What follows belongs to an exercise in optimizing a design on an open flow for small area, a short achievable clock period and few clock cycles per item; a production flow would make more cautious choices.
RTL that was checked went through simulation tests only; none was proved equivalent to the original.
Some runs may be left out. An edit can pass the tests and still lose a function that they never use.
Function not checked in runs 2 and 3: the RTL went through the layout flow alone.

==> design.v <==
module RC6dynamicRotFun(
    input   wire    [4:0]   inRotValue,
    input   wire    [31:0]  inData,
    output  reg     [31:0]  outData
    );
    always @(*) begin
        case (inRotValue)
            5'd0:  outData = inData;
            5'd1:  outData = {inData[30:0], inData[31]};
            5'd2:  outData = {inData[29:0], inData[31:30]};
            5'd3:  outData = {inData[28:0], inData[31:29]};
            5'd4:  outData = {inData[27:0], inData[31:28]};
            5'd5:  outData = {inData[26:0], inData[31:27]};
            5'd6:  outData = {inData[25:0], inData[31:26]};
            5'd7:  outData = {inData[24:0], inData[31:25]};
            5'd8:  outData = {inData[23:0], inData[31:24]};
            5'd9:  outData = {inData[22:0], inData[31:23]};
            5'd10: outData = {inData[21:0], inData[31:22]};
            5'd11: outData = {inData[20:0], inData[31:21]};
            5'd12: outData = {inData[19:0], inData[31:20]};
            5'd13: outData = {inData[18:0], inData[31:19]};
            5'd14: outData = {inData[17:0], inData[31:18]};
            5'd15: outData = {inData[16:0], inData[31:17]};
            5'd16: outData = {inData[15:0], inData[31:16]};
            5'd17: outData = {inData[14:0], inData[31:15]};
            5'd18: outData = {inData[13:0], inData[31:14]};
            5'd19: outData = {inData[12:0], inData[31:13]};
            5'd20: outData = {inData[11:0], inData[31:12]};
            5'd21: outData = {inData[10:0], inData[31:11]};
            5'd22: outData = {inData[9:0],  inData[31:10]};
            5'd23: outData = {inData[8:0],  inData[31:9]};
            5'd24: outData = {inData[7:0],  inData[31:8]};
            5'd25: outData = {inData[6:0],  inData[31:7]};
            5'd26: outData = {inData[5:0],  inData[31:6]};
            5'd27: outData = {inData[4:0],  inData[31:5]};
            5'd28: outData = {inData[3:0],  inData[31:4]};
            5'd29: outData = {inData[2:0],  inData[31:3]};
            5'd30: outData = {inData[1:0],  inData[31:2]};
            5'd31: outData = {inData[0],    inData[31:1]};
        endcase
    end
endmodule
module RC6keyExpansion(
    input   wire    [31:0]  inLregValue,
    input   wire    [31:0]  inSregValue,
    input   wire    [31:0]  inAdata,
    input   wire    [31:0]  inBdata,
    output  wire    [31:0]  outAdata,
    output  wire    [31:0]  outBdata
    );
wire    [4:0]   RotationValue;
wire    [31:0]  temp1;
wire    [31:0]  temp2;
assign temp1 = inSregValue + inAdata + inBdata;
assign outAdata = {temp1[28:0], temp1[31:29]};
assign RotationValue = outAdata + inBdata;
assign temp2 = inLregValue + outAdata + inBdata;
RC6dynamicRotFun _RC6dynamicRotFun1(.inRotValue(RotationValue), .inData(temp2), .outData(outBdata));
endmodule
module RC6keyReg(
	input		wire			 	inClk,
	input		wire			 	inReset,
	input 	wire			 	inExtWr,
	input 	wire			 	inIntWr,
	input		wire				inKeyRd,
	input		wire				inStart,	 
	input 	wire 	[255:0] 	inExtKey,
	input		wire	[31:0]	inSvalue,
	input		wire	[31:0]	inLvalue,
	output	wire	[31:0]	outKey0,
	output	wire	[31:0]	outKey1,
	output	wire	[31:0]	outKey2,
	output	wire	[31:0]	outKey3,
	output	wire	[63:0]	outSubKeys,
	output 	wire 	[31:0] 	outLregValue,
	output	wire	[31:0]	outSregValue,
	output	wire	[31:0]	outAdata,
	output	wire	[31:0]	outBdata
	);
reg 	[255:0] 	regLarray;	 
reg	[1407:0]	regSarray;	 
reg	[31:0]	regAdata;	 
reg	[31:0]	regBdata;	 
always @(posedge(inClk)) begin	 
	if(inReset == 1'b1 || inStart == 1'b1) begin
		regSarray <= 1408'h4B32C376ACFB49BD0EC3D004708C564BD254DC92341D62D995E5E920F7AE6F675976F5AEBB3F7BF51D08023C7ED08883E0990ECA42619511A42A1B5805F2A19F67BB27E6C983AE2D2B4C34748D14BABBEEDD410250A5C749B26E4D901436D3D775FF5A1ED7C7E065399066AC9B58ECF3FD21733A5EE9F981C0B27FC8227B060F84438C56E60C129D47D498E4A99D1F2B0B65A5726D2E2BB9CEF6B20030BF38479287BE8EF45044D55618CB1CB7E15163;
		regLarray <= 256'b0;
		regAdata <= 32'b0;
		regBdata <= 32'b0;	
	end
	if(inExtWr == 1'b1) begin  
				regLarray[7:0]     <= inExtKey[255:248];
            regLarray[15:8]    <= inExtKey[247:240];
            regLarray[23:16]   <= inExtKey[239:232];
            regLarray[31:24]   <= inExtKey[231:224];
            regLarray[39:32]   <= inExtKey[223:216];
            regLarray[47:40]   <= inExtKey[215:208];
            regLarray[55:48]   <= inExtKey[207:200];
            regLarray[63:56]   <= inExtKey[199:192];
            regLarray[71:64]   <= inExtKey[191:184];
            regLarray[79:72]   <= inExtKey[183:176];
            regLarray[87:80]   <= inExtKey[175:168];
            regLarray[95:88]   <= inExtKey[167:160];
            regLarray[103:96]  <= inExtKey[159:152];
            regLarray[111:104] <= inExtKey[151:144];
            regLarray[119:112] <= inExtKey[143:136];
            regLarray[127:120] <= inExtKey[135:128];
            regLarray[135:128] <= inExtKey[127:120];
            regLarray[143:136] <= inExtKey[119:112];
            regLarray[151:144] <= inExtKey[111:104];
            regLarray[159:152] <= inExtKey[103:96];
            regLarray[167:160] <= inExtKey[95:88];
            regLarray[175:168] <= inExtKey[87:80];
            regLarray[183:176] <= inExtKey[79:72];
            regLarray[191:184] <= inExtKey[71:64];
            regLarray[199:192] <= inExtKey[63:56];
            regLarray[207:200] <= inExtKey[55:48];
            regLarray[215:208] <= inExtKey[47:40];
            regLarray[223:216] <= inExtKey[39:32];
            regLarray[231:224] <= inExtKey[31:24];
            regLarray[239:232] <= inExtKey[23:16];
            regLarray[247:240] <= inExtKey[15:8];
            regLarray[255:248] <= inExtKey[7:0];
	end
	if(inIntWr == 1'b1) begin
		regSarray <= {inSvalue, regSarray[1407:32]};	 
		regLarray <= {inLvalue,regLarray[255:32]};  
		regAdata <= inSvalue;
		regBdata <= inLvalue;
	end
	if(inKeyRd == 1'b1) begin  
		regSarray <= {64'b0, regSarray[1407:64]};
	end
end
assign outKey0 = regSarray[31:0];		
assign outKey1 = regSarray[63:32];
assign outKey2 = regSarray[159:128];
assign outKey3 = regSarray[191:160];
assign outSubKeys = regSarray[127:64];
assign outLregValue = regLarray[31:0];
assign outSregValue = regSarray[31:0];
assign outAdata = regAdata;
assign outBdata = regBdata;
endmodule
module RC6control(
	input 	wire 			inClk,
	input 	wire 			inReset,
	input 	wire 			inKeyWr,
	input		wire 			inDataWr,
	output	wire			outKeyExtWr,
	output	wire			outKeyIntWr,
	output	wire			outDataExtWr,
	output	wire			outDataIntWr,
	output	wire			outMode1,
	output	wire			outMode2,
	output	wire			outBusy,
	output	wire			outStart
	);
reg	[8:0]	regCounter;
always @(posedge(inClk)) begin
	if (inReset == 1'b1 || regCounter == 8'd152) begin
		regCounter <= 9'b0;
	end else
	if ((inKeyWr == 1'b1 && inDataWr == 1'b1) || regCounter != 9'b0) begin
		regCounter <= regCounter + 9'd1;
	end
end
assign outKeyExtWr 		= (regCounter == 9'b0) ? inKeyWr : 1'b0;
assign outKeyIntWr 		= (regCounter == 9'b0 || regCounter > 9'd132) ? 1'b0 : 1'b1;
assign outDataIntWr 		= (regCounter > 9'd132) ? 1'b1 : 1'b0;
assign outDataExtWr 		= (regCounter == 9'b0) ? inDataWr : 1'b0;
assign outMode1	 		= (regCounter == 9'd133) ? 1'b1 : 1'b0;
assign outMode2	 		= (regCounter == 9'd152) ? 1'b1 : 1'b0;
assign outBusy  			= (regCounter == 9'b0) ? 1'b0 : 1'b1;
assign outStart			= (regCounter == 9'b0 && inKeyWr == 1'b1 && inDataWr == 1'b1 && inReset == 1'b0) ? 1'b1 : 1'b0;
endmodule
module RC6dataReg(
	input		wire				inClk,
	input		wire				inReset,
	input		wire				inExtWr,
	input		wire				inIntWr,
	input		wire	[127:0]	inExtData,
	input		wire	[127:0]	inIntData,
	output	wire	[127:0]	outData
	);
reg	[127:0]	regData;
always @(posedge(inClk)) begin
	if(inReset == 1'b1) begin
		regData <= 128'b0;
	end
	if(inExtWr == 1'b1) begin
		regData <= inExtData;
	end
	if(inIntWr == 1'b1) begin
		regData <= inIntData;
	end
end
assign outData = regData;
endmodule
module RC6round(
    input  wire           inMode1,	 
    input  wire           inMode2,	 
    input  wire  [31:0]   inKey0,	 
    input  wire  [31:0]   inKey1,	 
    input  wire  [31:0]   inKey2,	 
    input  wire  [31:0]   inKey3,	 
    input  wire  [127:0]  inData,	 
    input  wire  [63:0]   inSubKeys, 
    output wire  [127:0]  outData	 
    );
wire [31:0] Adata;	 
wire [31:0] Bdata;
wire [31:0] Cdata;
wire [31:0] Ddata;
wire [31:0] B_final;
wire [31:0] D_final;
wire [31:0] tVariable;
wire [31:0] uVariable;
wire [4:0] t_shift;
wire [4:0] u_shift;
wire [63:0] temp0_full;
wire [63:0] temp1_full;
wire [31:0] temp0;
wire [31:0] temp1;
wire [31:0] temp3;
wire [31:0] temp4;
wire [31:0] temp5;
wire [31:0] temp6;
assign Bdata = (inMode1) ? (inData[95:64] + inKey0) : inData[95:64];
assign Ddata = (inMode1) ? (inData[31:0] + inKey1)  : inData[31:0];
assign temp0_full = Bdata * ({Bdata[30:0], 1'b0} + 1);  
assign temp0 = temp0_full[31:0];  
assign tVariable = {temp0[26:0],temp0[31:27]};
assign temp1_full = Ddata * ({Ddata[30:0], 1'b0} + 1);  
assign temp1 = temp1_full[31:0];  
assign uVariable = {temp1[26:0],temp1[31:27]};
assign t_shift = tVariable[4:0];
assign u_shift = uVariable[4:0];
assign temp3 = inData[127:96] ^ tVariable;
RC6dynamicRotFun _RC6dynamicRotFun2(.inRotValue(u_shift), .inData(temp3), .outData(temp4));
assign temp5 = inData[63:32] ^ uVariable;
RC6dynamicRotFun _RC6dynamicRotFun3(.inRotValue(t_shift), .inData(temp5), .outData(temp6));
assign Adata = (temp4 + inSubKeys[31:0]);
assign Cdata = (temp6 + inSubKeys[63:32]);
assign B_final = (Bdata + inKey2);
assign D_final = (Ddata + inKey3);
assign outData = (inMode2 == 1'b1) ? {B_final, Cdata, D_final, Adata} : {Bdata, Cdata, Ddata, Adata};
endmodule
module RC6dataOutReg(
	input		wire				inClk,
	input		wire				inRd,
	input		wire				inReset,
	input		wire	[127:0]	inData,
	output	wire	[127:0]	outData
	);
reg	[127:0]	regData;
always @(posedge(inClk)) begin	 
	if(inReset == 1'b1) begin
		regData <= 128'b0;
	end
	if(inRd == 1'b1) begin			 
		regData[127:120] <= inData[103:96]; 	 
		regData[119:112] <= inData[111:104]; 	 
		regData[111:104] <= inData[119:112]; 	 
		regData[103:96]  <= inData[127:120]; 	 
		regData[95:88]   <= inData[71:64]; 		 
		regData[87:80]   <= inData[79:72]; 		 
		regData[79:72]   <= inData[87:80]; 		 
		regData[71:64]   <= inData[95:88]; 		 
		regData[63:56]   <= inData[39:32]; 		 
		regData[55:48]   <= inData[47:40]; 		 
		regData[47:40]   <= inData[55:48]; 		 
		regData[39:32]   <= inData[63:56]; 		 
		regData[31:24]   <= inData[7:0]; 		 
		regData[23:16]   <= inData[15:8]; 		 
		regData[15:8]    <= inData[23:16]; 		 
		regData[7:0]     <= inData[31:24]; 		 
	end
end
assign outData = regData;			 
endmodule
module RC6encryption(
	input		wire			  	inClk,
	input		wire				inReset,
	input		wire				inKeyWr,
	input		wire				inDataWr,
	input 	wire 	[127:0] 	inData,
	input		wire	[255:0] 	inKey,
	output 	wire 	[127:0] 	outData,
	output	wire				outBusy
	);
wire	wireOutControl_outKeyExtWr;
wire	wireOutControl_outKeyIntWr;
wire	wireOutControl_outDataExtWr;
wire	wireOutControl_outDataIntWr;
wire	wireOutControl_outMode1;
wire	wireOutControl_outMode2;
wire	wireOutControl_outStart;
wire	[63:0]	wireOutKeyReg_outSubKeys;
wire	[31:0]	wireOutKeyReg_outKey0;
wire	[31:0]	wireOutKeyReg_outKey1;
wire	[31:0]	wireOutKeyReg_outKey2;
wire	[31:0]	wireOutKeyReg_outKey3;
wire	[31:0]	wireOutKeyReg_outLvalue;
wire	[31:0]	wireOutKeyReg_outSvalue;
wire	[31:0]	wireOutKeyReg_outAdata;
wire	[31:0]	wireOutKeyReg_outBdata;
wire	[31:0]	wireOutKeyExpansion_outSvalue;
wire	[31:0]	wireOutKeyExpansion_outLvalue;
wire	[127:0]	wireOutRC6round_outData;
wire	[127:0]	wireOutDataReg_outData;
RC6keyReg _RC6keyReg(
	.inClk(inClk),
	.inReset(inReset),
	.inExtWr(wireOutControl_outKeyExtWr),
	.inIntWr(wireOutControl_outKeyIntWr),
	.inKeyRd(wireOutControl_outDataIntWr),
	.inStart(wireOutControl_outStart),
	.inExtKey(inKey),
	.inSvalue(wireOutKeyExpansion_outSvalue),
	.inLvalue(wireOutKeyExpansion_outLvalue),
	.outKey0(wireOutKeyReg_outKey0),
	.outKey1(wireOutKeyReg_outKey1),
	.outKey2(wireOutKeyReg_outKey2),
	.outKey3(wireOutKeyReg_outKey3),
	.outSubKeys(wireOutKeyReg_outSubKeys),
	.outLregValue(wireOutKeyReg_outLvalue),
	.outSregValue(wireOutKeyReg_outSvalue),
	.outAdata(wireOutKeyReg_outAdata),
	.outBdata(wireOutKeyReg_outBdata)
	);
RC6keyExpansion _RC6keyExpansion(
	.inLregValue(wireOutKeyReg_outLvalue),
	.inSregValue(wireOutKeyReg_outSvalue),
	.inAdata(wireOutKeyReg_outAdata),
	.inBdata(wireOutKeyReg_outBdata),
	.outAdata(wireOutKeyExpansion_outSvalue),
	.outBdata(wireOutKeyExpansion_outLvalue)
	);
RC6control _RC6control(
	.inClk(inClk),
	.inReset(inReset),
	.inKeyWr(inKeyWr),
	.inDataWr(inDataWr),
	.outKeyExtWr(wireOutControl_outKeyExtWr),
	.outKeyIntWr(wireOutControl_outKeyIntWr),
	.outDataExtWr(wireOutControl_outDataExtWr),
	.outDataIntWr(wireOutControl_outDataIntWr),
	.outMode1(wireOutControl_outMode1),
	.outMode2(wireOutControl_outMode2),
	.outBusy(outBusy),
	.outStart(wireOutControl_outStart)
	);
RC6dataReg _RC6dataReg(
	.inClk(inClk),
	.inReset(inReset),
	.inExtWr(wireOutControl_outDataExtWr),
	.inIntWr(wireOutControl_outDataIntWr),
	.inExtData(inData),
	.inIntData(wireOutRC6round_outData),
	.outData(wireOutDataReg_outData)
	);
RC6round _RC6round(	
	.inMode1(wireOutControl_outMode1),
	.inMode2(wireOutControl_outMode2),
	.inKey0(wireOutKeyReg_outKey0),
	.inKey1(wireOutKeyReg_outKey1),
	.inKey2(wireOutKeyReg_outKey2),
	.inKey3(wireOutKeyReg_outKey3),
	.inData(wireOutDataReg_outData),
	.inSubKeys(wireOutKeyReg_outSubKeys),
	.outData(wireOutRC6round_outData)
	);
RC6dataOutReg _RC6dataOutReg(
	.inClk(inClk),
	.inRd(wireOutControl_outMode2),
	.inReset(inReset),
	.inData(wireOutRC6round_outData),
	.outData(outData)
	);
endmodule
==> run.sh <==
#!/bin/bash
# synth_recipe.tcl (not shown) runs the flow's synth.tcl, then flattens the netlist and writes it again
# the make line also repeats each setting of config.mk as NAME=value (left out here)
make -C /OpenROAD-flow-scripts/flow DESIGN_CONFIG=/design/flow/config.mk WORK_HOME=/design/flow/orfs CLKGATE_MAP_FILE= SYNTH_SCRIPT=/design/flow/synth_recipe.tcl finish
==> config.mk <==
export PLATFORM = sky130hd
export DESIGN_NAME = RC6encryption
export DESIGN_NICKNAME = RC6encryption
export VERILOG_FILES = /design/flow/design.v
export SDC_FILE = /design/flow/constraint.sdc
export NUM_CORES = 4
export LEC_CHECK = 0
export CAP_MARGIN = 20
export CORE_MARGIN = 2
export CORE_UTILIZATION = 40
export SLEW_MARGIN = 20
==> constraint.sdc <==
create_clock -name core_clock -period 20.0 [get_ports {inClk}]
set_input_delay 4.0000 -clock core_clock [delete_from_list [all_inputs] [get_ports {inClk}]]
set_output_delay 4.0000 -clock core_clock [all_outputs]
set_load 0.01 [all_outputs]
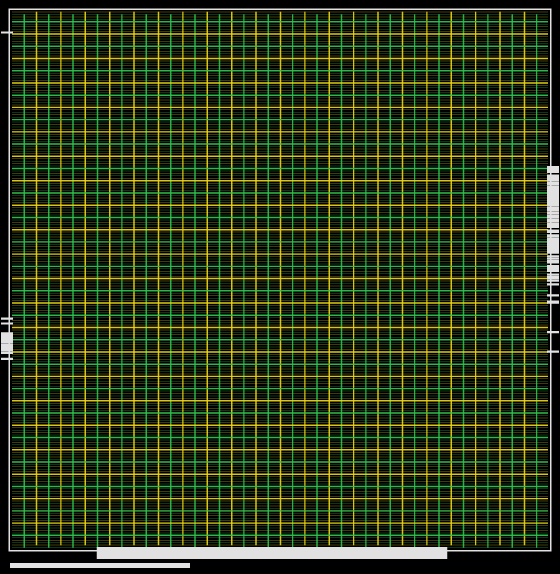
Run 1: supply network
Scale bar: 200 um. Pins as bars on the die edge.
Green marks VSS. Yellow marks VDD.
43 straps on met4. 517 signal pins sit on the boundary. 43 straps on met5. The core has 219 rows. 220 met1 rails follow the rows.

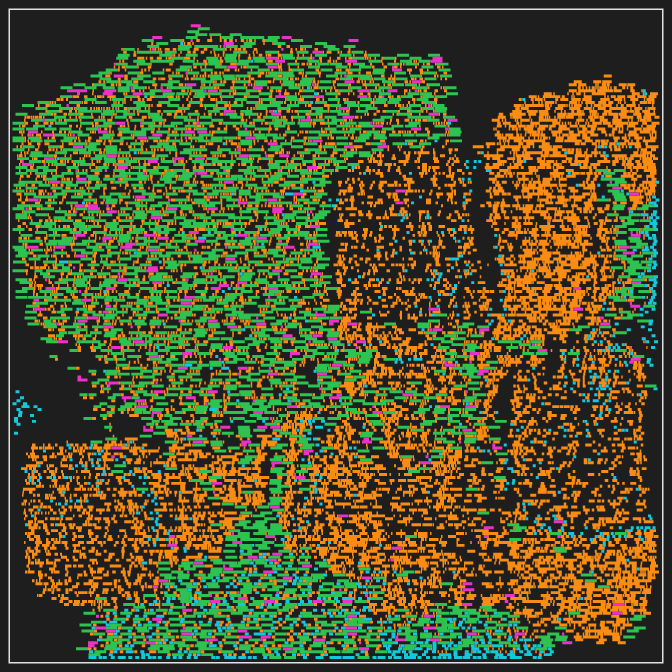
Run 1: placement by cell class
Green marks flip-flops, cells 1993. Orange marks all other logic, cells 12115. Cyan marks other buffers and delay cells, cells 1048. Magenta marks clock drivers and dummy loads, cells 414.

==> key figures, run 1 <==
Run status
  – Status: no timing/DRC/antenna violations

Cells and area
  – Footprint of the multi-input gates: 76300 um^2
  – Layout fillers: 34300
  – Synthesis-to-layout area growth: 13.4%
  – Nets: 17100

Worst setup path
  – Setup CP Type: reg2reg
  – Startpoint Class: flip-flop
  – R2R Path End: _RC6dataReg.regData[30]
  – Crit path launch: _RC6keyReg.regSarray[0]
  – Reg2Reg Setup Slack: 1.58 ns
  – Slowest CP cell: a21oi_1
  – Length in cells of the worst reg-to-reg path: 56
  – WP data required: 20.60 ns

Clocking
  – TritonCTS Sinks: 1993
  – CTS tree: yes
  – Clock transition at path regs: 0.06 ns
  – Root buffer cell: clkbuf_16
  – CTS Buf Count: 224
  – Htree depth: 4
  – CTS resizes: 0

Timing
  – Max-slew violation count: 0
  – Setup Skew: 0.130 ns
  – Final hold violation count: 0
  – Max_slew headroom: 0.109
  – Tmin final: 18.42 ns
  – Slew at the pin with the worst max-slew slack: 1.32 ns

Run
  – Max cap viols: 0

Synth
  – Yosys warns: 5
  – Ys async rst share: 0
  – Distinct cell type count after synthesis: 93

Floorplanning
  – Core area: 355000 um^2
  – Die Span X: 601 um
  – Die area: 361000 um^2
  – IO Pins: 517
  – Rows: 219

Route
  – Routed wire length: 608000 um
  – Avg Vias per Cell: 6.16
  – Drt first pass iters: 13
  – Detailed Route Iter0 Violations: 17600

Place
  – GP Congestion: 1.03
  – Port-buffer cells: 516

Global route
  – First-pass GRT wire length: 876000 um
  – Largest net degree at the start of global routing: 216
  – Grt total ovfl: 0
Testbench counts for the RTL of run 1, summed over its fixed seeds: cycles 48,960, items 320.
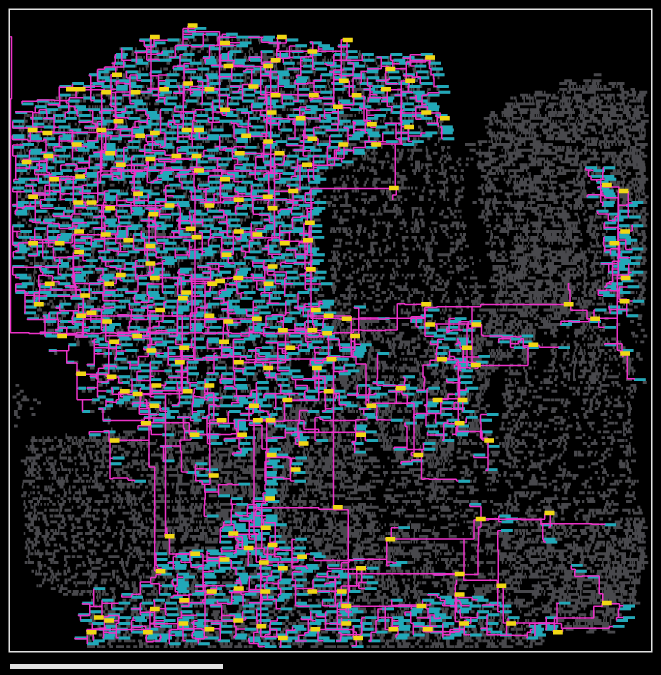
Run 1: clock wires, drivers and flops
Scale bar: 200 um.
Magenta marks clock wires, length 28.9 mm. Yellow marks cells driving clock nets, count 224. Cyan marks flip-flops, count 1993.
There are 225 routed clock nets.

-- run 1: per-layer routing --
metal  part of all wire  up-vias  global-route usage
met4              0.078       30               0.206
met2               0.43     7306               0.483
met1               0.39    61500               0.431
li1                   -    54600                   -
met3               0.10     2044              0.0811
met5            0.00059        -             0.00225
-- run 1: how the worst min path moves through the flow --
stage / start / to / slack (ns)
floorplan: _RC6keyReg.regSarray[1376] / _RC6keyReg.regSarray[1376] / 0.45
finish: _RC6keyReg.regSarray[991] / _RC6keyReg.regSarray[927] / 0.45
global placement: _RC6keyReg.regSarray[1392] / _RC6keyReg.regSarray[1392] / 0.48
CTS: _RC6keyReg.regSarray[341] / _RC6keyReg.regSarray[309] / 0.42
global route: _RC6keyReg.regSarray[1050] / _RC6keyReg.regSarray[986] / 0.46
detailed placement: _RC6keyReg.regSarray[1386] / _RC6keyReg.regSarray[1386] / 0.48
-- run 1: layout make-up --
class	count	share of cell area
timing repair buffer	1048	0.0574
inverter	997	0.0232
tap	4751	0.0368
clock inverter	125	0.00731
multi-input combinational	11100	0.472
sequential	1993	0.366
antenna	25	0.000387
clock buffer	289	0.0368
-- run 1: sequential cells by signal, indices dropped and copies added, names as in the netlist --
register and flops:
_RC6control.regCounter 9, _RC6dataOutReg.regData 128, _RC6dataReg.regData 128, _RC6keyReg.regAdata 32, _RC6keyReg.regBdata 32, _RC6keyReg.regLarray 256
_RC6keyReg.regSarray 1408
-- run 1: logic make-up after synthesis --
logic type	Yosys count	share of synthesized area
xor+xnor	466	0.0290
flops	1993	0.415
mux	73	0.00523
simple gates	5626	0.167
compound gates	3629	0.168
buf+inv	2144	0.0573
fa+ha+maj	1324	0.159
-- run 1: cell usage in the layout (no fill, tap or decap), types with 139 or more instances in the layout --
cell type	count
a21o_1	143
a22o_1	251
a21oi_1	412
nand2_1	3374
buf_4	523
o21ai_0	1056
edfxtp_1	1920
fa_1	809
nor3_1	147
nor2_1	781
inv_1	980
o22ai_1	684
xor2_1	139
a221oi_1	150
nand3_1	801
ha_1	515
xnor2_1	247
clkdlybuf4s50_1	516
clkbuf_16	224
-- run 1: synthesized netlist by cell type (118+ instances only) --
library cell	count	share of area
nor2_1	794	0.021
fa_1	809	0.11
a21o_1	143	0.0075
edfxtp_1	1920	0.40
ha_1	515	0.045
nor3_1	163	0.0057
nand3_1	803	0.028
o21ai_0	1063	0.037
xor2_1	159	0.0098
nor4_1	118	0.0052
nand2_1	3378	0.089
a21oi_1	415	0.015
a221oi_1	151	0.0093
a22o_1	251	0.015
o22ai_1	685	0.030
o221ai_1	126	0.0077
a22oi_1	136	0.0072
xnor2_1	303	0.019
inv_1	981	0.026
clkbuf_1	1053	0.028
-- run 1: through the flow --
| step | instance area (um^2) | setup WS [ns] | std cells | hold slack, ns |
|---|---|---|---|---|
| 2_1_floorplan | 142000 | -5.64 | 15300 | 0.446 |
| 3_3_place_gp | 154000 | 2.27 | 19900 | 0.481 |
| 3_5_place_dp | 154000 | 1.99 | 19900 | 0.476 |
| 4_1_cts | 161000 | 1.83 | 20300 | 0.422 |
| 5_1_grt | 162000 | 0.553 | 20300 | 0.461 |
| 6_report | 162000 | 1.58 | 20300 | 0.451 |
-- run 1: critical path: cells and delay by family (launching register included) --
| family | cells | cell delay, ns |
|---|---|---|
| AO/OA/AOI/OAI | 29 | 7.81 |
| adder cells (fa/ha/maj) | 12 | 5.19 |
| AND/OR/NAND/NOR | 6 | 2.14 |
| buffers and inverters | 6 | 1.49 |
| XOR/XNOR | 3 | 1.00 |
| flip-flops | 1 | 0.42 |
## Run 2: files that changed since run 1, shown whole
==> design.v <==
module RC6round(
    input  wire [31:0] inData,
    output wire [31:0] outData
    );
wire [31:0] rows [0:15];
wire [31:0] diag;
genvar i, k;
generate
    for (k = 0; k < 32; k = k + 1) begin : g_diag
        if (k % 2 == 1) begin : g_odd
            assign diag[k] = inData[(k - 1) / 2];
        end else begin : g_even
            assign diag[k] = 1'b0;
        end
    end
    for (i = 0; i < 15; i = i + 1) begin : g_rows
        for (k = 0; k < 32; k = k + 1) begin : g_bits
            if (k >= 2 * i + 3) begin : g_pp
                assign rows[i][k] = inData[i] & inData[k - i - 2];
            end else begin : g_zero
                assign rows[i][k] = 1'b0;
            end
        end
    end
endgenerate
assign rows[15] = 32'd0;
wire [31:0] sum = inData + diag + rows[0] + rows[1] + rows[2] + rows[3] + rows[4] + rows[5] + rows[6]
                + rows[7] + rows[8] + rows[9] + rows[10] + rows[11] + rows[12] + rows[13] + rows[14];
assign outData = {sum[26:0], sum[31:27]};
endmodule
module RC6encryption(
	input		wire			  	inClk,
	input		wire				inReset,
	input		wire				inKeyWr,
	input		wire				inDataWr,
	input 	wire 	[127:0] 	inData,
	input		wire	[255:0] 	inKey,
	output 	wire 	[127:0] 	outData,
	output	wire				outBusy
	);
localparam [31:0] P32 = 32'hB7E15163;
localparam [31:0] Q32 = 32'h9E3779B9;
function [31:0] bswap(input [31:0] x);
	bswap = {x[7:0], x[15:8], x[23:16], x[31:24]};
endfunction
function [31:0] rotl(input [31:0] x, input [4:0] n);
	reg [31:0] y;
	begin
		y = n[0] ? {x[30:0], x[31]}    : x;
		y = n[1] ? {y[29:0], y[31:30]} : y;
		y = n[2] ? {y[27:0], y[31:28]} : y;
		y = n[3] ? {y[23:0], y[31:24]} : y;
		y = n[4] ? {y[15:0], y[31:16]} : y;
		rotl = y;
	end
endfunction
reg			busy;
reg	[7:0]	cnt;
always @(posedge inClk) begin
	if (inReset)
		busy <= 1'b0;
	else if (!busy)
		busy <= inKeyWr & inDataWr;
	else if (cnt == 8'd132)
		busy <= 1'b0;
	cnt <= (busy && !inReset) ? cnt + 8'd1 : 8'd0;
end
wire	start	= inKeyWr & inDataWr & ~busy & ~inReset;
wire	first	= (cnt == 8'd0);
wire	pass1	= (cnt < 8'd44);
wire	stepX	= (cnt >= 8'd91) && (cnt <= 8'd129) && cnt[0];
wire	stepY	= (cnt >= 8'd90) && !cnt[0];
wire	pre		= (cnt == 8'd90);
assign outBusy = busy;
reg	[31:0]	sr [0:43];	 
reg	[31:0]	lr [0:7];	 
reg	[31:0]	pc;			 
wire	[31:0]	Ap = sr[43];
wire	[31:0]	Bp = first ? 32'd0 : lr[7];
wire	[31:0]	Sin = pass1 ? pc : sr[0];
wire	[31:0]	s1 = Sin + Ap + Bp;
wire	[31:0]	An = {s1[28:0], s1[31:29]};
wire	[31:0]	s2 = lr[0] + An + Bp;
wire	[4:0]		rk = An[4:0] + Bp[4:0];
wire	[31:0]	Bn = rotl(s2, rk);
integer n;
always @(posedge inClk) begin
	for (n = 0; n < 43; n = n + 1)
		sr[n] <= sr[n + 1];
	sr[43] <= busy ? An : 32'd0;
	for (n = 0; n < 7; n = n + 1)
		lr[n] <= busy ? lr[n + 1] : bswap(inKey[255 - 32 * n -: 32]);
	lr[7] <= busy ? Bn : bswap(inKey[31:0]);
	pc <= busy ? pc + Q32 : P32;
end
reg	[31:0]	d0, d1, d2, d3;	 
reg	[31:0]	T, U;
wire	[31:0]	ft, fu;
RC6round _fB(.inData(d1), .outData(ft));
RC6round _fD(.inData(d3), .outData(fu));
wire	[31:0]	K0 = pre ? sr[43] : sr[42];
wire	[31:0]	K2 = pre ? sr[42] : sr[43];
wire	[31:0]	a0 = rotl(d0 ^ T, U[4:0]) + K0;
wire	[31:0]	a2 = rotl(d2 ^ U, T[4:0]) + K2;
always @(posedge inClk) begin
	T <= stepX ? ft : 32'd0;
	U <= stepX ? fu : 32'd0;
	if (start) begin
		d0 <= inData[31:0];
		d1 <= inData[127:96];
		d2 <= inData[95:64];
		d3 <= inData[63:32];
	end else if (stepY) begin
		d0 <= d1;
		d1 <= a2;
		d2 <= d3;
		d3 <= a0;
	end
end
assign outData = {bswap(d3), bswap(d0), bswap(d1), bswap(d2)};
endmodule
==> run 2 against run 1 <==
  * Synthesized area down 46%
  * Register-to-register slack improved by 7.9 ns
  * Critical path depth down 20
  * Sequential cell count down 96
  * Critical path type unchanged
  * Largest cell class is now registers
==> key figures, run 2 <==
Floorplanning
  – IO Pins: 517 (unchanged)
  – Die Span X: 442 um (-26%)
  – Core area: 190000 um^2 (-46%)
  – Rows: 160 (-27%)

Cells and area
  – Most flops, register: sr
  – Layout fillers: 17200 (-50%)
  – Most frequent cells in the layout: 1768 x dfxtp_1, 689 x nand2_1, 639 x inv_1, 516 x clkdlybuf4s50_1, 442 x fa_1
  – Nets: 8426 (-51%)
  – Max reg flops: 1408 (unchanged)
  – Commonest non-fill, non-tap cell in the layout: dfxtp_1
  – Synthesis-to-layout area growth: 18.8%
  – Cell Count, Final, Fillers Out: 9922 (-51%)
  – Largest registers: sr: 1408 flops, lr: 256 flops

Synth
  – Post-synthesis sequential area ratio: 0.512
  – Area contributors post-synth: dfxtp_1 46%, fa_1 12%, ha_1 5.6%
  – Synth top area share: 0.462 (+0.0570)
  – Cell with the most instances after synthesis: dfxtp_1
  – Distinct cell type count after synthesis: 85 (-8.6%)
  – Ys async rst share: 0 (unchanged)
  – Yosys warns: 4 (-1)
  – Top cells by count, synth: 1769 x dfxtp_1, 690 x nand2_1, 640 x inv_1
  – Mapped cell area: 76700 um^2

Timing
  – Max_slew headroom: 0.280 (+0.171)
  – Slew at the pin with the worst max-slew slack: 1.08 ns (-0.243 ns)
  – Max-slew violation count: 0 (unchanged)
  – Final hold violation count: 0 (unchanged)
  – Worst hold margin: 0.281 ns (-0.171 ns)

Global route
  – Largest net degree at the start of global routing: 93 (-57%)
  – Grt total ovfl: 0 (unchanged)
  – First-pass GRT wire length: 306000 um (-65%)

Place
  – Post-Place Cells: 9576 (-52%)
  – Port-buffer cells: 516 (unchanged)
  – GP Congestion: 0.928 (-10%)

Clocking
  – CTS Buf Count: 181 (-19%)
  – Clock transition at path regs: 0.06 ns (about the same)
  – Htree depth: 4 (unchanged)
  – Root buffer cell: clkbuf_16
  – CTS resizes: 0 (unchanged)
  – TritonCTS Sinks: 1897 (-4.8%)

Worst setup path
  – Slowest CP cell: o41ai_1
  – Setup CP Type: reg2reg
  – Startpoint Class: flip-flop
  – Largest stage delay, worst path: 0.55 ns
  – WP data required: 20.68 ns (+0.08 ns)

Route
  – Avg Vias per Cell: 4.90 (-21%)
  – Final ANT Viol Nets: 0
  – Drt first pass iters: 7 (-6)
  – Routed wire length: 204000 um (-66%)
  – Via count: 48600
  – Detailed Route Iter0 Violations: 3278 (-81%)

Run
  – Max cap viols: 0 (unchanged)

Run status
  – Status: no timing/DRC/antenna violations
## run 2: cell type report
| cell class | count | area share |
|---|---|---|
| Clock inverter | 90 | 0.0146 |
| Sequential cell | 1897 | 0.431 |
| Antenna cell | 6 | 0.000165 |
| Inverter | 647 | 0.0267 |
| Clock buffer | 248 | 0.0558 |
| Timing Repair Buffer | 592 | 0.0634 |
| Multi-Input combinational cell | 3931 | 0.374 |
| Tap cell | 2511 | 0.0345 |
## run 2: per-stage QoR
stage / setup WS [ns] / util / cell area [um^2]
floorplan: 9.33 / - / 76700
global placement: 9.83 / 0.444 / 84600
detailed placement: 9.70 / 0.445 / 84600
CTS: 9.67 / 0.478 / 91000
global route: 8.80 / 0.478 / 91100
finish: 9.50 / 0.479 / 91100
## run 2: layer usage
metal | GRT usage | routed length (um) | up-vias
met4 | 0.0809 | 7740 | 0
met5 | 0 | 0 | -
met2 | 0.342 | 96300 | 1299
met1 | 0.273 | 89800 | 23900
met3 | 0.0324 | 10100 | 321
li1 | - | - | 23100
## run 2: path summary, 6_finish.rpt
kind                   start          to  slack [ns]  cells past startpoint
hold / removal    sr[16][31]  sr[15][31]        0.28                      0
hold reg to reg   sr[16][31]  sr[15][31]        0.28                      0
setup / recovery      cnt[2]   lr[7][28]        9.50                     36
setup reg to reg      cnt[2]   lr[7][28]        9.50                     36
## run 2: cell families (layout without fill, tap and decap cells)
group | count (synthesis) | after routing | synth area share
AND/OR/NAND/NOR | 1521 | 1521 | 0.0894
adder cells (fa/ha/maj) | 788 | 788 | 0.172
AO/OA/AOI/OAI | 826 | 826 | 0.0685
multiplexers | 491 | 491 | 0.0791
flip-flops | 1897 | 1897 | 0.512
XOR/XNOR | 305 | 305 | 0.0348
buffers and inverters | 901 | 1577 | 0.0443
other | 0 | 6 | 0
## run 2: worst max-delay path, delay by kind of cell (launching register included)
kind / cells / cell delay [ns]
AOI/OAI and AO/OA: 16 / 4.68
xor gates and xnor gates: 2 / 0.64
adders and majority gates: 6 / 1.89
buffers and inverters: 4 / 1.04
DFF: 1 / 0.50
muxes: 1 / 0.41
and+or+nand+nor: 7 / 1.12
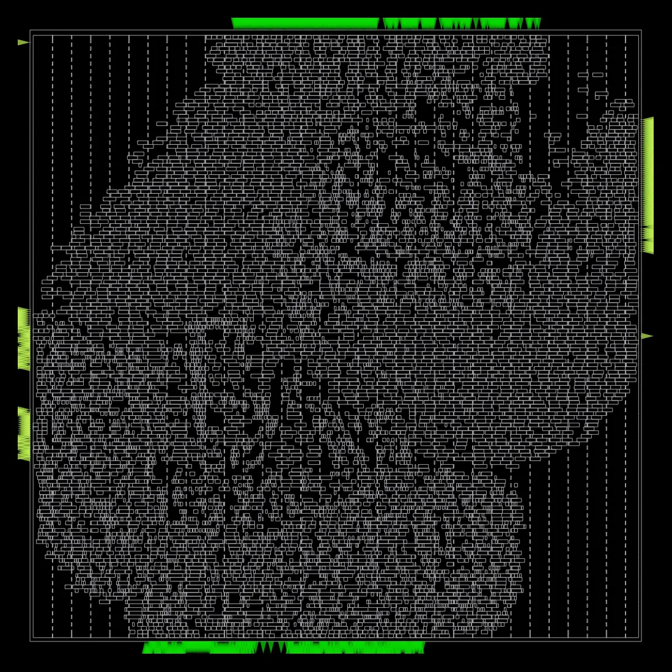
Run 2: cell outlines without signal wires
well tap count: 2511
FFs & Latches: 1897
fraction of area in registers: 0.431

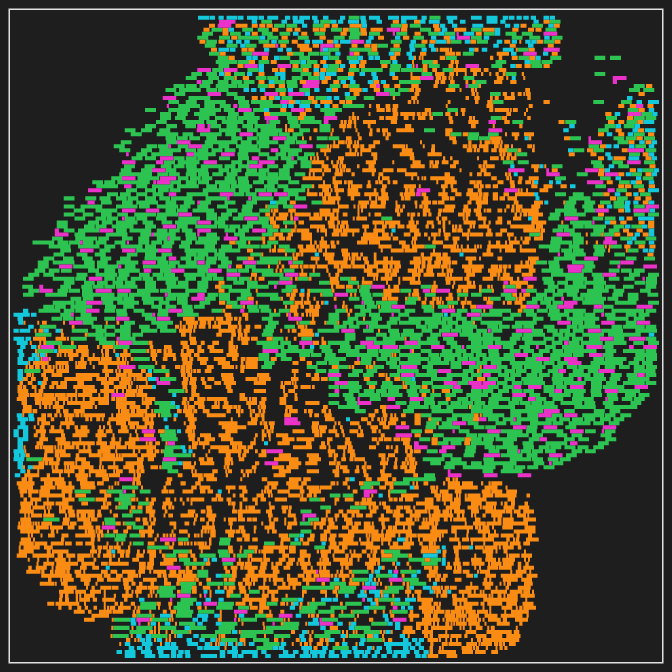
Run 2: placement by cell class
Magenta marks clock drivers and dummy loads, cells 338. Orange marks all other logic, cells 4578. Green marks flip-flops, cells 1897. Cyan marks other buffers and delay cells, cells 592.

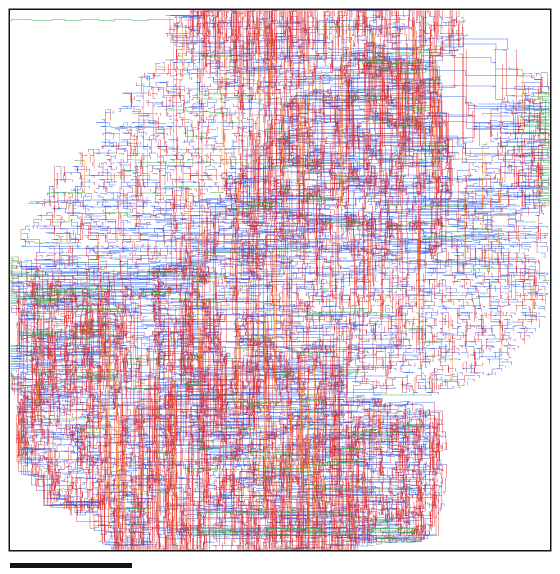
Run 2: routed metal, one color a layer
Scale bar: 100 um.
Blue marks met1, wire length 89.8 mm. Green marks met3, wire length 10100 um. Red marks met2, wire length 96.3 mm. Orange marks met4, wire length 7740 um.

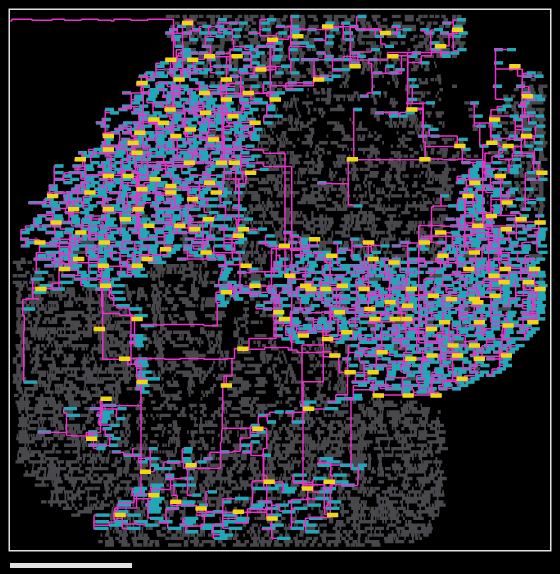
Run 2: clock wires, drivers and flops
Scale bar: 100 um.
Yellow marks cells driving clock nets, count 181. Magenta marks clock wires, length 20.5 mm. Cyan marks flip-flops, count 1897.
There are 182 routed clock nets.

==> run 3: a larger rewrite; changed files in full <==
removed: run.sh
==> design.v <==
module RC6dynamicRotFun(
    input   wire    [4:0]   inRotValue,
    input   wire    [31:0]  inData,
    output  wire    [31:0]  outData
    );
wire [31:0] r0 = inRotValue[0] ? {inData[30:0], inData[31]} : inData;
wire [31:0] r1 = inRotValue[1] ? {r0[29:0], r0[31:30]} : r0;
wire [31:0] r2 = inRotValue[2] ? {r1[27:0], r1[31:28]} : r1;
wire [31:0] r3 = inRotValue[3] ? {r2[23:0], r2[31:24]} : r2;
assign outData = inRotValue[4] ? {r3[15:0], r3[31:16]} : r3;
endmodule
module RC6keyExpansion #(parameter W = 32) (
    input   wire    [W-1:0]  inA,
    input   wire    [W-1:0]  inB,
    output  wire    [W-1:0]  outSum0,
    output  wire    [W-1:0]  outSum1
    );
wire [W-1:0] p = inA ^ inB;
wire [W-1:0] g0 = inA & inB;
wire [W-1:0] p0 = p;
wire [W-1:0] g1, p1, g2, p2, g3, p3, g4, p4, g5, p5;
genvar i;
generate
    for (i = 0; i < W; i = i + 1) begin : g_ks
        if (i >= 1) begin : g_l1
            assign g1[i] = g0[i] | (p0[i] & g0[i-1]);
            assign p1[i] = p0[i] & p0[i-1];
        end else begin : g_l1n
            assign g1[i] = g0[i];
            assign p1[i] = p0[i];
        end
        if (i >= 2) begin : g_l2
            assign g2[i] = g1[i] | (p1[i] & g1[i-2]);
            assign p2[i] = p1[i] & p1[i-2];
        end else begin : g_l2n
            assign g2[i] = g1[i];
            assign p2[i] = p1[i];
        end
        if (i >= 4) begin : g_l3
            assign g3[i] = g2[i] | (p2[i] & g2[i-4]);
            assign p3[i] = p2[i] & p2[i-4];
        end else begin : g_l3n
            assign g3[i] = g2[i];
            assign p3[i] = p2[i];
        end
        if (i >= 8) begin : g_l4
            assign g4[i] = g3[i] | (p3[i] & g3[i-8]);
            assign p4[i] = p3[i] & p3[i-8];
        end else begin : g_l4n
            assign g4[i] = g3[i];
            assign p4[i] = p3[i];
        end
        if (i >= 16) begin : g_l5
            assign g5[i] = g4[i] | (p4[i] & g4[i-16]);
            assign p5[i] = p4[i] & p4[i-16];
        end else begin : g_l5n
            assign g5[i] = g4[i];
            assign p5[i] = p4[i];
        end
    end
endgenerate
assign outSum0 = p ^ {g5[W-2:0], 1'b0};
assign outSum1 = p ^ {g5[W-2:0] | p5[W-2:0], 1'b1};
endmodule
module RC6keyReg #(parameter W = 29) (
    input   wire    [W-1:0]  inA,
    input   wire    [W-1:0]  inB,
    output  wire             outCarry
    );
wire [W-1:0] g0 = inA & inB;
wire [W-1:0] p0 = inA ^ inB;
wire [W-1:0] g1, p1, g2, p2, g3, p3, g4, p4, g5;
genvar i;
generate
    for (i = 0; i < W; i = i + 1) begin : g_ks
        if (i >= 1) begin : g_l1
            assign g1[i] = g0[i] | (p0[i] & g0[i-1]);
            assign p1[i] = p0[i] & p0[i-1];
        end else begin : g_l1n
            assign g1[i] = g0[i];
            assign p1[i] = p0[i];
        end
        if (i >= 2) begin : g_l2
            assign g2[i] = g1[i] | (p1[i] & g1[i-2]);
            assign p2[i] = p1[i] & p1[i-2];
        end else begin : g_l2n
            assign g2[i] = g1[i];
            assign p2[i] = p1[i];
        end
        if (i >= 4) begin : g_l3
            assign g3[i] = g2[i] | (p2[i] & g2[i-4]);
            assign p3[i] = p2[i] & p2[i-4];
        end else begin : g_l3n
            assign g3[i] = g2[i];
            assign p3[i] = p2[i];
        end
        if (i >= 8) begin : g_l4
            assign g4[i] = g3[i] | (p3[i] & g3[i-8]);
            assign p4[i] = p3[i] & p3[i-8];
        end else begin : g_l4n
            assign g4[i] = g3[i];
            assign p4[i] = p3[i];
        end
        if (i >= 16) begin : g_l5
            assign g5[i] = g4[i] | (p4[i] & g4[i-16]);
        end else begin : g_l5n
            assign g5[i] = g4[i];
        end
    end
endgenerate
assign outCarry = g5[W-1];
endmodule
module RC6control #(parameter W = 1) (
    input   wire            inSel,
    input   wire    [W-1:0] inData0,
    input   wire    [W-1:0] inData1,
    output  wire    [W-1:0] outData
    );
assign outData = inSel ? inData1 : inData0;
endmodule
module RC6round(
    input  wire [31:0] inData,
    output wire [31:0] outData
    );
wire [31:0] rows [0:15];
wire [31:0] diag;
genvar i, k;
generate
    for (k = 0; k < 32; k = k + 1) begin : g_diag
        if (k % 2 == 1) begin : g_odd
            assign diag[k] = inData[(k - 1) / 2];
        end else begin : g_even
            assign diag[k] = 1'b0;
        end
    end
    for (i = 0; i < 15; i = i + 1) begin : g_rows
        for (k = 0; k < 32; k = k + 1) begin : g_bits
            if (k >= 2 * i + 3) begin : g_pp
                assign rows[i][k] = inData[i] & inData[k - i - 2];
            end else begin : g_zero
                assign rows[i][k] = 1'b0;
            end
        end
    end
endgenerate
assign rows[15] = 32'd0;
wire [31:0] sum = inData + diag + rows[0] + rows[1] + rows[2] + rows[3] + rows[4] + rows[5] + rows[6]
                + rows[7] + rows[8] + rows[9] + rows[10] + rows[11] + rows[12] + rows[13] + rows[14];
assign outData = {sum[26:0], sum[31:27]};
endmodule
module RC6encryption(
	input		wire			  	inClk,
	input		wire				inReset,
	input		wire				inKeyWr,
	input		wire				inDataWr,
	input 	wire 	[127:0] 	inData,
	input		wire	[255:0] 	inKey,
	output 	wire 	[127:0] 	outData,
	output	wire				outBusy
	);
localparam [31:0] P32 = 32'hB7E15163;
localparam [31:0] Q32 = 32'h9E3779B9;
function [31:0] bswap(input [31:0] x);
	bswap = {x[7:0], x[15:8], x[23:16], x[31:24]};
endfunction
function [31:0] rotl3(input [31:0] x);
	rotl3 = {x[28:0], x[31:29]};
endfunction
reg			busy;
reg	[7:0]	cnt;
reg			pass1n;		 
reg			loadD;		 
reg			stepY;		 
reg			pre;		 
reg			post;		 
reg			noTU;		 
reg			zS;			 
wire		last = (cnt == 8'd131);
wire	[7:0]	cntn = cnt + 8'd1;
wire		run = busy && !inReset && !last;	 
always @(posedge inClk) begin
	if (inReset)
		busy <= 1'b0;
	else if (!busy)
		busy <= inKeyWr & inDataWr;
	else if (last)
		busy <= 1'b0;
	cnt		<= run ? cntn : 8'd0;
	pass1n	<= run ? (cntn < 8'd43) : 1'b1;
	loadD	<= run && (cntn == 8'd1);
	stepY	<= run && (((cntn >= 8'd90) && !cntn[0]) || (cntn == 8'd131));
	pre		<= run && (cntn == 8'd90);
	post	<= run && (cntn == 8'd131);
	noTU	<= run && ((cntn == 8'd90) || (cntn == 8'd131));
	zS		<= run && ((cntn == 8'd88) || (cntn == 8'd129));
end
assign outBusy = busy;
reg	[31:0]	sr [0:42];	 
reg	[31:0]	lr [0:7];	 
reg	[31:0]	pc;			 
reg	[31:0]	SA;			 
reg	[31:0]	Br;			 
wire	[31:0]	x = SA;
wire	[31:0]	y = Br;
wire	[31:0]	L = lr[0];
wire	[28:0]	lo = x[28:0] + y[28:0];
wire			c29;
RC6keyReg #(.W(29)) _c29(.inA(x[28:0]), .inB(y[28:0]), .outCarry(c29));
wire	[2:0]		hi0 = x[31:29] + y[31:29];
wire	[2:0]		hi1 = hi0 + 3'd1;
wire	[3:0]		w = {1'b0, L[2:0]} + {1'b0, y[2:0]};
wire	[3:0]		wl0 = {1'b0, w[2:0]} + {1'b0, hi0};
wire	[3:0]		wl1 = {1'b0, w[2:0]} + {1'b0, hi1};
wire	[3:0]		wl;
RC6control #(.W(4)) _mwl(.inSel(c29), .inData0(wl0), .inData1(wl1), .outData(wl));
wire	[28:0]	b1 = L[31:3], b2 = y[31:3], b3 = x[28:0], b4 = y[28:0];
wire	[28:0]	bh = b1 ^ b2 ^ b3;
wire	[28:0]	bk = {((b1[27:0] & b2[27:0]) | (b1[27:0] & b3[27:0]) | (b2[27:0] & b3[27:0])), w[3]};
wire	[28:0]	bu = bh ^ bk ^ b4;
wire	[28:0]	bv = {((bh[27:0] & bk[27:0]) | (bh[27:0] & b4[27:0]) | (bk[27:0] & b4[27:0])), 1'b0};
wire	[28:0]	bs0, bs1;
RC6keyExpansion #(.W(29)) _addB(.inA(bu), .inB(bv), .outSum0(bs0), .outSum1(bs1));
wire	[28:0]	bs;
RC6control #(.W(29)) _mbs(.inSel(wl[3]), .inData0(bs0), .inData1(bs1), .outData(bs));
wire	[31:0]	s2 = {bs, wl[2:0]};
wire	[4:0]		rk0 = {lo[1:0], hi0} + y[4:0];
wire	[4:0]		rk1 = {lo[1:0], hi1} + y[4:0];
wire	[4:0]		rk;
RC6control #(.W(5)) _mrk(.inSel(c29), .inData0(rk0), .inData1(rk1), .outData(rk));
wire	[31:0]	Bn;
RC6dynamicRotFun _rotB(.inRotValue(rk), .inData(s2), .outData(Bn));
wire	[31:0]	Snext = pass1n ? pc : sr[0];
wire	[3:0]		ql0 = {1'b0, Snext[2:0]} + {1'b0, hi0};
wire	[3:0]		ql1 = {1'b0, Snext[2:0]} + {1'b0, hi1};
wire	[3:0]		ql;
RC6control #(.W(4)) _mql(.inSel(c29), .inData0(ql0), .inData1(ql1), .outData(ql));
wire	[28:0]	q1 = Snext[31:3], q2 = x[28:0], q3 = y[28:0];
wire	[28:0]	qh = q1 ^ q2 ^ q3;
wire	[28:0]	qk = {((q1[27:0] & q2[27:0]) | (q1[27:0] & q3[27:0]) | (q2[27:0] & q3[27:0])), 1'b0};
wire	[28:0]	qs0, qs1;
RC6keyExpansion #(.W(29)) _addA(.inA(qh), .inB(qk), .outSum0(qs0), .outSum1(qs1));
wire	[28:0]	qs;
RC6control #(.W(29)) _mqs(.inSel(ql[3]), .inData0(qs0), .inData1(qs1), .outData(qs));
wire	[31:0]	SAn = {qs, ql[2:0]};
wire	[31:0]	An = {lo[28:0], c29 ? hi1 : hi0};
integer n;
always @(posedge inClk) begin
	for (n = 0; n < 42; n = n + 1)
		sr[n] <= sr[n + 1];
	sr[42] <= busy ? An : inData[127:96];
	if (!busy) begin
		sr[41] <= inData[95:64];
		sr[40] <= inData[63:32];
		sr[39] <= inData[31:0];
	end
	for (n = 0; n < 7; n = n + 1)
		lr[n] <= busy ? lr[n + 1] : bswap(inKey[255 - 32 * n -: 32]);
	lr[7] <= busy ? Bn : bswap(inKey[31:0]);
	pc <= busy ? pc + Q32 : P32 + Q32;
	SA <= busy ? SAn : P32;
	Br <= busy ? Bn : 32'd0;
end
reg	[31:0]	d0, d1, d2, d3;	 
reg	[31:0]	d1s, d3s;			 
reg	[31:0]	T, U;
wire	[31:0]	ft, fu;
RC6round _fB(.inData(d1s), .outData(ft));
RC6round _fD(.inData(d3s), .outData(fu));
wire	[31:0]	K0 = noTU ? sr[42] : sr[41];
wire	[31:0]	K2 = pre ? sr[41] : (post ? An : sr[42]);
wire	[31:0]	r0, r2;
RC6dynamicRotFun _rot0(.inRotValue(U[4:0]), .inData(d0 ^ T), .outData(r0));
RC6dynamicRotFun _rot2(.inRotValue(T[4:0]), .inData(d2 ^ U), .outData(r2));
wire	[31:0]	a0 = r0 + K0;
wire	[31:0]	a2 = r2 + K2;
always @(posedge inClk) begin
	T <= ft;
	U <= fu;
	d1s <= zS ? 32'd0 : a2;
	d3s <= zS ? 32'd0 : a0;
	if (loadD) begin
		d0 <= sr[38];
		d1 <= sr[41];
		d2 <= sr[40];
		d3 <= sr[39];
	end else if (stepY) begin
		d0 <= d1;
		d1 <= a2;
		d2 <= d3;
		d3 <= a0;
	end
end
assign outData = {bswap(d3), bswap(d0), bswap(d1), bswap(d2)};
endmodule
==> flow/run.sh <==
#!/bin/bash
set -euo pipefail
bash standard.sh SETUP_SLACK_MARGIN=15 finish > standard.log 2>&1
==> standard.sh <==
#!/bin/bash
# synth_recipe.tcl (not shown) runs the flow's synth.tcl, then flattens the netlist and writes it again
# the make line also repeats each setting of config.mk as NAME=value (left out here)
make -C /OpenROAD-flow-scripts/flow DESIGN_CONFIG=/design/flow/config.mk WORK_HOME=/design/flow/orfs CLKGATE_MAP_FILE= SYNTH_SCRIPT=/design/flow/synth_recipe.tcl "${@:-finish}"
==> config.mk <==
export PLATFORM = sky130hd
export DESIGN_NAME = RC6encryption
export DESIGN_NICKNAME = RC6encryption
export VERILOG_FILES = /design/flow/design.v
export SDC_FILE = /design/flow/constraint.sdc
export NUM_CORES = 4
export LEC_CHECK = 0
export CAP_MARGIN = 30
export CORE_MARGIN = 2
export CORE_UTILIZATION = 40
export SLEW_MARGIN = 30
export SYNTH_HIERARCHICAL = 1
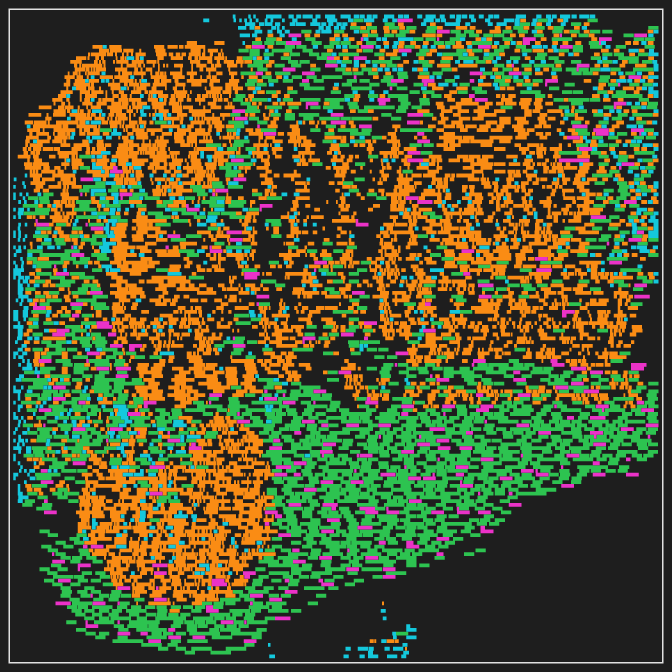
Run 3: placement by cell class
Orange marks all other logic, cells 4720. Cyan marks other buffers and delay cells, cells 971. Magenta marks clock drivers and dummy loads, cells 368. Green marks flip-flops, cells 2000.

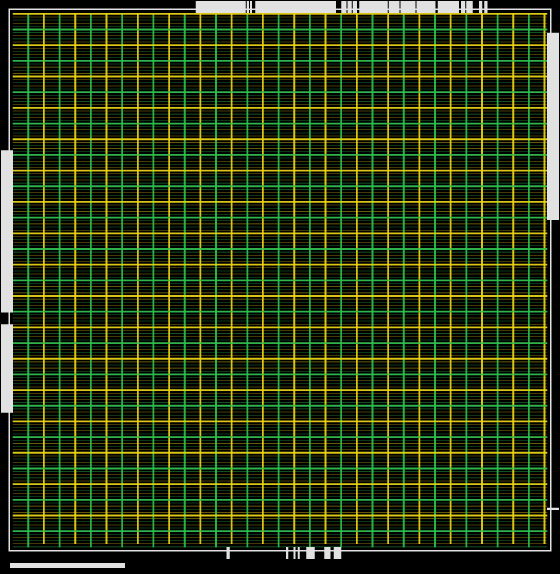
Run 3: supply network
Scale bar: 100 um. Pins as bars on the die edge.
Green marks VSS. Yellow marks VDD.
34 straps on met5. 34 straps on met4. The core has 170 rows. 517 signal pins sit on the boundary. 171 met1 rails follow the rows.

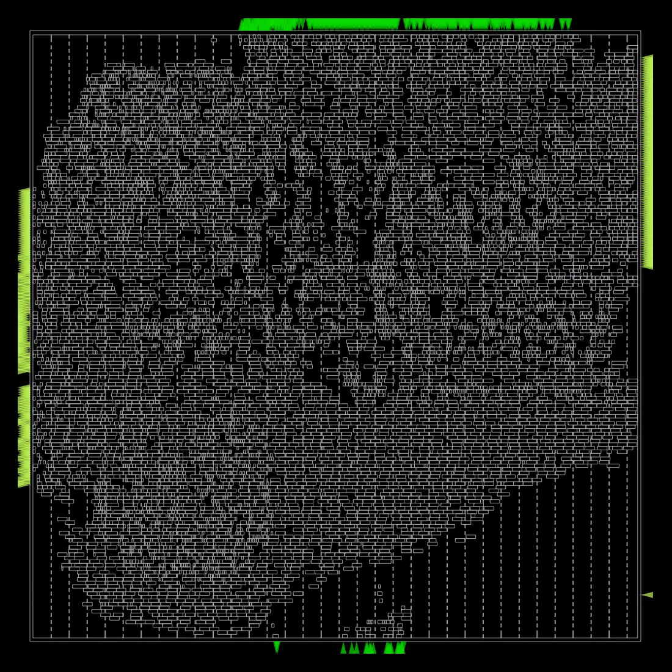
Run 3: cell outlines without signal wires
core area: 214000 um^2
FFs & Latches: 2000
fin util: 0.505

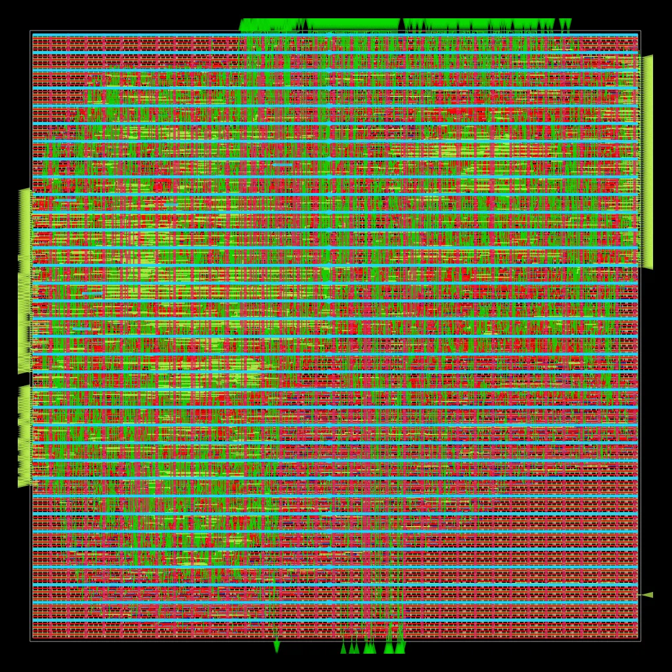
Run 3: full-chip view from the flow's report step
IO Pins: 517
Rows: 170
Die Span X: 468 um
die area: 219000 um^2
Final Cell Area: 108000 um^2

==> run 3 against run 2 <==
  * Still clean
  * Clock skew increased by 0.00070 ns
  * Maximum frequency increased by 87%
  * First-iteration DRC count increased by 33%
  * Synthesized cell count increased by 4.1%
  * Die area increased by 12%
  * Largest cell class is now multi-input gates
  * Highest routed layer is now met5
==> key figures, run 3 <==
Synth
  – Mapped cell area: 86300 um^2 (+13%)
  – Area contributors post-synth: dfxtp_1 43%, fa_1 11%, mux2_2 8.6%
  – Mapped Cells: 7005
  – Post-synthesis sequential area ratio: 0.479 (-0.0331)
  – Avg Cell Area, Syn: 12.3 um^2
  – Top flip-flop cell by instance count after synthesis: dfxtp_1
  – Ys async rst share: 0 (unchanged)
  – Cell with the most instances after synthesis: dfxtp_1
  – Post-synth EDFFs: 128
  – Distinct cell type count after synthesis: 101 (+19%)
  – Flop and latch count out of synthesis: 2000
  – Top cells by count, synth: 1872 x dfxtp_1, 661 x mux2_2, 543 x nand2_1
  – Synth top area share: 0.434 (-0.0275)
  – Yosys warns: 10 (+6)

Cells and area
  – Commonest non-fill, non-tap cell in the layout: dfxtp_1
  – Largest registers: sr: 1376 flops, lr: 256 flops
  – Nets: 9173 (+8.9%)
  – Cell Count, Final, Fillers Out: 10900 (+10%)
  – Synthesis-to-layout area growth: 25.5%
  – Share of cells above drive strength 1: 0.302
  – Max reg flops: 1376 (-2.3%)
  – Layout fillers: 18700 (+8.8%)
  – Most flops, register: sr
  – Most frequent cells in the layout: 1748 x dfxtp_1, 590 x mux2_2, 524 x nand2_1, 480 x inv_1, 446 x fa_1

Route
  – Number of remaining DRC errors: 0
  – Routed length per instance: 24.7 um
  – Drt first pass iters: 5 (-2)
  – Routed wire length: 270000 um (+32%)
  – Detailed Route Iter0 Violations: 4347 (+33%)
  – Avg Vias per Cell: 5.16 (+5.5%)
  – Final ANT Viol Nets: 0 (unchanged)
  – Via count: 56300 (+16%)

Hold path
  – Worst Hold Launch: sr[15][8]
  – Hold Path End: sr[14][8]
  – Hold Path Stages: 0 (unchanged)

Global route
  – Grt met2 use: 0.396 (+0.0537)
  – First-pass GRT wire length: 382000 um (+25%)
  – Initial antenna violation count: 24
  – Grt total ovfl: 0 (unchanged)
  – Largest net degree at the start of global routing: 151 (+62%)
  – Number of global-route vias before repair: 56800
  – Met3 Track Usage GR: 0.0577 (+0.0253)
  – GR Util met1: 0.294 (+0.0209)
  – Gr busiest metal: met2

Worst setup path
  – Crit path launch: d1[12]
  – Slowest CP cell: edfxtp_1
  – WP data required: 16.00 ns (-4.68 ns)
  – Startpoint Class: flip-flop
  – Setup CP Type: reg2out
  – Buf/Inv on CP: 1 (-3)
  – CP cell instances: buf_2
  – CP top delay family: flip-flops
  – CP Capture Type: primary output
  – R2R Path End: T[0]
  – Worst R2R Start: d1s[3]
  – Largest stage delay, worst path: 0.55 ns (about the same)
  – Crit-path max FO: 2
  – Reg2Reg Setup Slack: 14.55 ns (+5.05 ns)
  – Length in cells of the worst reg-to-reg path: 20 (-44%)

Clocking
  – Cts hold-fix bufs: 0
  – Root buffer cell: clkbuf_16
  – TritonCTS Sinks: 2000 (+5.4%)
  – Htree depth: 4 (unchanged)
  – Clock transition at path regs: 0.07 ns (about the same)
  – CTS Buf Count: 198 (+9.4%)
  – CTS tree: yes

Timing
  – Worst hold margin: 0.286 ns (+0.00502 ns)
  – Max_slew headroom: 0.291 (+0.0114)
  – F_max: 178 MHz
  – Final hold violation count: 0 (unchanged)
  – Max-slew violation count: 0 (unchanged)
  – RSZ-0062 raised after global routing: true
  – Tmin final: 5.60 ns
  – Final TNS setup: 0 ns
  – Final worst setup slack: 14.40 ns (+4.89 ns)
  – Fin crit share: 0.280
  – Slew at the pin with the worst max-slew slack: 1.06 ns (-0.0170 ns)

Place
  – GP Congestion: 0.953 (+2.6%)
  – Post-Place Cells: 10100 (+5.4%)
  – Post-placement cell area: 94200 um^2 (+11%)
  – Port-buffer cells: 516 (unchanged)
  – Pre-CTS setup slack: 13.77 ns (+4.07 ns)
  – Dpl hpwl: 201000 um

Run
  – Max cap viols: 0 (unchanged)

Floorplanning
  – Initial Util: 0.402

Run status
  – Status: no timing/DRC/antenna violations
run 3: cell types whose count changed in the layout (fill, tap and decap cells not counted), moves of 104 or more:
| cell | change |
|---|---|
| a21oi_1 | -110 |
| buf_2 | +104 |
| buf_4 | +255 |
| clkdlybuf4s50_1 | -129 |
| inv_1 | -159 |
| mux2_2 | +307 |
| mux2i_1 | -121 |
| mux4_2 | +130 |
| nand2_1 | -165 |
| nor2_1 | -163 |
run 3: cell type report:
cell class,instances,area (um^2),share of cell area
Clock buffer,280,5680,0.0524
Tap cell,2838,3550,0.0328
Sequential cell,2000,41700,0.385
Inverter,501,1900,0.0176
Timing Repair Buffer,971,8980,0.0829
Multi-Input combinational cell,4219,45200,0.418
Clock inverter,88,1240,0.0115
Antenna cell,14,35.0,0.000324
run 3: layer usage:
| metal | wire, um | up-vias |
|---|---|---|
| met5 | 61 | - |
| met4 | 14400 | 10 |
| met3 | 20900 | 529 |
| met2 | 128000 | 2138 |
| met1 | 106000 | 28100 |
| li1 | - | 25500 |
run 3: kinds of logic after synthesis:
group | Yosys count | synth area share
buf+inv | 792 | 0.0381
mux | 901 | 0.144
simple gates | 1239 | 0.0684
other cells | 1 | 0.0000435
compound gates | 791 | 0.0608
flops | 2000 | 0.479
fa+ha+maj | 894 | 0.171
xor+xnor | 387 | 0.0394
run 3: worst max-delay path by stage:
stage / end / slack [ns] / depth (start not counted)
global route: outData[52] / 14.35 / 1
global placement: d1[20] / 13.76 / 22
detailed placement: d1[20] / 13.77 / 22
CTS: outData[15] / 14.33 / 1
floorplan: U[0] / 14.92 / 20
finish: outData[52] / 14.40 / 1
run 3: repair_timing:
item                                     CTS  global route
setup buffers                            286           141
gates cloned                               5             0
gates resized for setup                 1088           406
pin swaps                                140           196
endpoints found under the setup margin   321           282
run 3: modules after synthesis, one instance, submodules excluded, excerpt:
module	cell area, um^2	flip-flops and latches	copies in the design
RC6encryption	58200	2000	1
RC6dynamicRotFun	1950	0	3
RC6round	7990	0	2
==> inputs of run 4 (changes only) <==
--- a/design.v
+++ b/design.v
@@ -176,3 +176,2 @@
 reg			noTU;		 
-reg			zS;			 
 wire		last = (cnt == 8'd131);
@@ -194,3 +193,2 @@
 	noTU	<= run && ((cntn == 8'd90) || (cntn == 8'd131));
-	zS		<= run && ((cntn == 8'd88) || (cntn == 8'd129));
 end
@@ -268,2 +266,4 @@
 RC6round _fD(.inData(d3s), .outData(fu));
+wire	[31:0]	Te = noTU ? 32'd0 : T;
+wire	[31:0]	Ue = noTU ? 32'd0 : U;
 wire	[31:0]	K0 = noTU ? sr[42] : sr[41];
@@ -271,4 +271,4 @@
 wire	[31:0]	r0, r2;
-RC6dynamicRotFun _rot0(.inRotValue(U[4:0]), .inData(d0 ^ T), .outData(r0));
-RC6dynamicRotFun _rot2(.inRotValue(T[4:0]), .inData(d2 ^ U), .outData(r2));
+RC6dynamicRotFun _rot0(.inRotValue(Ue[4:0]), .inData(d0 ^ Te), .outData(r0));
+RC6dynamicRotFun _rot2(.inRotValue(Te[4:0]), .inData(d2 ^ Ue), .outData(r2));
 wire	[31:0]	a0 = r0 + K0;
@@ -278,4 +278,4 @@
 	U <= fu;
-	d1s <= zS ? 32'd0 : a2;
-	d3s <= zS ? 32'd0 : a0;
+	d1s <= a2;
+	d3s <= a0;
 	if (loadD) begin
==> flow/run.sh (replaced) <==
#!/bin/bash
set -euo pipefail
bash standard.sh SETUP_SLACK_MARGIN=14 finish > standard.log 2>&1
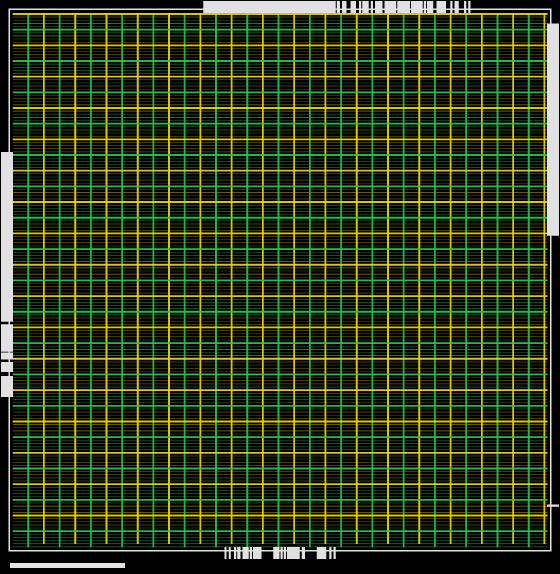
Run 4: supply network
Scale bar: 100 um. Pins as bars on the die edge.
Green marks VSS. Yellow marks VDD.
517 signal pins sit on the boundary. The core has 170 rows.

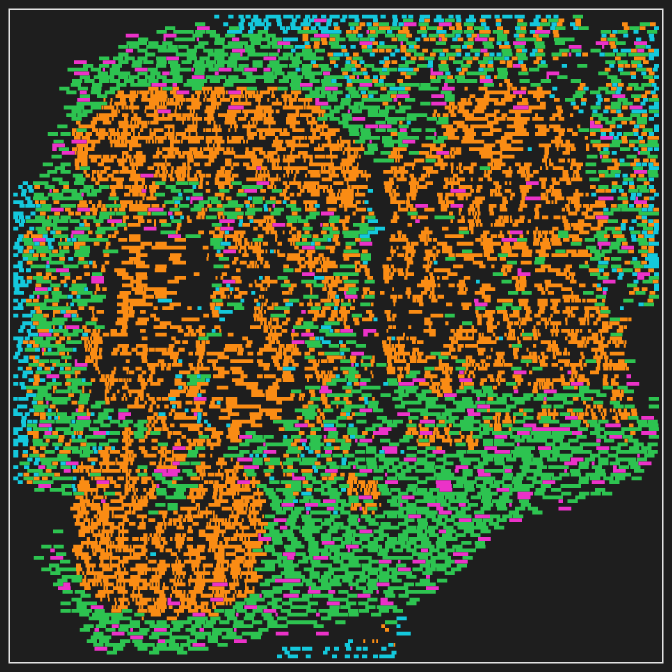
Run 4: placement by cell class
Green marks flip-flops, cells 1999. Cyan marks other buffers and delay cells, cells 654. Orange marks all other logic, cells 4676. Magenta marks clock drivers and dummy loads, cells 371.

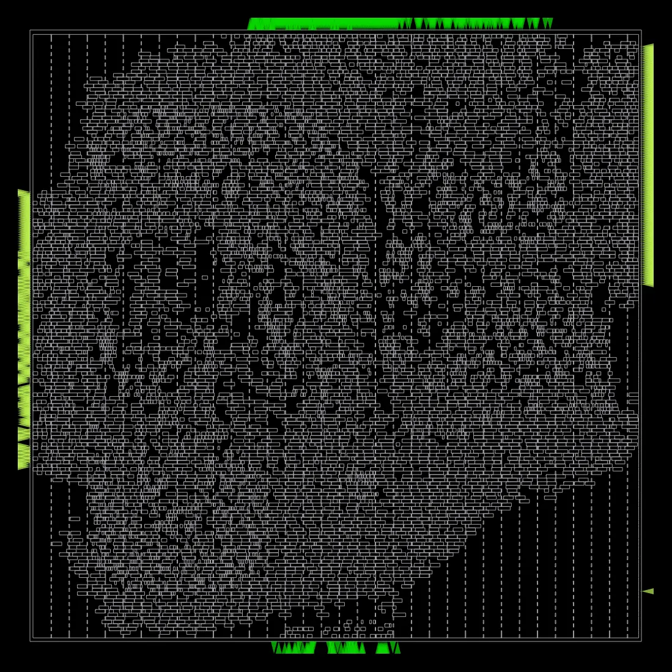
Run 4: cell outlines without signal wires
Cell Count, Final, Fillers Out: 10500
Layout fillers: 19000
core area: 215000 um^2
fraction of area in registers: 0.404

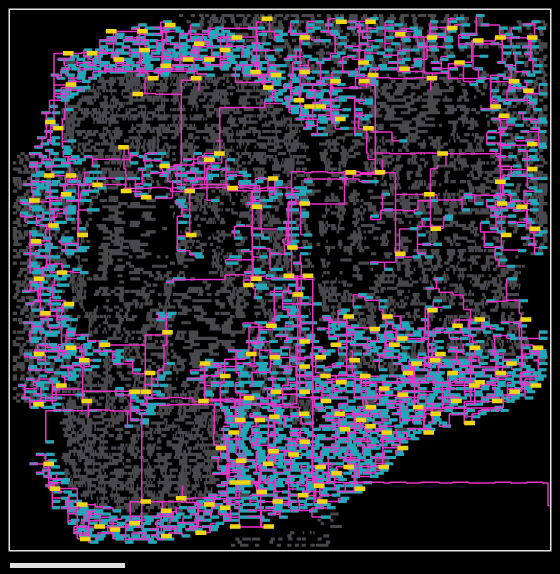
Run 4: clock wires, drivers and flops
Scale bar: 100 um.
Magenta marks clock wires, length 22.9 mm. Yellow marks cells driving clock nets, count 197. Cyan marks flip-flops, count 1999.
There are 198 routed clock nets.

==> run 4 against run 3 <==
  * Register-to-register slack worse by 0.39 ns
  * Design area down 5.5%
  * Wire length down 3.4%
  * Core utilization down 2.8 points
  * Maximum frequency down 5.8%
  * Synthesized cell count down 0.77%
  * Critical path depth unchanged
  * Hold slack worse by 0.0091 ns
  * Sequential cell count down 1
  * Largest cell class unchanged
==> key figures, run 4 <==
Run status
  – Status: no timing/DRC/antenna violations

Timing
  – Max-slew violation count: 0 (unchanged)
  – Final hold violation count: 0 (unchanged)
  – Worst hold margin: 0.276 ns (-0.00908 ns)
  – Fin crit share: 0.298 (+0.0174)
  – Slew at the pin with the worst max-slew slack: 1.13 ns (+0.0620 ns)
  – Final TNS setup: 0 ns (unchanged)

Clocking
  – CTS tree: yes
  – CTS Buf Count: 197 (-0.51%)
  – Cts hold-fix bufs: 0 (unchanged)
  – Htree depth: 4 (unchanged)
  – TritonCTS Sinks: 1999 (-0.050%)
  – Clock transition at path regs: 0.06 ns (about the same)

Cells and area
  – Nets: 8811 (-3.9%)
  – Register area: 41400 um^2 (-0.75%)
  – Synthesis-to-layout area growth: 18.5%
  – Largest registers: sr: 1376 flops, lr: 256 flops
  – Most frequent cells in the layout: 1829 x dfxtp_1, 682 x mux2_2, 551 x nand2_1, 494 x inv_1, 491 x clkdlybuf4s50_1
  – Commonest non-fill, non-tap cell in the layout: dfxtp_1
  – Max reg flops: 1376 (unchanged)
  – Final Cell Area: 102000 um^2 (-5.5%)
  – Footprint of the multi-input gates: 42000 um^2 (-7.1%)

Route
  – Via count: 53900 (-4.3%)
  – Number of remaining DRC errors: 0 (unchanged)
  – Detailed Route Iter0 Violations: 4030 (-7.3%)
  – Routed wire length: 261000 um (-3.4%)
  – Avg Vias per Cell: 5.11 (-1.0%)
  – Final ANT Viol Nets: 0 (unchanged)

Worst setup path
  – CP Capture Type: primary output
  – Slowest CP cell: clkdlybuf4s50_1
  – CP cell instances: clkdlybuf4s50_1
  – Buf/Inv on CP: 1 (unchanged)
  – R2R Path End: U[4]
  – Setup CP Type: reg2out
  – Reg2Reg Setup Slack: 14.16 ns (-0.39 ns)
  – Largest stage delay, worst path: 0.59 ns (+0.04 ns)
  – Worst R2R Start: d3s[19]
  – Length in cells of the worst reg-to-reg path: 19 (-5.0%)
  – WP data required: 16.00 ns (about the same)
  – CP top delay family: buffers and inverters

Floorplanning
  – Die Span X: 469 um (about the same)
  – Die area: 220000 um^2 (about the same)

Global route
  – Number of global-route vias before repair: 54900 (-3.4%)
  – Largest net degree at the start of global routing: 90 (-40%)
  – Met3 Track Usage GR: 0.0441 (-0.0136)
  – Grt met2 use: 0.390 (-0.00548)
  – Gr busiest metal: met2
  – First-pass GRT wire length: 375000 um (-1.8%)

Synth
  – Synth top area share: 0.434 (-0.000477)
  – Yosys warns: 10 (unchanged)
  – Post-synthesis sequential area ratio: 0.478 (-0.000503)
  – Mapped cell area: 86300 um^2 (about the same)
  – Flop and latch count out of synthesis: 1999 (-0.050%)
  – Post-synth EDFFs: 128 (unchanged)
  – Area contributors post-synth: dfxtp_1 43%, fa_1 11%, mux2_2 8.9%
  – Distinct cell type count after synthesis: 95 (-5.9%)
  – Ys async rst share: 0 (unchanged)
  – Cell with the most instances after synthesis: dfxtp_1
  – Mapped Cells: 6951 (-0.77%)

Place
  – Dpl hpwl: 203000 um (+0.80%)
  – Port-buffer cells: 516 (unchanged)
Testbench counts for the RTL of run 4, summed over its fixed seeds: cycles 42,560, items 320.
## run 4: cell types whose count changed after synthesis, sizes merged, moves of 11 or more
cell / delta
a21boi: -11
a21o: +19
a21oi: -11
buf: +15
clkbuf: -24
mux2: +25
nand2b: +49
nor2: -51
o211ai: -14
o21ai: -35
o31ai: -11
xnor2: +61
xor2: -56
## run 4: how the worst max path moves through the flow
stage / startpoint / endpoint / slack, ns
final: d1[15] / outData[55] / 14.05
after global routing: Br[0] / d1[29] / 13.98
after CTS: noTU / d1[30] / 13.93
after detailed placement: noTU / d1[31] / 13.60
after global placement: noTU / d1[31] / 13.60
after floorplan: d1s[7] / T[1] / 14.51
## run 4: metal layers
metal	routed length, um	up-vias
li1	-	24600
met5	45	-
met4	13300	8
met1	107000	26800
met2	123000	2010
met3	17200	462
## run 4: repair_timing
item | CTS | global route
gates cloned | 3 | 1
endpoints found under the setup margin | 92 | 30
setup buffers | 71 | 12
gates resized for setup | 37 | 60
pin swaps | 2 | 0
## run 4: Yosys stat by module (local to each module, per instance), a selection
module / cell area (um^2) / cells
RC6dynamicRotFun: 1950 / 116
RC6encryption: 58100 / 3976
RC6round: 8070 / 906
## run 4: kinds of logic after synthesis
kind of cell	after synthesis	share of synthesized area
fa+ha+maj	895	0.171
simple gates	1228	0.0685
other cells	1	0.0000434
xor+xnor	392	0.0398
mux	928	0.147
flops	1999	0.478
compound gates	731	0.0577
buf+inv	777	0.0377
## run 4: layout make-up
| cell class | count | share of cell area |
|---|---|---|
| Multi-Input combinational cell | 4181 | 0.411 |
| Sequential cell | 1999 | 0.404 |
| Timing Repair Buffer | 654 | 0.0628 |
| Clock buffer | 269 | 0.0551 |
| Tap cell | 2838 | 0.0347 |
| Inverter | 495 | 0.0182 |
| Clock inverter | 102 | 0.0140 |
| Antenna cell | 8 | 0.000196 |
## run 4: stage by stage
| step | cells | worst slack [ns] | util |
|---|---|---|---|
| floorplan | 6954 | 14.51 | - |
| global placement | 10100 | 13.60 | 0.439 |
| detailed placement | 10100 | 13.60 | 0.439 |
| CTS | 10500 | 13.93 | 0.475 |
| global route | 10500 | 13.98 | 0.477 |
| finish | 10500 | 14.05 | 0.477 |
Run 4, full-chip view from the flow's report step:
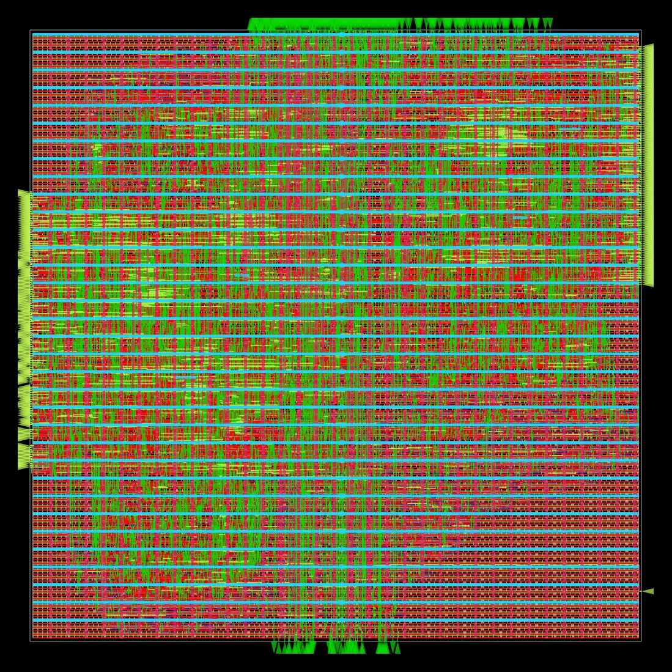

==> run 5: too many edits to list; what changed since run 4 <==
design.v: 294 -> 679 lines; modules unchanged: 4
  RC6round: edited, 30 -> 415 lines
  RC6encryption: edited, 144 -> 144 lines
==> module RC6encryption as of run 5 <==
module RC6encryption(
	input		wire			  	inClk,
	input		wire				inReset,
	input		wire				inKeyWr,
	input		wire				inDataWr,
	input 	wire 	[127:0] 	inData,
	input		wire	[255:0] 	inKey,
	output 	wire 	[127:0] 	outData,
	output	wire				outBusy
	);
localparam [31:0] P32 = 32'hB7E15163;
localparam [31:0] Q32 = 32'h9E3779B9;
function [31:0] bswap(input [31:0] x);
	bswap = {x[7:0], x[15:8], x[23:16], x[31:24]};
endfunction
function [31:0] rotl3(input [31:0] x);
	rotl3 = {x[28:0], x[31:29]};
endfunction
reg			busy;
reg	[7:0]	cnt;
reg			pass1n;		 
reg			loadD;		 
reg			stepY;		 
reg			pre;		 
reg			post;		 
reg			noTU;		 
reg			zS;			 
wire		last = (cnt == 8'd131);
wire	[7:0]	cntn = cnt + 8'd1;
wire		run = busy && !inReset && !last;	 
always @(posedge inClk) begin
	if (inReset)
		busy <= 1'b0;
	else if (!busy)
		busy <= inKeyWr & inDataWr;
	else if (last)
		busy <= 1'b0;
	cnt		<= run ? cntn : 8'd0;
	pass1n	<= run ? (cntn < 8'd43) : 1'b1;
	loadD	<= run && (cntn == 8'd1);
	stepY	<= run && (((cntn >= 8'd90) && !cntn[0]) || (cntn == 8'd131));
	pre		<= run && (cntn == 8'd90);
	post	<= run && (cntn == 8'd131);
	noTU	<= run && ((cntn == 8'd90) || (cntn == 8'd131));
	zS		<= run && ((cntn == 8'd88) || (cntn == 8'd129));
end
assign outBusy = busy;
reg	[31:0]	d0, d1, d2, d3;	 
reg	[31:0]	sr [0:42];	 
reg	[31:0]	lr [0:7];	 
reg	[31:0]	pc;			 
reg	[31:0]	SA;			 
reg	[31:0]	Br;			 
wire	[31:0]	x = SA;
wire	[31:0]	y = Br;
wire	[31:0]	L = lr[0];
wire	[28:0]	lo = x[28:0] + y[28:0];
wire			c29;
RC6keyReg #(.W(29)) _c29(.inA(x[28:0]), .inB(y[28:0]), .outCarry(c29));
wire	[2:0]		hi0 = x[31:29] + y[31:29];
wire	[2:0]		hi1 = hi0 + 3'd1;
wire	[3:0]		w = {1'b0, L[2:0]} + {1'b0, y[2:0]};
wire	[3:0]		wl0 = {1'b0, w[2:0]} + {1'b0, hi0};
wire	[3:0]		wl1 = {1'b0, w[2:0]} + {1'b0, hi1};
wire	[3:0]		wl;
RC6control #(.W(4)) _mwl(.inSel(c29), .inData0(wl0), .inData1(wl1), .outData(wl));
wire	[28:0]	b1 = L[31:3], b2 = y[31:3], b3 = x[28:0], b4 = y[28:0];
wire	[28:0]	bh = b1 ^ b2 ^ b3;
wire	[28:0]	bk = {((b1[27:0] & b2[27:0]) | (b1[27:0] & b3[27:0]) | (b2[27:0] & b3[27:0])), w[3]};
wire	[28:0]	bu = bh ^ bk ^ b4;
wire	[28:0]	bv = {((bh[27:0] & bk[27:0]) | (bh[27:0] & b4[27:0]) | (bk[27:0] & b4[27:0])), 1'b0};
wire	[28:0]	bs0, bs1;
RC6keyExpansion #(.W(29)) _addB(.inA(bu), .inB(bv), .outSum0(bs0), .outSum1(bs1));
wire	[28:0]	bs;
RC6control #(.W(29)) _mbs(.inSel(wl[3]), .inData0(bs0), .inData1(bs1), .outData(bs));
wire	[31:0]	s2 = {bs, wl[2:0]};
wire	[4:0]		rk0 = {lo[1:0], hi0} + y[4:0];
wire	[4:0]		rk1 = {lo[1:0], hi1} + y[4:0];
wire	[4:0]		rk;
RC6control #(.W(5)) _mrk(.inSel(c29), .inData0(rk0), .inData1(rk1), .outData(rk));
wire	[31:0]	Bn;
RC6dynamicRotFun _rotB(.inRotValue(rk), .inData(s2), .outData(Bn));
wire	[31:0]	Snext = pass1n ? pc : (post ? d2 : sr[0]);
wire	[3:0]		ql0 = {1'b0, Snext[2:0]} + {1'b0, hi0};
wire	[3:0]		ql1 = {1'b0, Snext[2:0]} + {1'b0, hi1};
wire	[3:0]		ql;
RC6control #(.W(4)) _mql(.inSel(c29), .inData0(ql0), .inData1(ql1), .outData(ql));
wire	[28:0]	q1 = Snext[31:3], q2 = x[28:0], q3 = y[28:0];
wire	[28:0]	qh = q1 ^ q2 ^ q3;
wire	[28:0]	qk = {((q1[27:0] & q2[27:0]) | (q1[27:0] & q3[27:0]) | (q2[27:0] & q3[27:0])), 1'b0};
wire	[28:0]	qs0, qs1;
RC6keyExpansion #(.W(29)) _addA(.inA(qh), .inB(qk), .outSum0(qs0), .outSum1(qs1));
wire	[28:0]	qs;
RC6control #(.W(29)) _mqs(.inSel(ql[3]), .inData0(qs0), .inData1(qs1), .outData(qs));
wire	[31:0]	SAn = {qs, ql[2:0]};
wire	[31:0]	An = {lo[28:0], c29 ? hi1 : hi0};
integer n;
always @(posedge inClk) begin
	for (n = 0; n < 42; n = n + 1)
		sr[n] <= sr[n + 1];
	sr[42] <= busy ? An : inData[127:96];
	if (!busy) begin
		sr[41] <= inData[95:64];
		sr[40] <= inData[63:32];
		sr[39] <= inData[31:0];
	end
	for (n = 0; n < 7; n = n + 1)
		lr[n] <= busy ? lr[n + 1] : bswap(inKey[255 - 32 * n -: 32]);
	lr[7] <= busy ? Bn : bswap(inKey[31:0]);
	pc <= busy ? pc + Q32 : P32 + Q32;
	SA <= busy ? SAn : P32;
	Br <= busy ? Bn : 32'd0;
end
reg	[31:0]	d1s, d3s;			 
reg	[31:0]	T, U;
wire	[31:0]	ft, fu;
RC6round _fB(.inData(d1s), .outData(ft));
RC6round _fD(.inData(d3s), .outData(fu));
wire	[31:0]	K0 = noTU ? sr[42] : sr[41];
wire	[31:0]	K2 = pre ? sr[41] : sr[42];
wire	[31:0]	r0, r2;
RC6dynamicRotFun _rot0(.inRotValue(U[4:0]), .inData(d0 ^ T), .outData(r0));
RC6dynamicRotFun _rot2(.inRotValue(T[4:0]), .inData(d2 ^ U), .outData(r2));
wire	[31:0]	a0 = r0 + K0;
wire	[31:0]	a2 = r2 + K2;
always @(posedge inClk) begin
	T <= ft;
	U <= fu;
	d1s <= zS ? 32'd0 : a2;
	d3s <= zS ? 32'd0 : a0;
	if (loadD) begin
		d0 <= sr[38];
		d1 <= sr[41];
		d2 <= sr[40];
		d3 <= sr[39];
	end else if (stepY) begin
		d0 <= d1;
		d1 <= post ? SAn : a2;
		d2 <= d3;
		d3 <= a0;
	end
end
assign outData = {bswap(d3), bswap(d0), bswap(d1), bswap(d2)};
endmodule
==> flow/run.sh (replaced) <==
#!/bin/bash
# The standard ORFS layout (standard.sh: unchanged synthesis and steps)
# with two knobs the settings list does not offer:
#  - the port buffers that every input and output gets are buf_2 cells.
set -euo pipefail
bash standard.sh SETUP_SLACK_MARGIN=15 "BUFFER_PORTS_ARGS=-buffer_cell sky130_fd_sc_hd__buf_2" finish > standard.log 2>&1
--- a/config.mk
+++ b/config.mk
@@ -9,4 +9,6 @@
 export CORE_MARGIN = 2
 export CORE_UTILIZATION = 40
+export CTS_CLUSTER_DIAMETER = 60
+export CTS_CLUSTER_SIZE = 25
 export SLEW_MARGIN = 30
 export SYNTH_HIERARCHICAL = 1
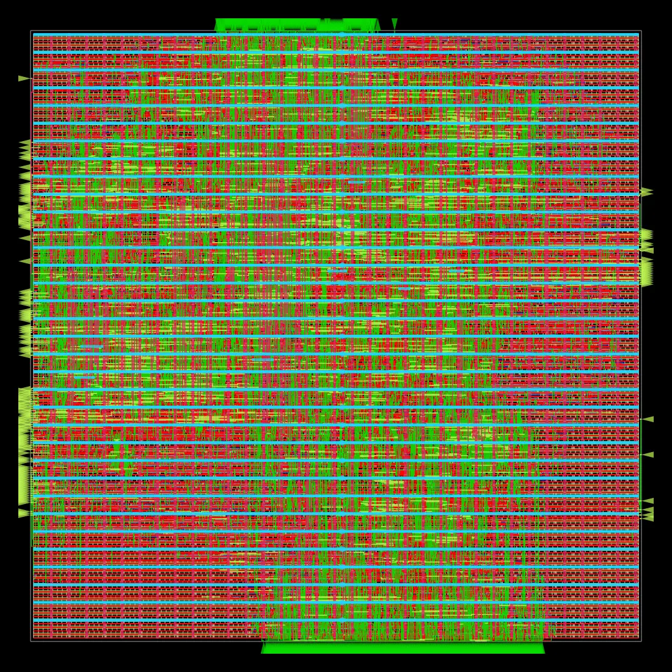
Run 5: full-chip view from the flow's report step
Final Cell Area: 103000 um^2
routed wire length: 307000 um
die area: 219000 um^2
fin util: 0.482

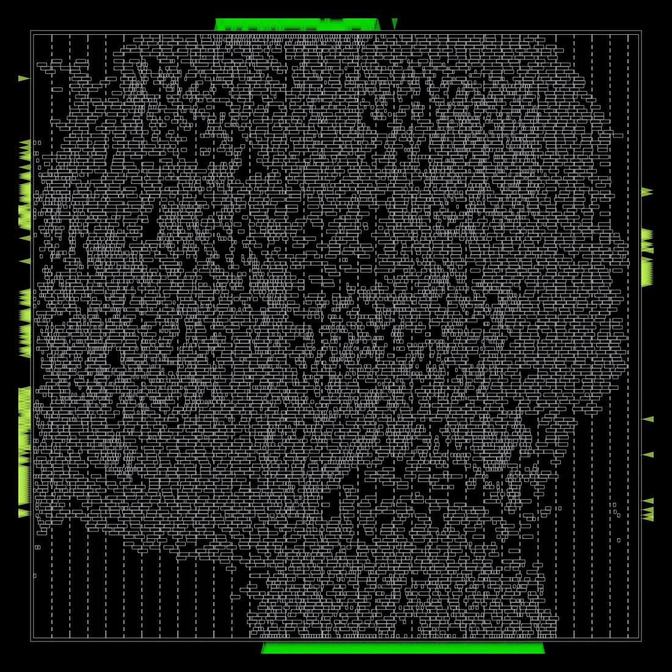
Run 5: cell outlines without signal wires
Cell Count, Final, Fillers Out: 10800
fraction of area in registers: 0.403
Layout fillers: 19300

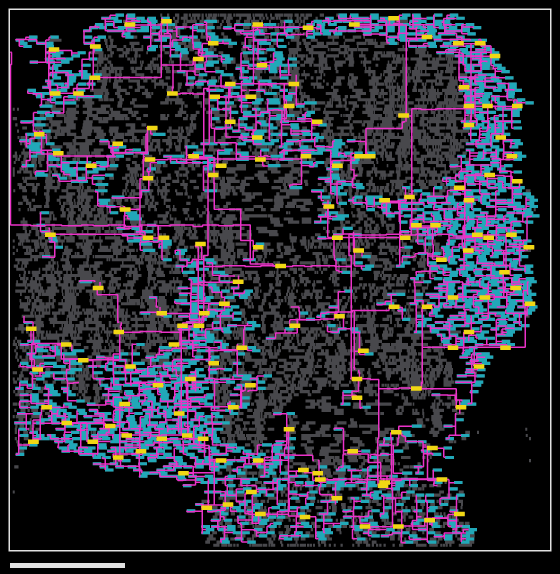
Run 5: clock wires, drivers and flops
Scale bar: 100 um.
Yellow marks cells driving clock nets, count 149. Cyan marks flip-flops, count 2000. Magenta marks clock wires, length 21.6 mm.
Position of the flops: spread over the die. There are 150 routed clock nets.

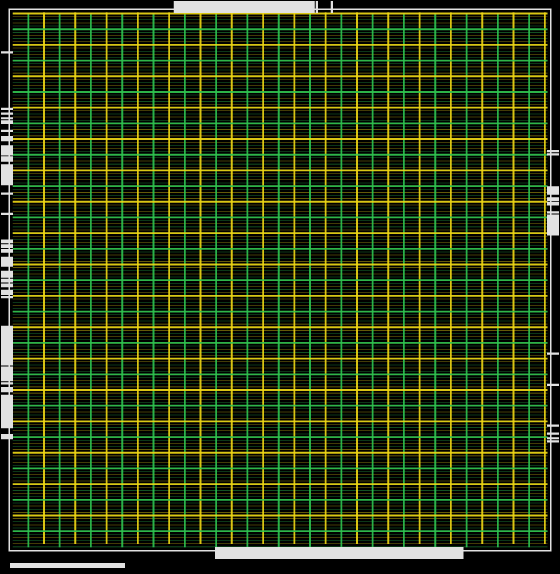
Run 5: supply network
Scale bar: 100 um. Pins as bars on the die edge.
Green marks VSS. Yellow marks VDD.
171 met1 rails follow the rows. 34 straps on met5. 34 straps on met4.

==> run 5 against run 4 <==
  * Still clean
  * Setup slack better by 0.31 ns
  * Design area up 0.96%
  * Hold slack better by 0.029 ns
  * Global-route usage up 4.0 points
  * Sequential share of layout area down 0.14 points
  * Critical path type unchanged
==> key figures, run 5 <==
Clocking
  – Cts hold-fix bufs: 0 (unchanged)
  – Clock transition at path regs: 0.09 ns (+0.03 ns)
  – CTS tree: yes
  – CTS Buf Count: 149 (-24%)

Cells and area
  – Max reg flops: 1376 (unchanged)
  – Nets: 9021 (+2.4%)
  – Most frequent cells in the layout: 1750 x dfxtp_1, 578 x mux2_2, 499 x nand2_1, 461 x buf_2, 441 x fa_1
  – Synthesis-to-layout area growth: 19.8%

Worst setup path
  – Largest stage delay, worst path: 0.56 ns (-0.03 ns)
  – Slowest CP cell: edfxtp_1
  – Worst R2R Start: Br[1]
  – Length in cells of the worst reg-to-reg path: 17 (-2)
  – R2R Path End: lr[7][26]
  – Setup CP Type: reg2out
  – Crit path launch: d0[2]
  – CP top delay family: flip-flops

Timing
  – Final TNS setup: 0 ns (unchanged)
  – Max-slew violation count: 0 (unchanged)
  – Worst hold margin: 0.305 ns (+0.0285 ns)
  – Final hold violation count: 0 (unchanged)

Global route
  – First-pass GRT wire length: 427000 um (+14%)
  – Number of global-route vias before repair: 57100 (+4.1%)
  – Largest net degree at the start of global routing: 166 (+84%)

Synth
  – Ys async rst share: 0 (unchanged)
  – Distinct cell type count after synthesis: 104 (+9.5%)
  – Mapped Cells: 7147 (+2.8%)
  – Mapped cell area: 86200 um^2 (-0.16%)
  – Yosys warns: 9 (-1)
  – Post-synth EDFFs: 128 (unchanged)
  – Cell with the most instances after synthesis: dfxtp_1
  – Flop and latch count out of synthesis: 2000 (+0.050%)
  – Post-synthesis sequential area ratio: 0.479 (+0.000996)

Floorplanning
  – Core area: 214000 um^2 (about the same)
  – Die Span X: 468 um (about the same)

Route
  – Final ANT Viol Nets: 0 (unchanged)
  – Avg Vias per Cell: 5.37 (+5.1%)

Run status
  – Status: no timing/DRC/antenna violations

Place
  – Dpl hpwl: 233000 um (+15%)
  – Port-buffer cells: 516 (unchanged)
Testbench counts for the RTL of run 5, summed over its fixed seeds: cycles 42,560, items 320.
-- run 5: cell count changes after synthesis, moves of 54 or more --
cell / delta
nor2_1: +86
nand2b_1: -54
and2_1: +66
xor2_1: +55
o21ai_0: +92
clkbuf_1: +57
mux2_2: -66
ha_1: -126
-- run 5: through the flow --
stage | cells | setup slack (ns) | utilization | area, um^2
after CTS | 10700 | 14.31 | 0.473 | 101000
after detailed placement | 10200 | 14.04 | 0.426 | 91300
after global placement | 10200 | 14.08 | 0.426 | 91200
after global routing | 10800 | 14.31 | 0.482 | 103000
after floorplan | 7150 | 15.00 | - | 86300
final | 10800 | 14.36 | 0.482 | 103000
-- run 5: per-layer routing --
layer | track usage | share of wire | vias up
li1 | - | - | 25700
met1 | 0.387 | 0.44 | 29500
met2 | 0.407 | 0.43 | 2413
met3 | 0.0541 | 0.079 | 511
met4 | 0.121 | 0.050 | 14
met5 | 0 | 0.00028 | -
-- run 5: modules after synthesis (local to each module, per instance), a selection --
| module | cells | copies in the design |
|---|---|---|
| RC6dynamicRotFun | 116 | 3 |
| RC6encryption | 4166 | 1 |
| RC6round | 909 | 2 |
-- run 5: timing repair --
action | CTS | global route
pin swaps | 146 | 122
gates cloned | 8 | 3
setup buffers | 235 | 85
resized for setup | 696 | 229
setup endpoints to repair | 288 | 260
-- run 5: logic make-up after synthesis --
family                   share of synthesized area
flip-flops                                   0.479
AND/OR/NAND/NOR                             0.0767
AO/OA/AOI/OAI                               0.0732
multiplexers                                 0.141
buffers and inverters                       0.0391
adder cells (fa/ha/maj)                      0.150
XOR/XNOR                                    0.0403
other                                    0.0000435
-- run 5: worst max path at each step --
stage                             end  slack [ns]  cells after the start
after floorplan                  T[0]       15.00                     19
after global placement      lr[7][24]       14.08                     15
after detailed placement    lr[7][24]       14.04                     15
after CTS                 outData[26]       14.31                      2
after global routing      outData[51]       14.31                      1
final                     outData[90]       14.36                      1
-- run 5: area by class of cell --
cell class,instances,area (um^2),share of cell area
Multi-Input combinational cell,4357,44000,0.426
Sequential cell,2000,41600,0.403
Timing Repair Buffer,910,6860,0.0664
Clock buffer,157,3810,0.0369
Tap cell,2838,3550,0.0344
Inverter,458,1780,0.0172
Clock inverter,103,1610,0.0156
Antenna cell,7,17.5,0.000170
==> inputs of run 6 (changes only) <==
--- a/config.mk
+++ b/config.mk
@@ -10,4 +10,2 @@
 export CORE_UTILIZATION = 40
-export CTS_CLUSTER_DIAMETER = 60
-export CTS_CLUSTER_SIZE = 25
 export SLEW_MARGIN = 30
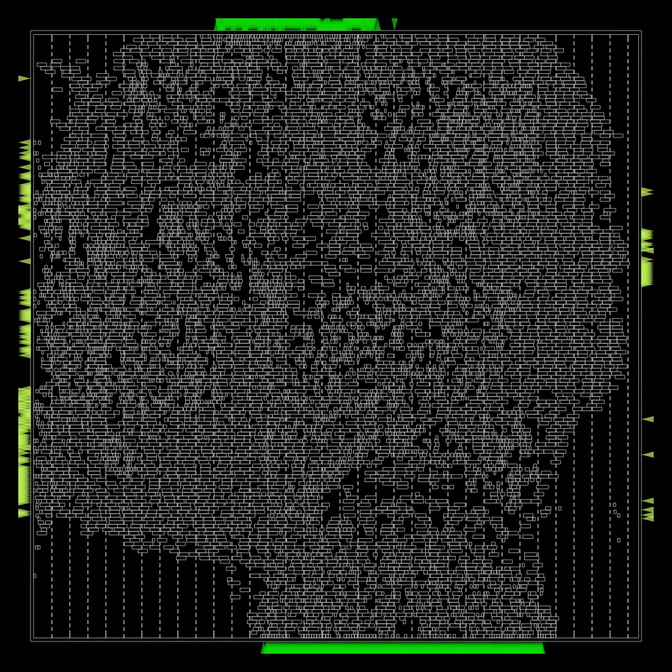
Run 6: cell outlines without signal wires
fraction of area in registers: 0.395
fin util: 0.492
well tap count: 2838
Layout fillers: 19000

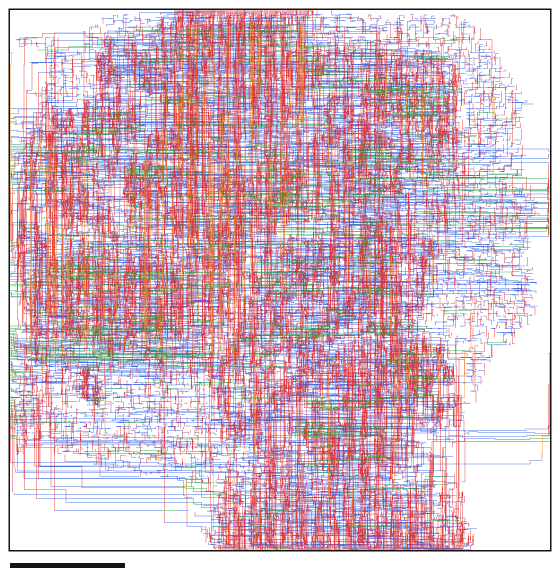
Run 6: routed metal, one color a layer
Scale bar: 100 um.
Blue marks met1, wire length 137 mm. Green marks met3, wire length 23.6 mm. Purple marks met5, wire length 61.6 um. Orange marks met4, wire length 14700 um. Red marks met2, wire length 134 mm.

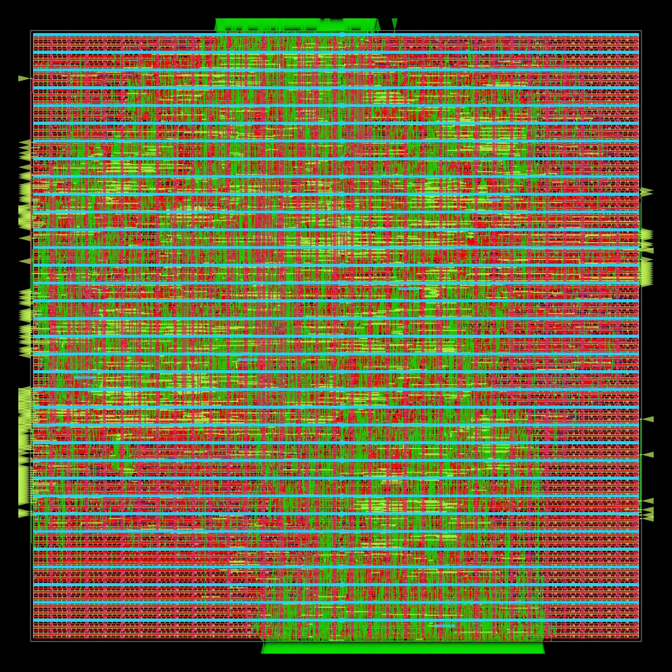
Run 6: full-chip view from the flow's report step
Final Cell Area: 106000 um^2
Die Span X: 468 um
Cell Count, Final, Fillers Out: 11000
DIE HEIGHT: 468 um
routed wire length: 310000 um

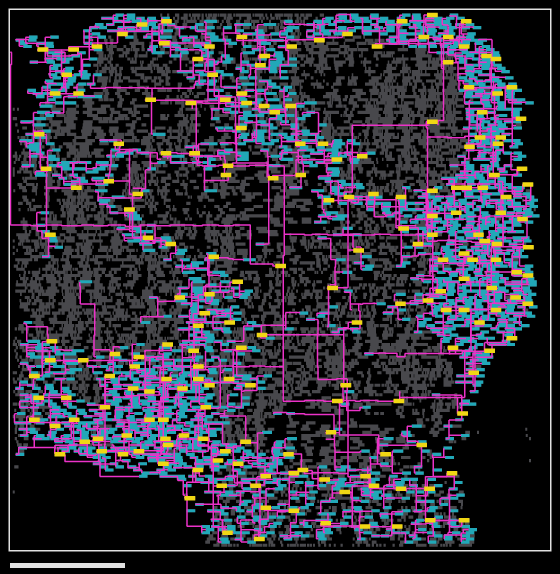
Run 6: clock wires, drivers and flops
Scale bar: 100 um.
Cyan marks flip-flops, count 2000. Yellow marks cells driving clock nets, count 200. Magenta marks clock wires, length 23.3 mm.
There are 201 routed clock nets.

==> run 6 against run 5 <==
  * Wire length up 0.96%
  * Critical path depth unchanged
  * Hold slack worse by 0.069 ns
  * Core utilization up 1.1 points
  * Clock skew up 0.018 ns
  * Die area unchanged
  * Via count up 0.91%
  * Design area up 2.2%
  * Cell count up 1.2%
  * Critical path type unchanged
  * Highest routed layer unchanged
==> key figures, run 6 <==
Floorplanning
  – Die area: 219000 um^2 (unchanged)
  – IO Pins: 517
  – Core area: 214000 um^2 (unchanged)
  – Initial Util: 0.402
  – Rows: 170

Cells and area
  – Footprint of the multi-input gates: 44300 um^2 (+0.72%)
  – Nets: 9078 (+0.63%)
  – Most frequent cells in the layout: 1754 x dfxtp_1, 573 x mux2_2, 495 x nand2_1, 460 x buf_2, 436 x fa_1
  – Largest registers: sr: 1376 flops, lr: 256 flops
  – Register area: 41600 um^2 (about the same)
  – Max reg flops: 1376 (unchanged)
  – Synthesis-to-layout area growth: 22.5%
  – Commonest non-fill, non-tap cell in the layout: dfxtp_1
  – Most flops, register: sr

Worst setup path
  – Startpoint Class: flip-flop
  – Crit-path max FO: 2
  – CP top delay family: flip-flops
  – CP Capture Type: primary output
  – Length in cells of the worst reg-to-reg path: 19 (+2)
  – Slowest CP cell: edfxtp_1
  – Setup CP Type: reg2out
  – Largest stage delay, worst path: 0.56 ns (about the same)
  – Reg2Reg Setup Slack: 14.72 ns
  – Buf/Inv on CP: 1
  – Worst R2R Start: d3s[1]
  – R2R Path End: U[4]
  – Worst path arrival time: 1.66 ns
  – WP data required: 16.00 ns

Timing
  – F_max: 177 MHz
  – Tmin final: 5.66 ns
  – Final hold violation count: 0 (unchanged)
  – Fin crit share: 0.283
  – Slew at the pin with the worst max-slew slack: 1.21 ns
  – Max_slew headroom: 0.194
  – Setup Skew: 0.0987 ns
  – Max-slew violation count: 0 (unchanged)
  – Final TNS setup: 0 ns (unchanged)

Global route
  – Largest net degree at the start of global routing: 166 (unchanged)
  – First-pass GRT wire length: 431000 um (+0.98%)
  – Grt total ovfl: 0
  – Total GRT Usage: 0.277
  – Number of global-route vias before repair: 57700 (+0.94%)

Place
  – GP Congestion: 0.998
  – Dpl hpwl: 233000 um (unchanged)
  – Port-buffer cells: 516 (unchanged)
  – Post-Place Cells: 10200 (unchanged)

Synth
  – Cell with the most instances after synthesis: dfxtp_1
  – Flop and latch count out of synthesis: 2000 (unchanged)
  – Ys async rst share: 0 (unchanged)
  – Mapped cell area: 86200 um^2 (unchanged)
  – Post-synthesis sequential area ratio: 0.479 (unchanged)
  – Synth top area share: 0.435
  – Top cells by count, synth: 1872 x dfxtp_1, 620 x mux2_2, 513 x nand2_1
  – Yosys warns: 9 (unchanged)
  – Top flip-flop cell by instance count after synthesis: dfxtp_1
  – Mapped Cells: 7147 (unchanged)
  – Avg Cell Area, Syn: 12.1 um^2
  – Distinct cell type count after synthesis: 104 (unchanged)
  – Cell taking the most area after synthesis: dfxtp_1
  – Post-synth EDFFs: 128 (unchanged)

Hold path
  – Hold Path Stages: 0
  – Hold Path Class: reg2reg
  – Worst Hold Launch: sr[6][13]
  – Hold Path End: sr[5][13]

Route
  – Drt first pass iters: 6
  – Routed length per instance: 28.3 um
  – Number of remaining DRC errors: 0
  – Via count: 58700
  – Final ANT Viol Nets: 0 (unchanged)
  – Avg Vias per Cell: 5.35 (-0.29%)

Clocking
  – TritonCTS Sinks: 2000
  – Clock transition at path regs: 0.07 ns (-0.02 ns)
  – CTS tree: yes
  – Worst-Skew Late Latency: 0.91 ns
  – CTS Buf Count: 200 (+34%)
  – Root buffer cell: clkbuf_16

Run status
  – Status: no timing/DRC/antenna violations

Run
  – Max cap viols: 0
[run 6: cell count changes in the layout (fill, tap and decap cells not counted), sizes merged]
| cell | delta |
|---|---|
| clkbuf | +110 |
| inv | -41 |
| clkinv | +24 |
| clkinvlp | +12 |
| bufinv | +11 |
| diode | +9 |
| mux2 | +3 |
| bufbuf | +2 |
[run 6: repair_timing]
action	CTS	global route
resized for setup	708	278
gates cloned	13	3
pin swaps	146	145
hold buffers	0	0
buffers inserted	211	110
setup endpoints to repair	290	260
[run 6: worst max path at each step]
stage           start           to  depth (start not counted)
6_report       d1[12]  outData[52]                          1
5_1_grt        d1[12]  outData[52]                          1
4_1_cts        d1[12]  outData[52]                          1
3_5_place_dp   Br[29]    lr[7][24]                         15
3_3_place_gp   Br[29]    lr[7][24]                         15
2_1_floorplan  d1s[1]         T[0]                         19
[run 6: cell families after synthesis]
| group | count (synthesis) | share of synthesized area |
|---|---|---|
| other | 1 | 0.0000435 |
| AO/OA/AOI/OAI | 955 | 0.0732 |
| AND/OR/NAND/NOR | 1360 | 0.0767 |
| adder cells (fa/ha/maj) | 757 | 0.150 |
| XOR/XNOR | 397 | 0.0403 |
| flip-flops | 2000 | 0.479 |
| buffers and inverters | 793 | 0.0391 |
| multiplexers | 884 | 0.141 |
[run 6: modules after synthesis (local to each module, per instance), a selection]
module,cells inside,area (um^2),times used,flops+latches
RC6round,909,7670,2,0
RC6dynamicRotFun,116,1950,3,0
RC6encryption,4166,58800,1,2000
[run 6: through the flow]
stage / util / cell area [um^2] / worst slack [ns] / hold slack (ns)
2_1_floorplan: - / 86300 / 15.00 / 0.310
3_3_place_gp: 0.426 / 91200 / 14.08 / 0.309
3_5_place_dp: 0.426 / 91300 / 14.04 / 0.312
4_1_cts: 0.481 / 103000 / 14.32 / 0.227
5_1_grt: 0.492 / 106000 / 14.28 / 0.236
6_report: 0.492 / 106000 / 14.34 / 0.236
[run 6: cell type report]
type	instances	area share
sequential	2000	0.395
antenna	16	0.000379
clock buffer	266	0.0540
inverter	458	0.0168
tap	2838	0.0336
clock inverter	109	0.0138
multi-input combinational	4360	0.420
timing repair buffer	913	0.0668
[run 6: routing by layer]
metal / track usage / wire length (um)
met1: 0.393 / 137000
met2: 0.411 / 134000
met3: 0.0547 / 23600
met4: 0.116 / 14700
met5: 0 / 61
==> inputs of run 7 (changes only) <==
--- a/config.mk
+++ b/config.mk
@@ -9,3 +9,5 @@
 export CORE_MARGIN = 2
-export CORE_UTILIZATION = 40
+export CORE_UTILIZATION = 55
+export CTS_CLUSTER_DIAMETER = 60
+export CTS_CLUSTER_SIZE = 25
 export SLEW_MARGIN = 30
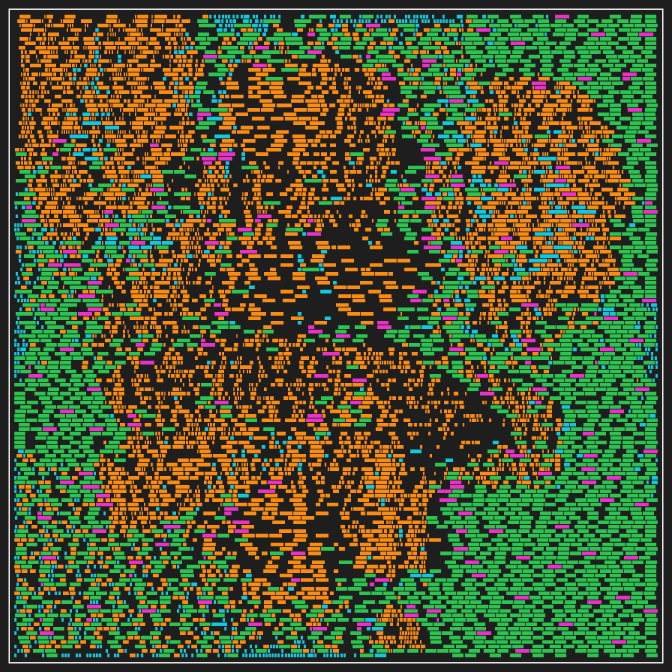
Run 7: placement by cell class
Cyan marks other buffers and delay cells, cells 903. Orange marks all other logic, cells 4815. Magenta marks clock drivers and dummy loads, cells 210. Green marks flip-flops, cells 2000.

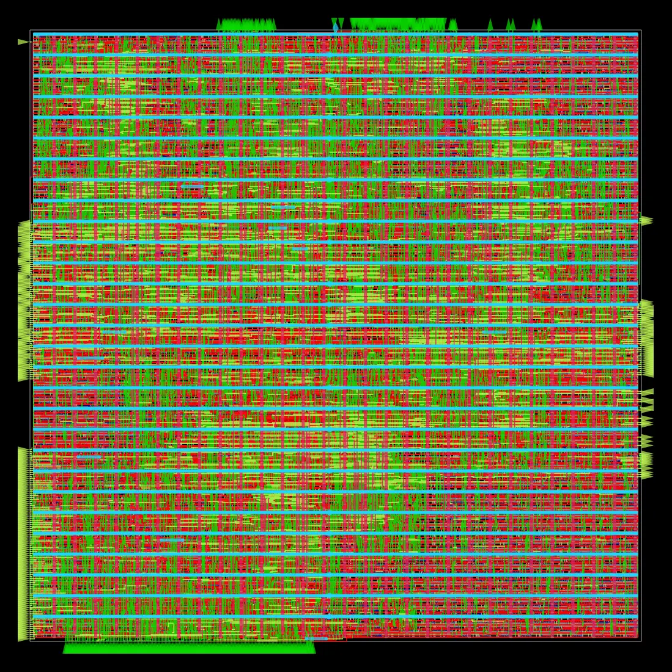
Run 7: full-chip view from the flow's report step
Rows: 145
Final Cell Area: 102000 um^2
routed wire length: 286000 um

==> run 7 against run 6 <==
  * Synthesized area unchanged
  * Hold slack improved by 0.070 ns
  * Maximum frequency increased by 1.3%
  * Critical path depth unchanged
  * Wire length decreased by 7.8%
  * Die area decreased by 27%
  * Sequential cell count unchanged
  * Critical path type unchanged
  * Highest routed layer unchanged
==> key figures, run 7 <==
Worst setup path
  – Worst path arrival time: 1.59 ns (-0.07 ns)
  – Slowest CP cell: edfxtp_1
  – Reg2Reg Setup Slack: 14.86 ns (+0.14 ns)
  – WP data required: 16.00 ns (about the same)
  – Length in cells of the worst reg-to-reg path: 16 (-3)
  – CP Capture Type: primary output
  – Startpoint Class: flip-flop
  – CP top delay family: flip-flops
  – Worst R2R Start: d3s[10]
  – Crit-path max FO: 2 (unchanged)
  – Setup CP Type: reg2out
  – Buf/Inv on CP: 1 (unchanged)

Route
  – Routed length per instance: 28.5 um (+0.95%)
  – Detailed Route Iter0 Violations: 5593
  – Avg Vias per Cell: 5.79 (+8.2%)
  – Number of remaining DRC errors: 0 (unchanged)
  – Final ANT Viol Nets: 0 (unchanged)
  – Drt first pass iters: 6 (unchanged)

Cells and area
  – Layout fillers: 11900 (-37%)
  – Most frequent cells in the layout: 1747 x dfxtp_1, 582 x mux2_2, 496 x nand2_1, 470 x buf_2, 440 x fa_1
  – Max reg flops: 1376 (unchanged)
  – Cell Count, Final, Fillers Out: 10000 (-8.7%)
  – Synthesis-to-layout area growth: 17.8%
  – Nets: 8997 (-0.89%)
  – Commonest non-fill, non-tap cell in the layout: dfxtp_1
  – Fin util: 0.652 (+0.159)
  – Largest registers: sr: 1376 flops, lr: 256 flops
  – Register area: 41600 um^2 (about the same)
  – Footprint of the multi-input gates: 44000 um^2 (-0.78%)
  – Most flops, register: sr

Global route
  – Number of global-route vias before repair: 56100 (-2.8%)
  – Total GRT Usage: 0.350 (+0.0723)
  – First-pass GRT wire length: 398000 um (-7.6%)
  – Largest net degree at the start of global routing: 162 (-2.4%)

Place
  – Dpl hpwl: 214000 um (-8.5%)
  – Post-Place Cells: 9440 (-7.7%)
  – Pre-CTS setup slack: 14.14 ns (+0.0931 ns)
  – Port-buffer cells: 516 (unchanged)
  – Post-placement cell area: 90200 um^2 (-1.2%)
  – GP Congestion: 1.01 (+1.0%)

Synth
  – Flop and latch count out of synthesis: 2000 (unchanged)
  – Yosys warns: 9 (unchanged)
  – Top flip-flop cell by instance count after synthesis: dfxtp_1
  – Mapped cell area: 86200 um^2 (unchanged)
  – Post-synthesis sequential area ratio: 0.479 (unchanged)
  – Distinct cell type count after synthesis: 104 (unchanged)
  – Post-synth EDFFs: 128 (unchanged)
  – Synth top area share: 0.435 (unchanged)
  – Cell with the most instances after synthesis: dfxtp_1
  – Ys async rst share: 0 (unchanged)
  – Avg Cell Area, Syn: 12.1 um^2 (unchanged)
  – Cell taking the most area after synthesis: dfxtp_1

Run status
  – Status: no timing/DRC/antenna violations

Clocking
  – TritonCTS Sinks: 2000 (unchanged)
  – CTS tree: yes
  – Clock transition at path regs: 0.09 ns (+0.02 ns)
  – Root buffer cell: clkbuf_16
  – Worst-Skew Late Latency: 0.84 ns (-0.07 ns)
  – Cts hold-fix bufs: 0 (unchanged)

Timing
  – Max_slew headroom: 0.241 (+0.0470)
  – Slew at the pin with the worst max-slew slack: 1.14 ns (-0.0705 ns)
  – Tmin final: 5.59 ns (-0.0722 ns)
  – Worst hold margin: 0.306 ns (+0.0699 ns)
  – Setup Skew: 0.0961 ns (-0.00256 ns)
  – Final worst setup slack: 14.41 ns (+0.0722 ns)
  – Final hold violation count: 0 (unchanged)
  – Final TNS setup: 0 ns (unchanged)
  – Fin crit share: 0.280 (-0.00361)

Floorplanning
  – Die area: 160000 um^2 (-27%)
  – DIE HEIGHT: 400 um (-15%)
  – Die Span X: 400 um (-15%)
  – IO Pins: 517 (unchanged)
  – Initial Util: 0.553 (+0.151)

Hold path
  – Hold Path Stages: 0 (unchanged)
  – Hold Path Class: reg2reg
  – Worst Hold Launch: sr[1][1]
  – Hold Path End: sr[0][1]

Run
  – Max cap viols: 0 (unchanged)
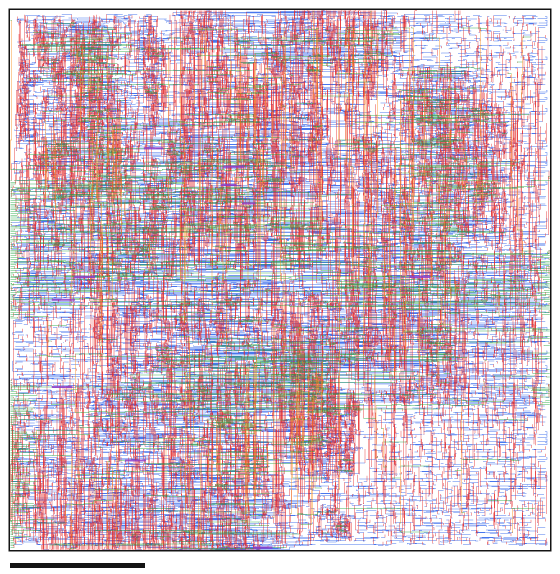
Run 7: routed metal, one color a layer
Scale bar: 100 um.
Orange marks met4, wire length 10700 um. Purple marks met5, wire length 129 um. Red marks met2, wire length 120 mm. Blue marks met1, wire length 124 mm. Green marks met3, wire length 31.3 mm.

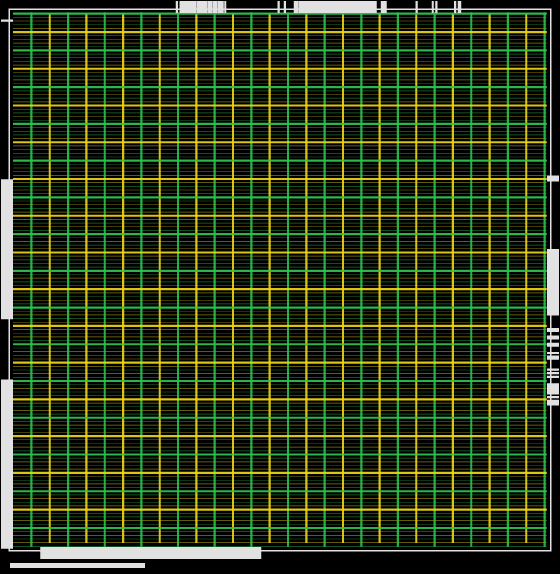
Run 7: supply network
Scale bar: 100 um. Pins as bars on the die edge.
Yellow marks VDD. Green marks VSS.
29 straps on met4. 517 signal pins sit on the boundary. 29 straps on met5. 146 met1 rails follow the rows.

-- run 7: worst max-delay path by stage --
stage | start | end | slack [ns] | cells after the start
after detailed placement | Br[1] | lr[7][24] | 14.14 | 17
after global placement | Br[1] | lr[7][20] | 14.10 | 17
final | d2[8] | outData[16] | 14.41 | 1
after CTS | d2[13] | outData[21] | 14.38 | 1
after floorplan | d1s[1] | T[0] | 15.00 | 19
after global routing | d2[17] | outData[9] | 14.38 | 2
-- run 7: per-layer routing --
layer	global-route usage	part of all wire	vias to the layer above
li1	-	-	25600
met1	0.498	0.43	29000
met2	0.500	0.42	2841
met3	0.115	0.11	506
met4	0.117	0.037	20
met5	0	0.00045	-
-- run 7: cell families after synthesis --
family                     share of synthesized area
other                                      0.0000435
xor gates and xnor gates                      0.0403
adders and majority gates                      0.150
DFF                                            0.479
muxes                                          0.141
AOI/OAI and AO/OA                             0.0732
and+or+nand+nor                               0.0767
buffers and inverters                         0.0391
-- run 7: what timing repair did --
| item | in CTS | in global routing |
|---|---|---|
| pin swaps | 92 | 152 |
| endpoints found under the setup margin | 279 | 254 |
| resized for setup | 558 | 329 |
| hold endpoints to repair | 0 | 0 |
| cloned | 10 | 3 |
| setup buffers | 188 | 134 |
-- run 7: layout make-up --
cell class              instances  area share
multi-input cells            4357       0.433
flip-flops and latches       2000       0.410
repair buffers                903      0.0678
clock buffers                 145      0.0340
well taps                    2058      0.0254
inverters                     458      0.0173
clock inverters                65      0.0115
diodes                         24    0.000591
-- run 7: modules after synthesis (local to each module, per instance), a selection --
module / copies in the design / cell area (um^2) / cells inside
RC6encryption: 1 / 58800 / 4166
RC6dynamicRotFun: 3 / 1950 / 116
RC6round: 2 / 7670 / 909
-- run 7: worst register-to-register path, stage by stage, from the launching register on --
cell and delay [ns]:
dfxtp_2 0.39, buf_12 0.15, nor2b_1 0.19, fa_1 0.45
fa_1 0.47, fa_2 0.60, fa_1 0.46, fa_1 0.56
ha_4 0.21, a21o_1 0.19, or4_4 0.54, o22ai_4 0.19
buf_6 0.14, o2bb2ai_4 0.07, nor2_4 0.17, a21oi_4 0.08
a21oi_4 0.18

==> layout pictures side by side <==
Routed metal, one color a layer.
panel A
Scale bar: 100 um.
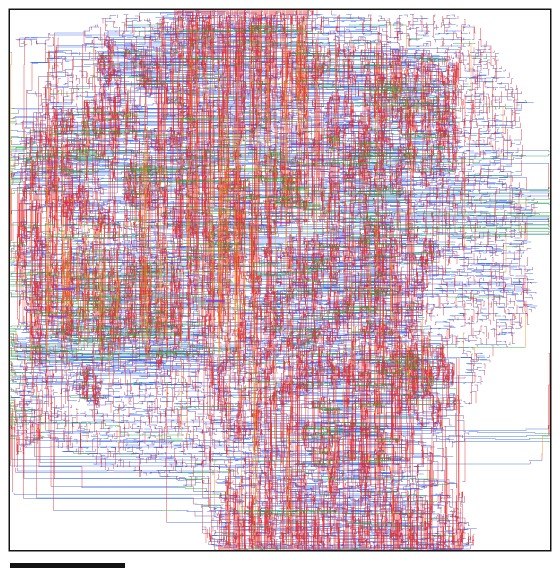
panel B
Scale bar: 100 um.
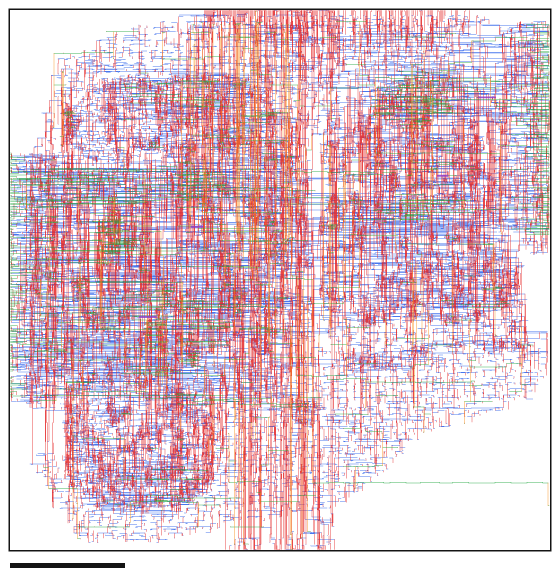
panel C
Scale bar: 200 um.
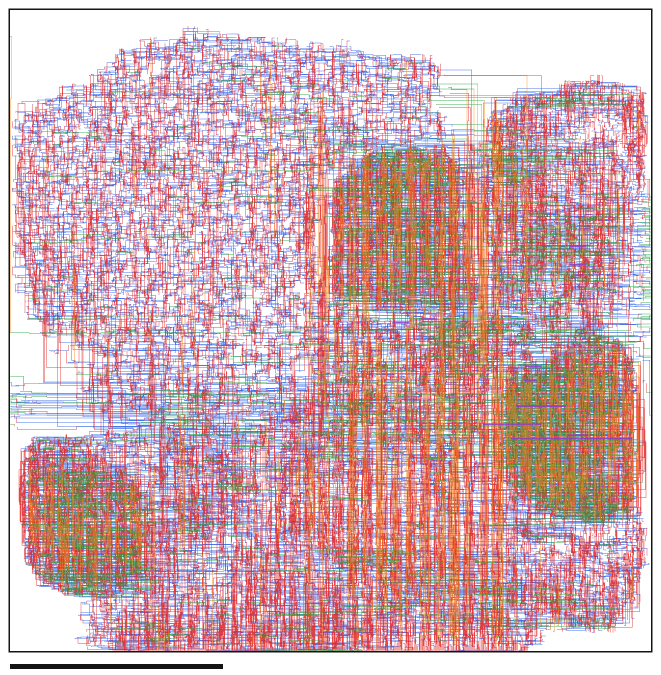
Run 5 is panel A.
Run 4 is panel B.
Run 1 is panel C.
The one with the most wire is panel C.
The one with the least wire is panel B.

Key to panel C:
Green marks met3, wire length 61.6 mm. Red marks met2, wire length 259 mm. Purple marks met5, wire length 358 um. Blue marks met1, wire length 240 mm. Orange marks met4, wire length 47.3 mm.

what the ideal ports hide:
No port has a modelled driver above. Below, the same layouts with a new extraction and two added sets of constraints.
Step 1 (the two cells are an assumption about what drives the block):
set clk [get_ports {inClk}]
set_driving_cell -lib_cell sky130_fd_sc_hd__clkbuf_16 $clk
set_driving_cell -lib_cell sky130_fd_sc_hd__buf_2 [delete_from_list [all_inputs] $clk]
Step 2 adds t to the input delays and takes it off the output delays; t is the mean of the earliest and latest rising clock arrival at the registers after step 1. Input paths then give back, and output paths get back, about the clock's delay inside the block.
a / b / c = ideal / step 1 / step 2; a / b = the first two.
run	shift t [ns]	setup slack, ns	worst setup path at the end	worst slew at a driven data input, ns	pins driven straight from the clock port
run 1	1.018	1.578 / 1.578 / 1.578	register to register	0.22	1
run 2	0.891	9.504 / 9.504 / 9.504	register to register	0.13	1
run 3	0.910	14.397 / 14.315 / 14.403	input to register	0.16	1
run 4	0.941	14.050 / 13.963 / 13.899	input to register	0.23	1
run 5	0.920	14.365 / 14.275 / 14.747	input to register	0.24	1
run 6	0.949	14.337 / 14.248 / 14.716	register to register	0.23	1
run 7	0.882	14.409 / 14.323 / 14.464	input to register	0.14	1
After both steps setup and hold are still met in every run listed. For run 4, which loses most, drivers alone change the setup slack by -0.087 ns; drivers and shift together by -0.151 ns.
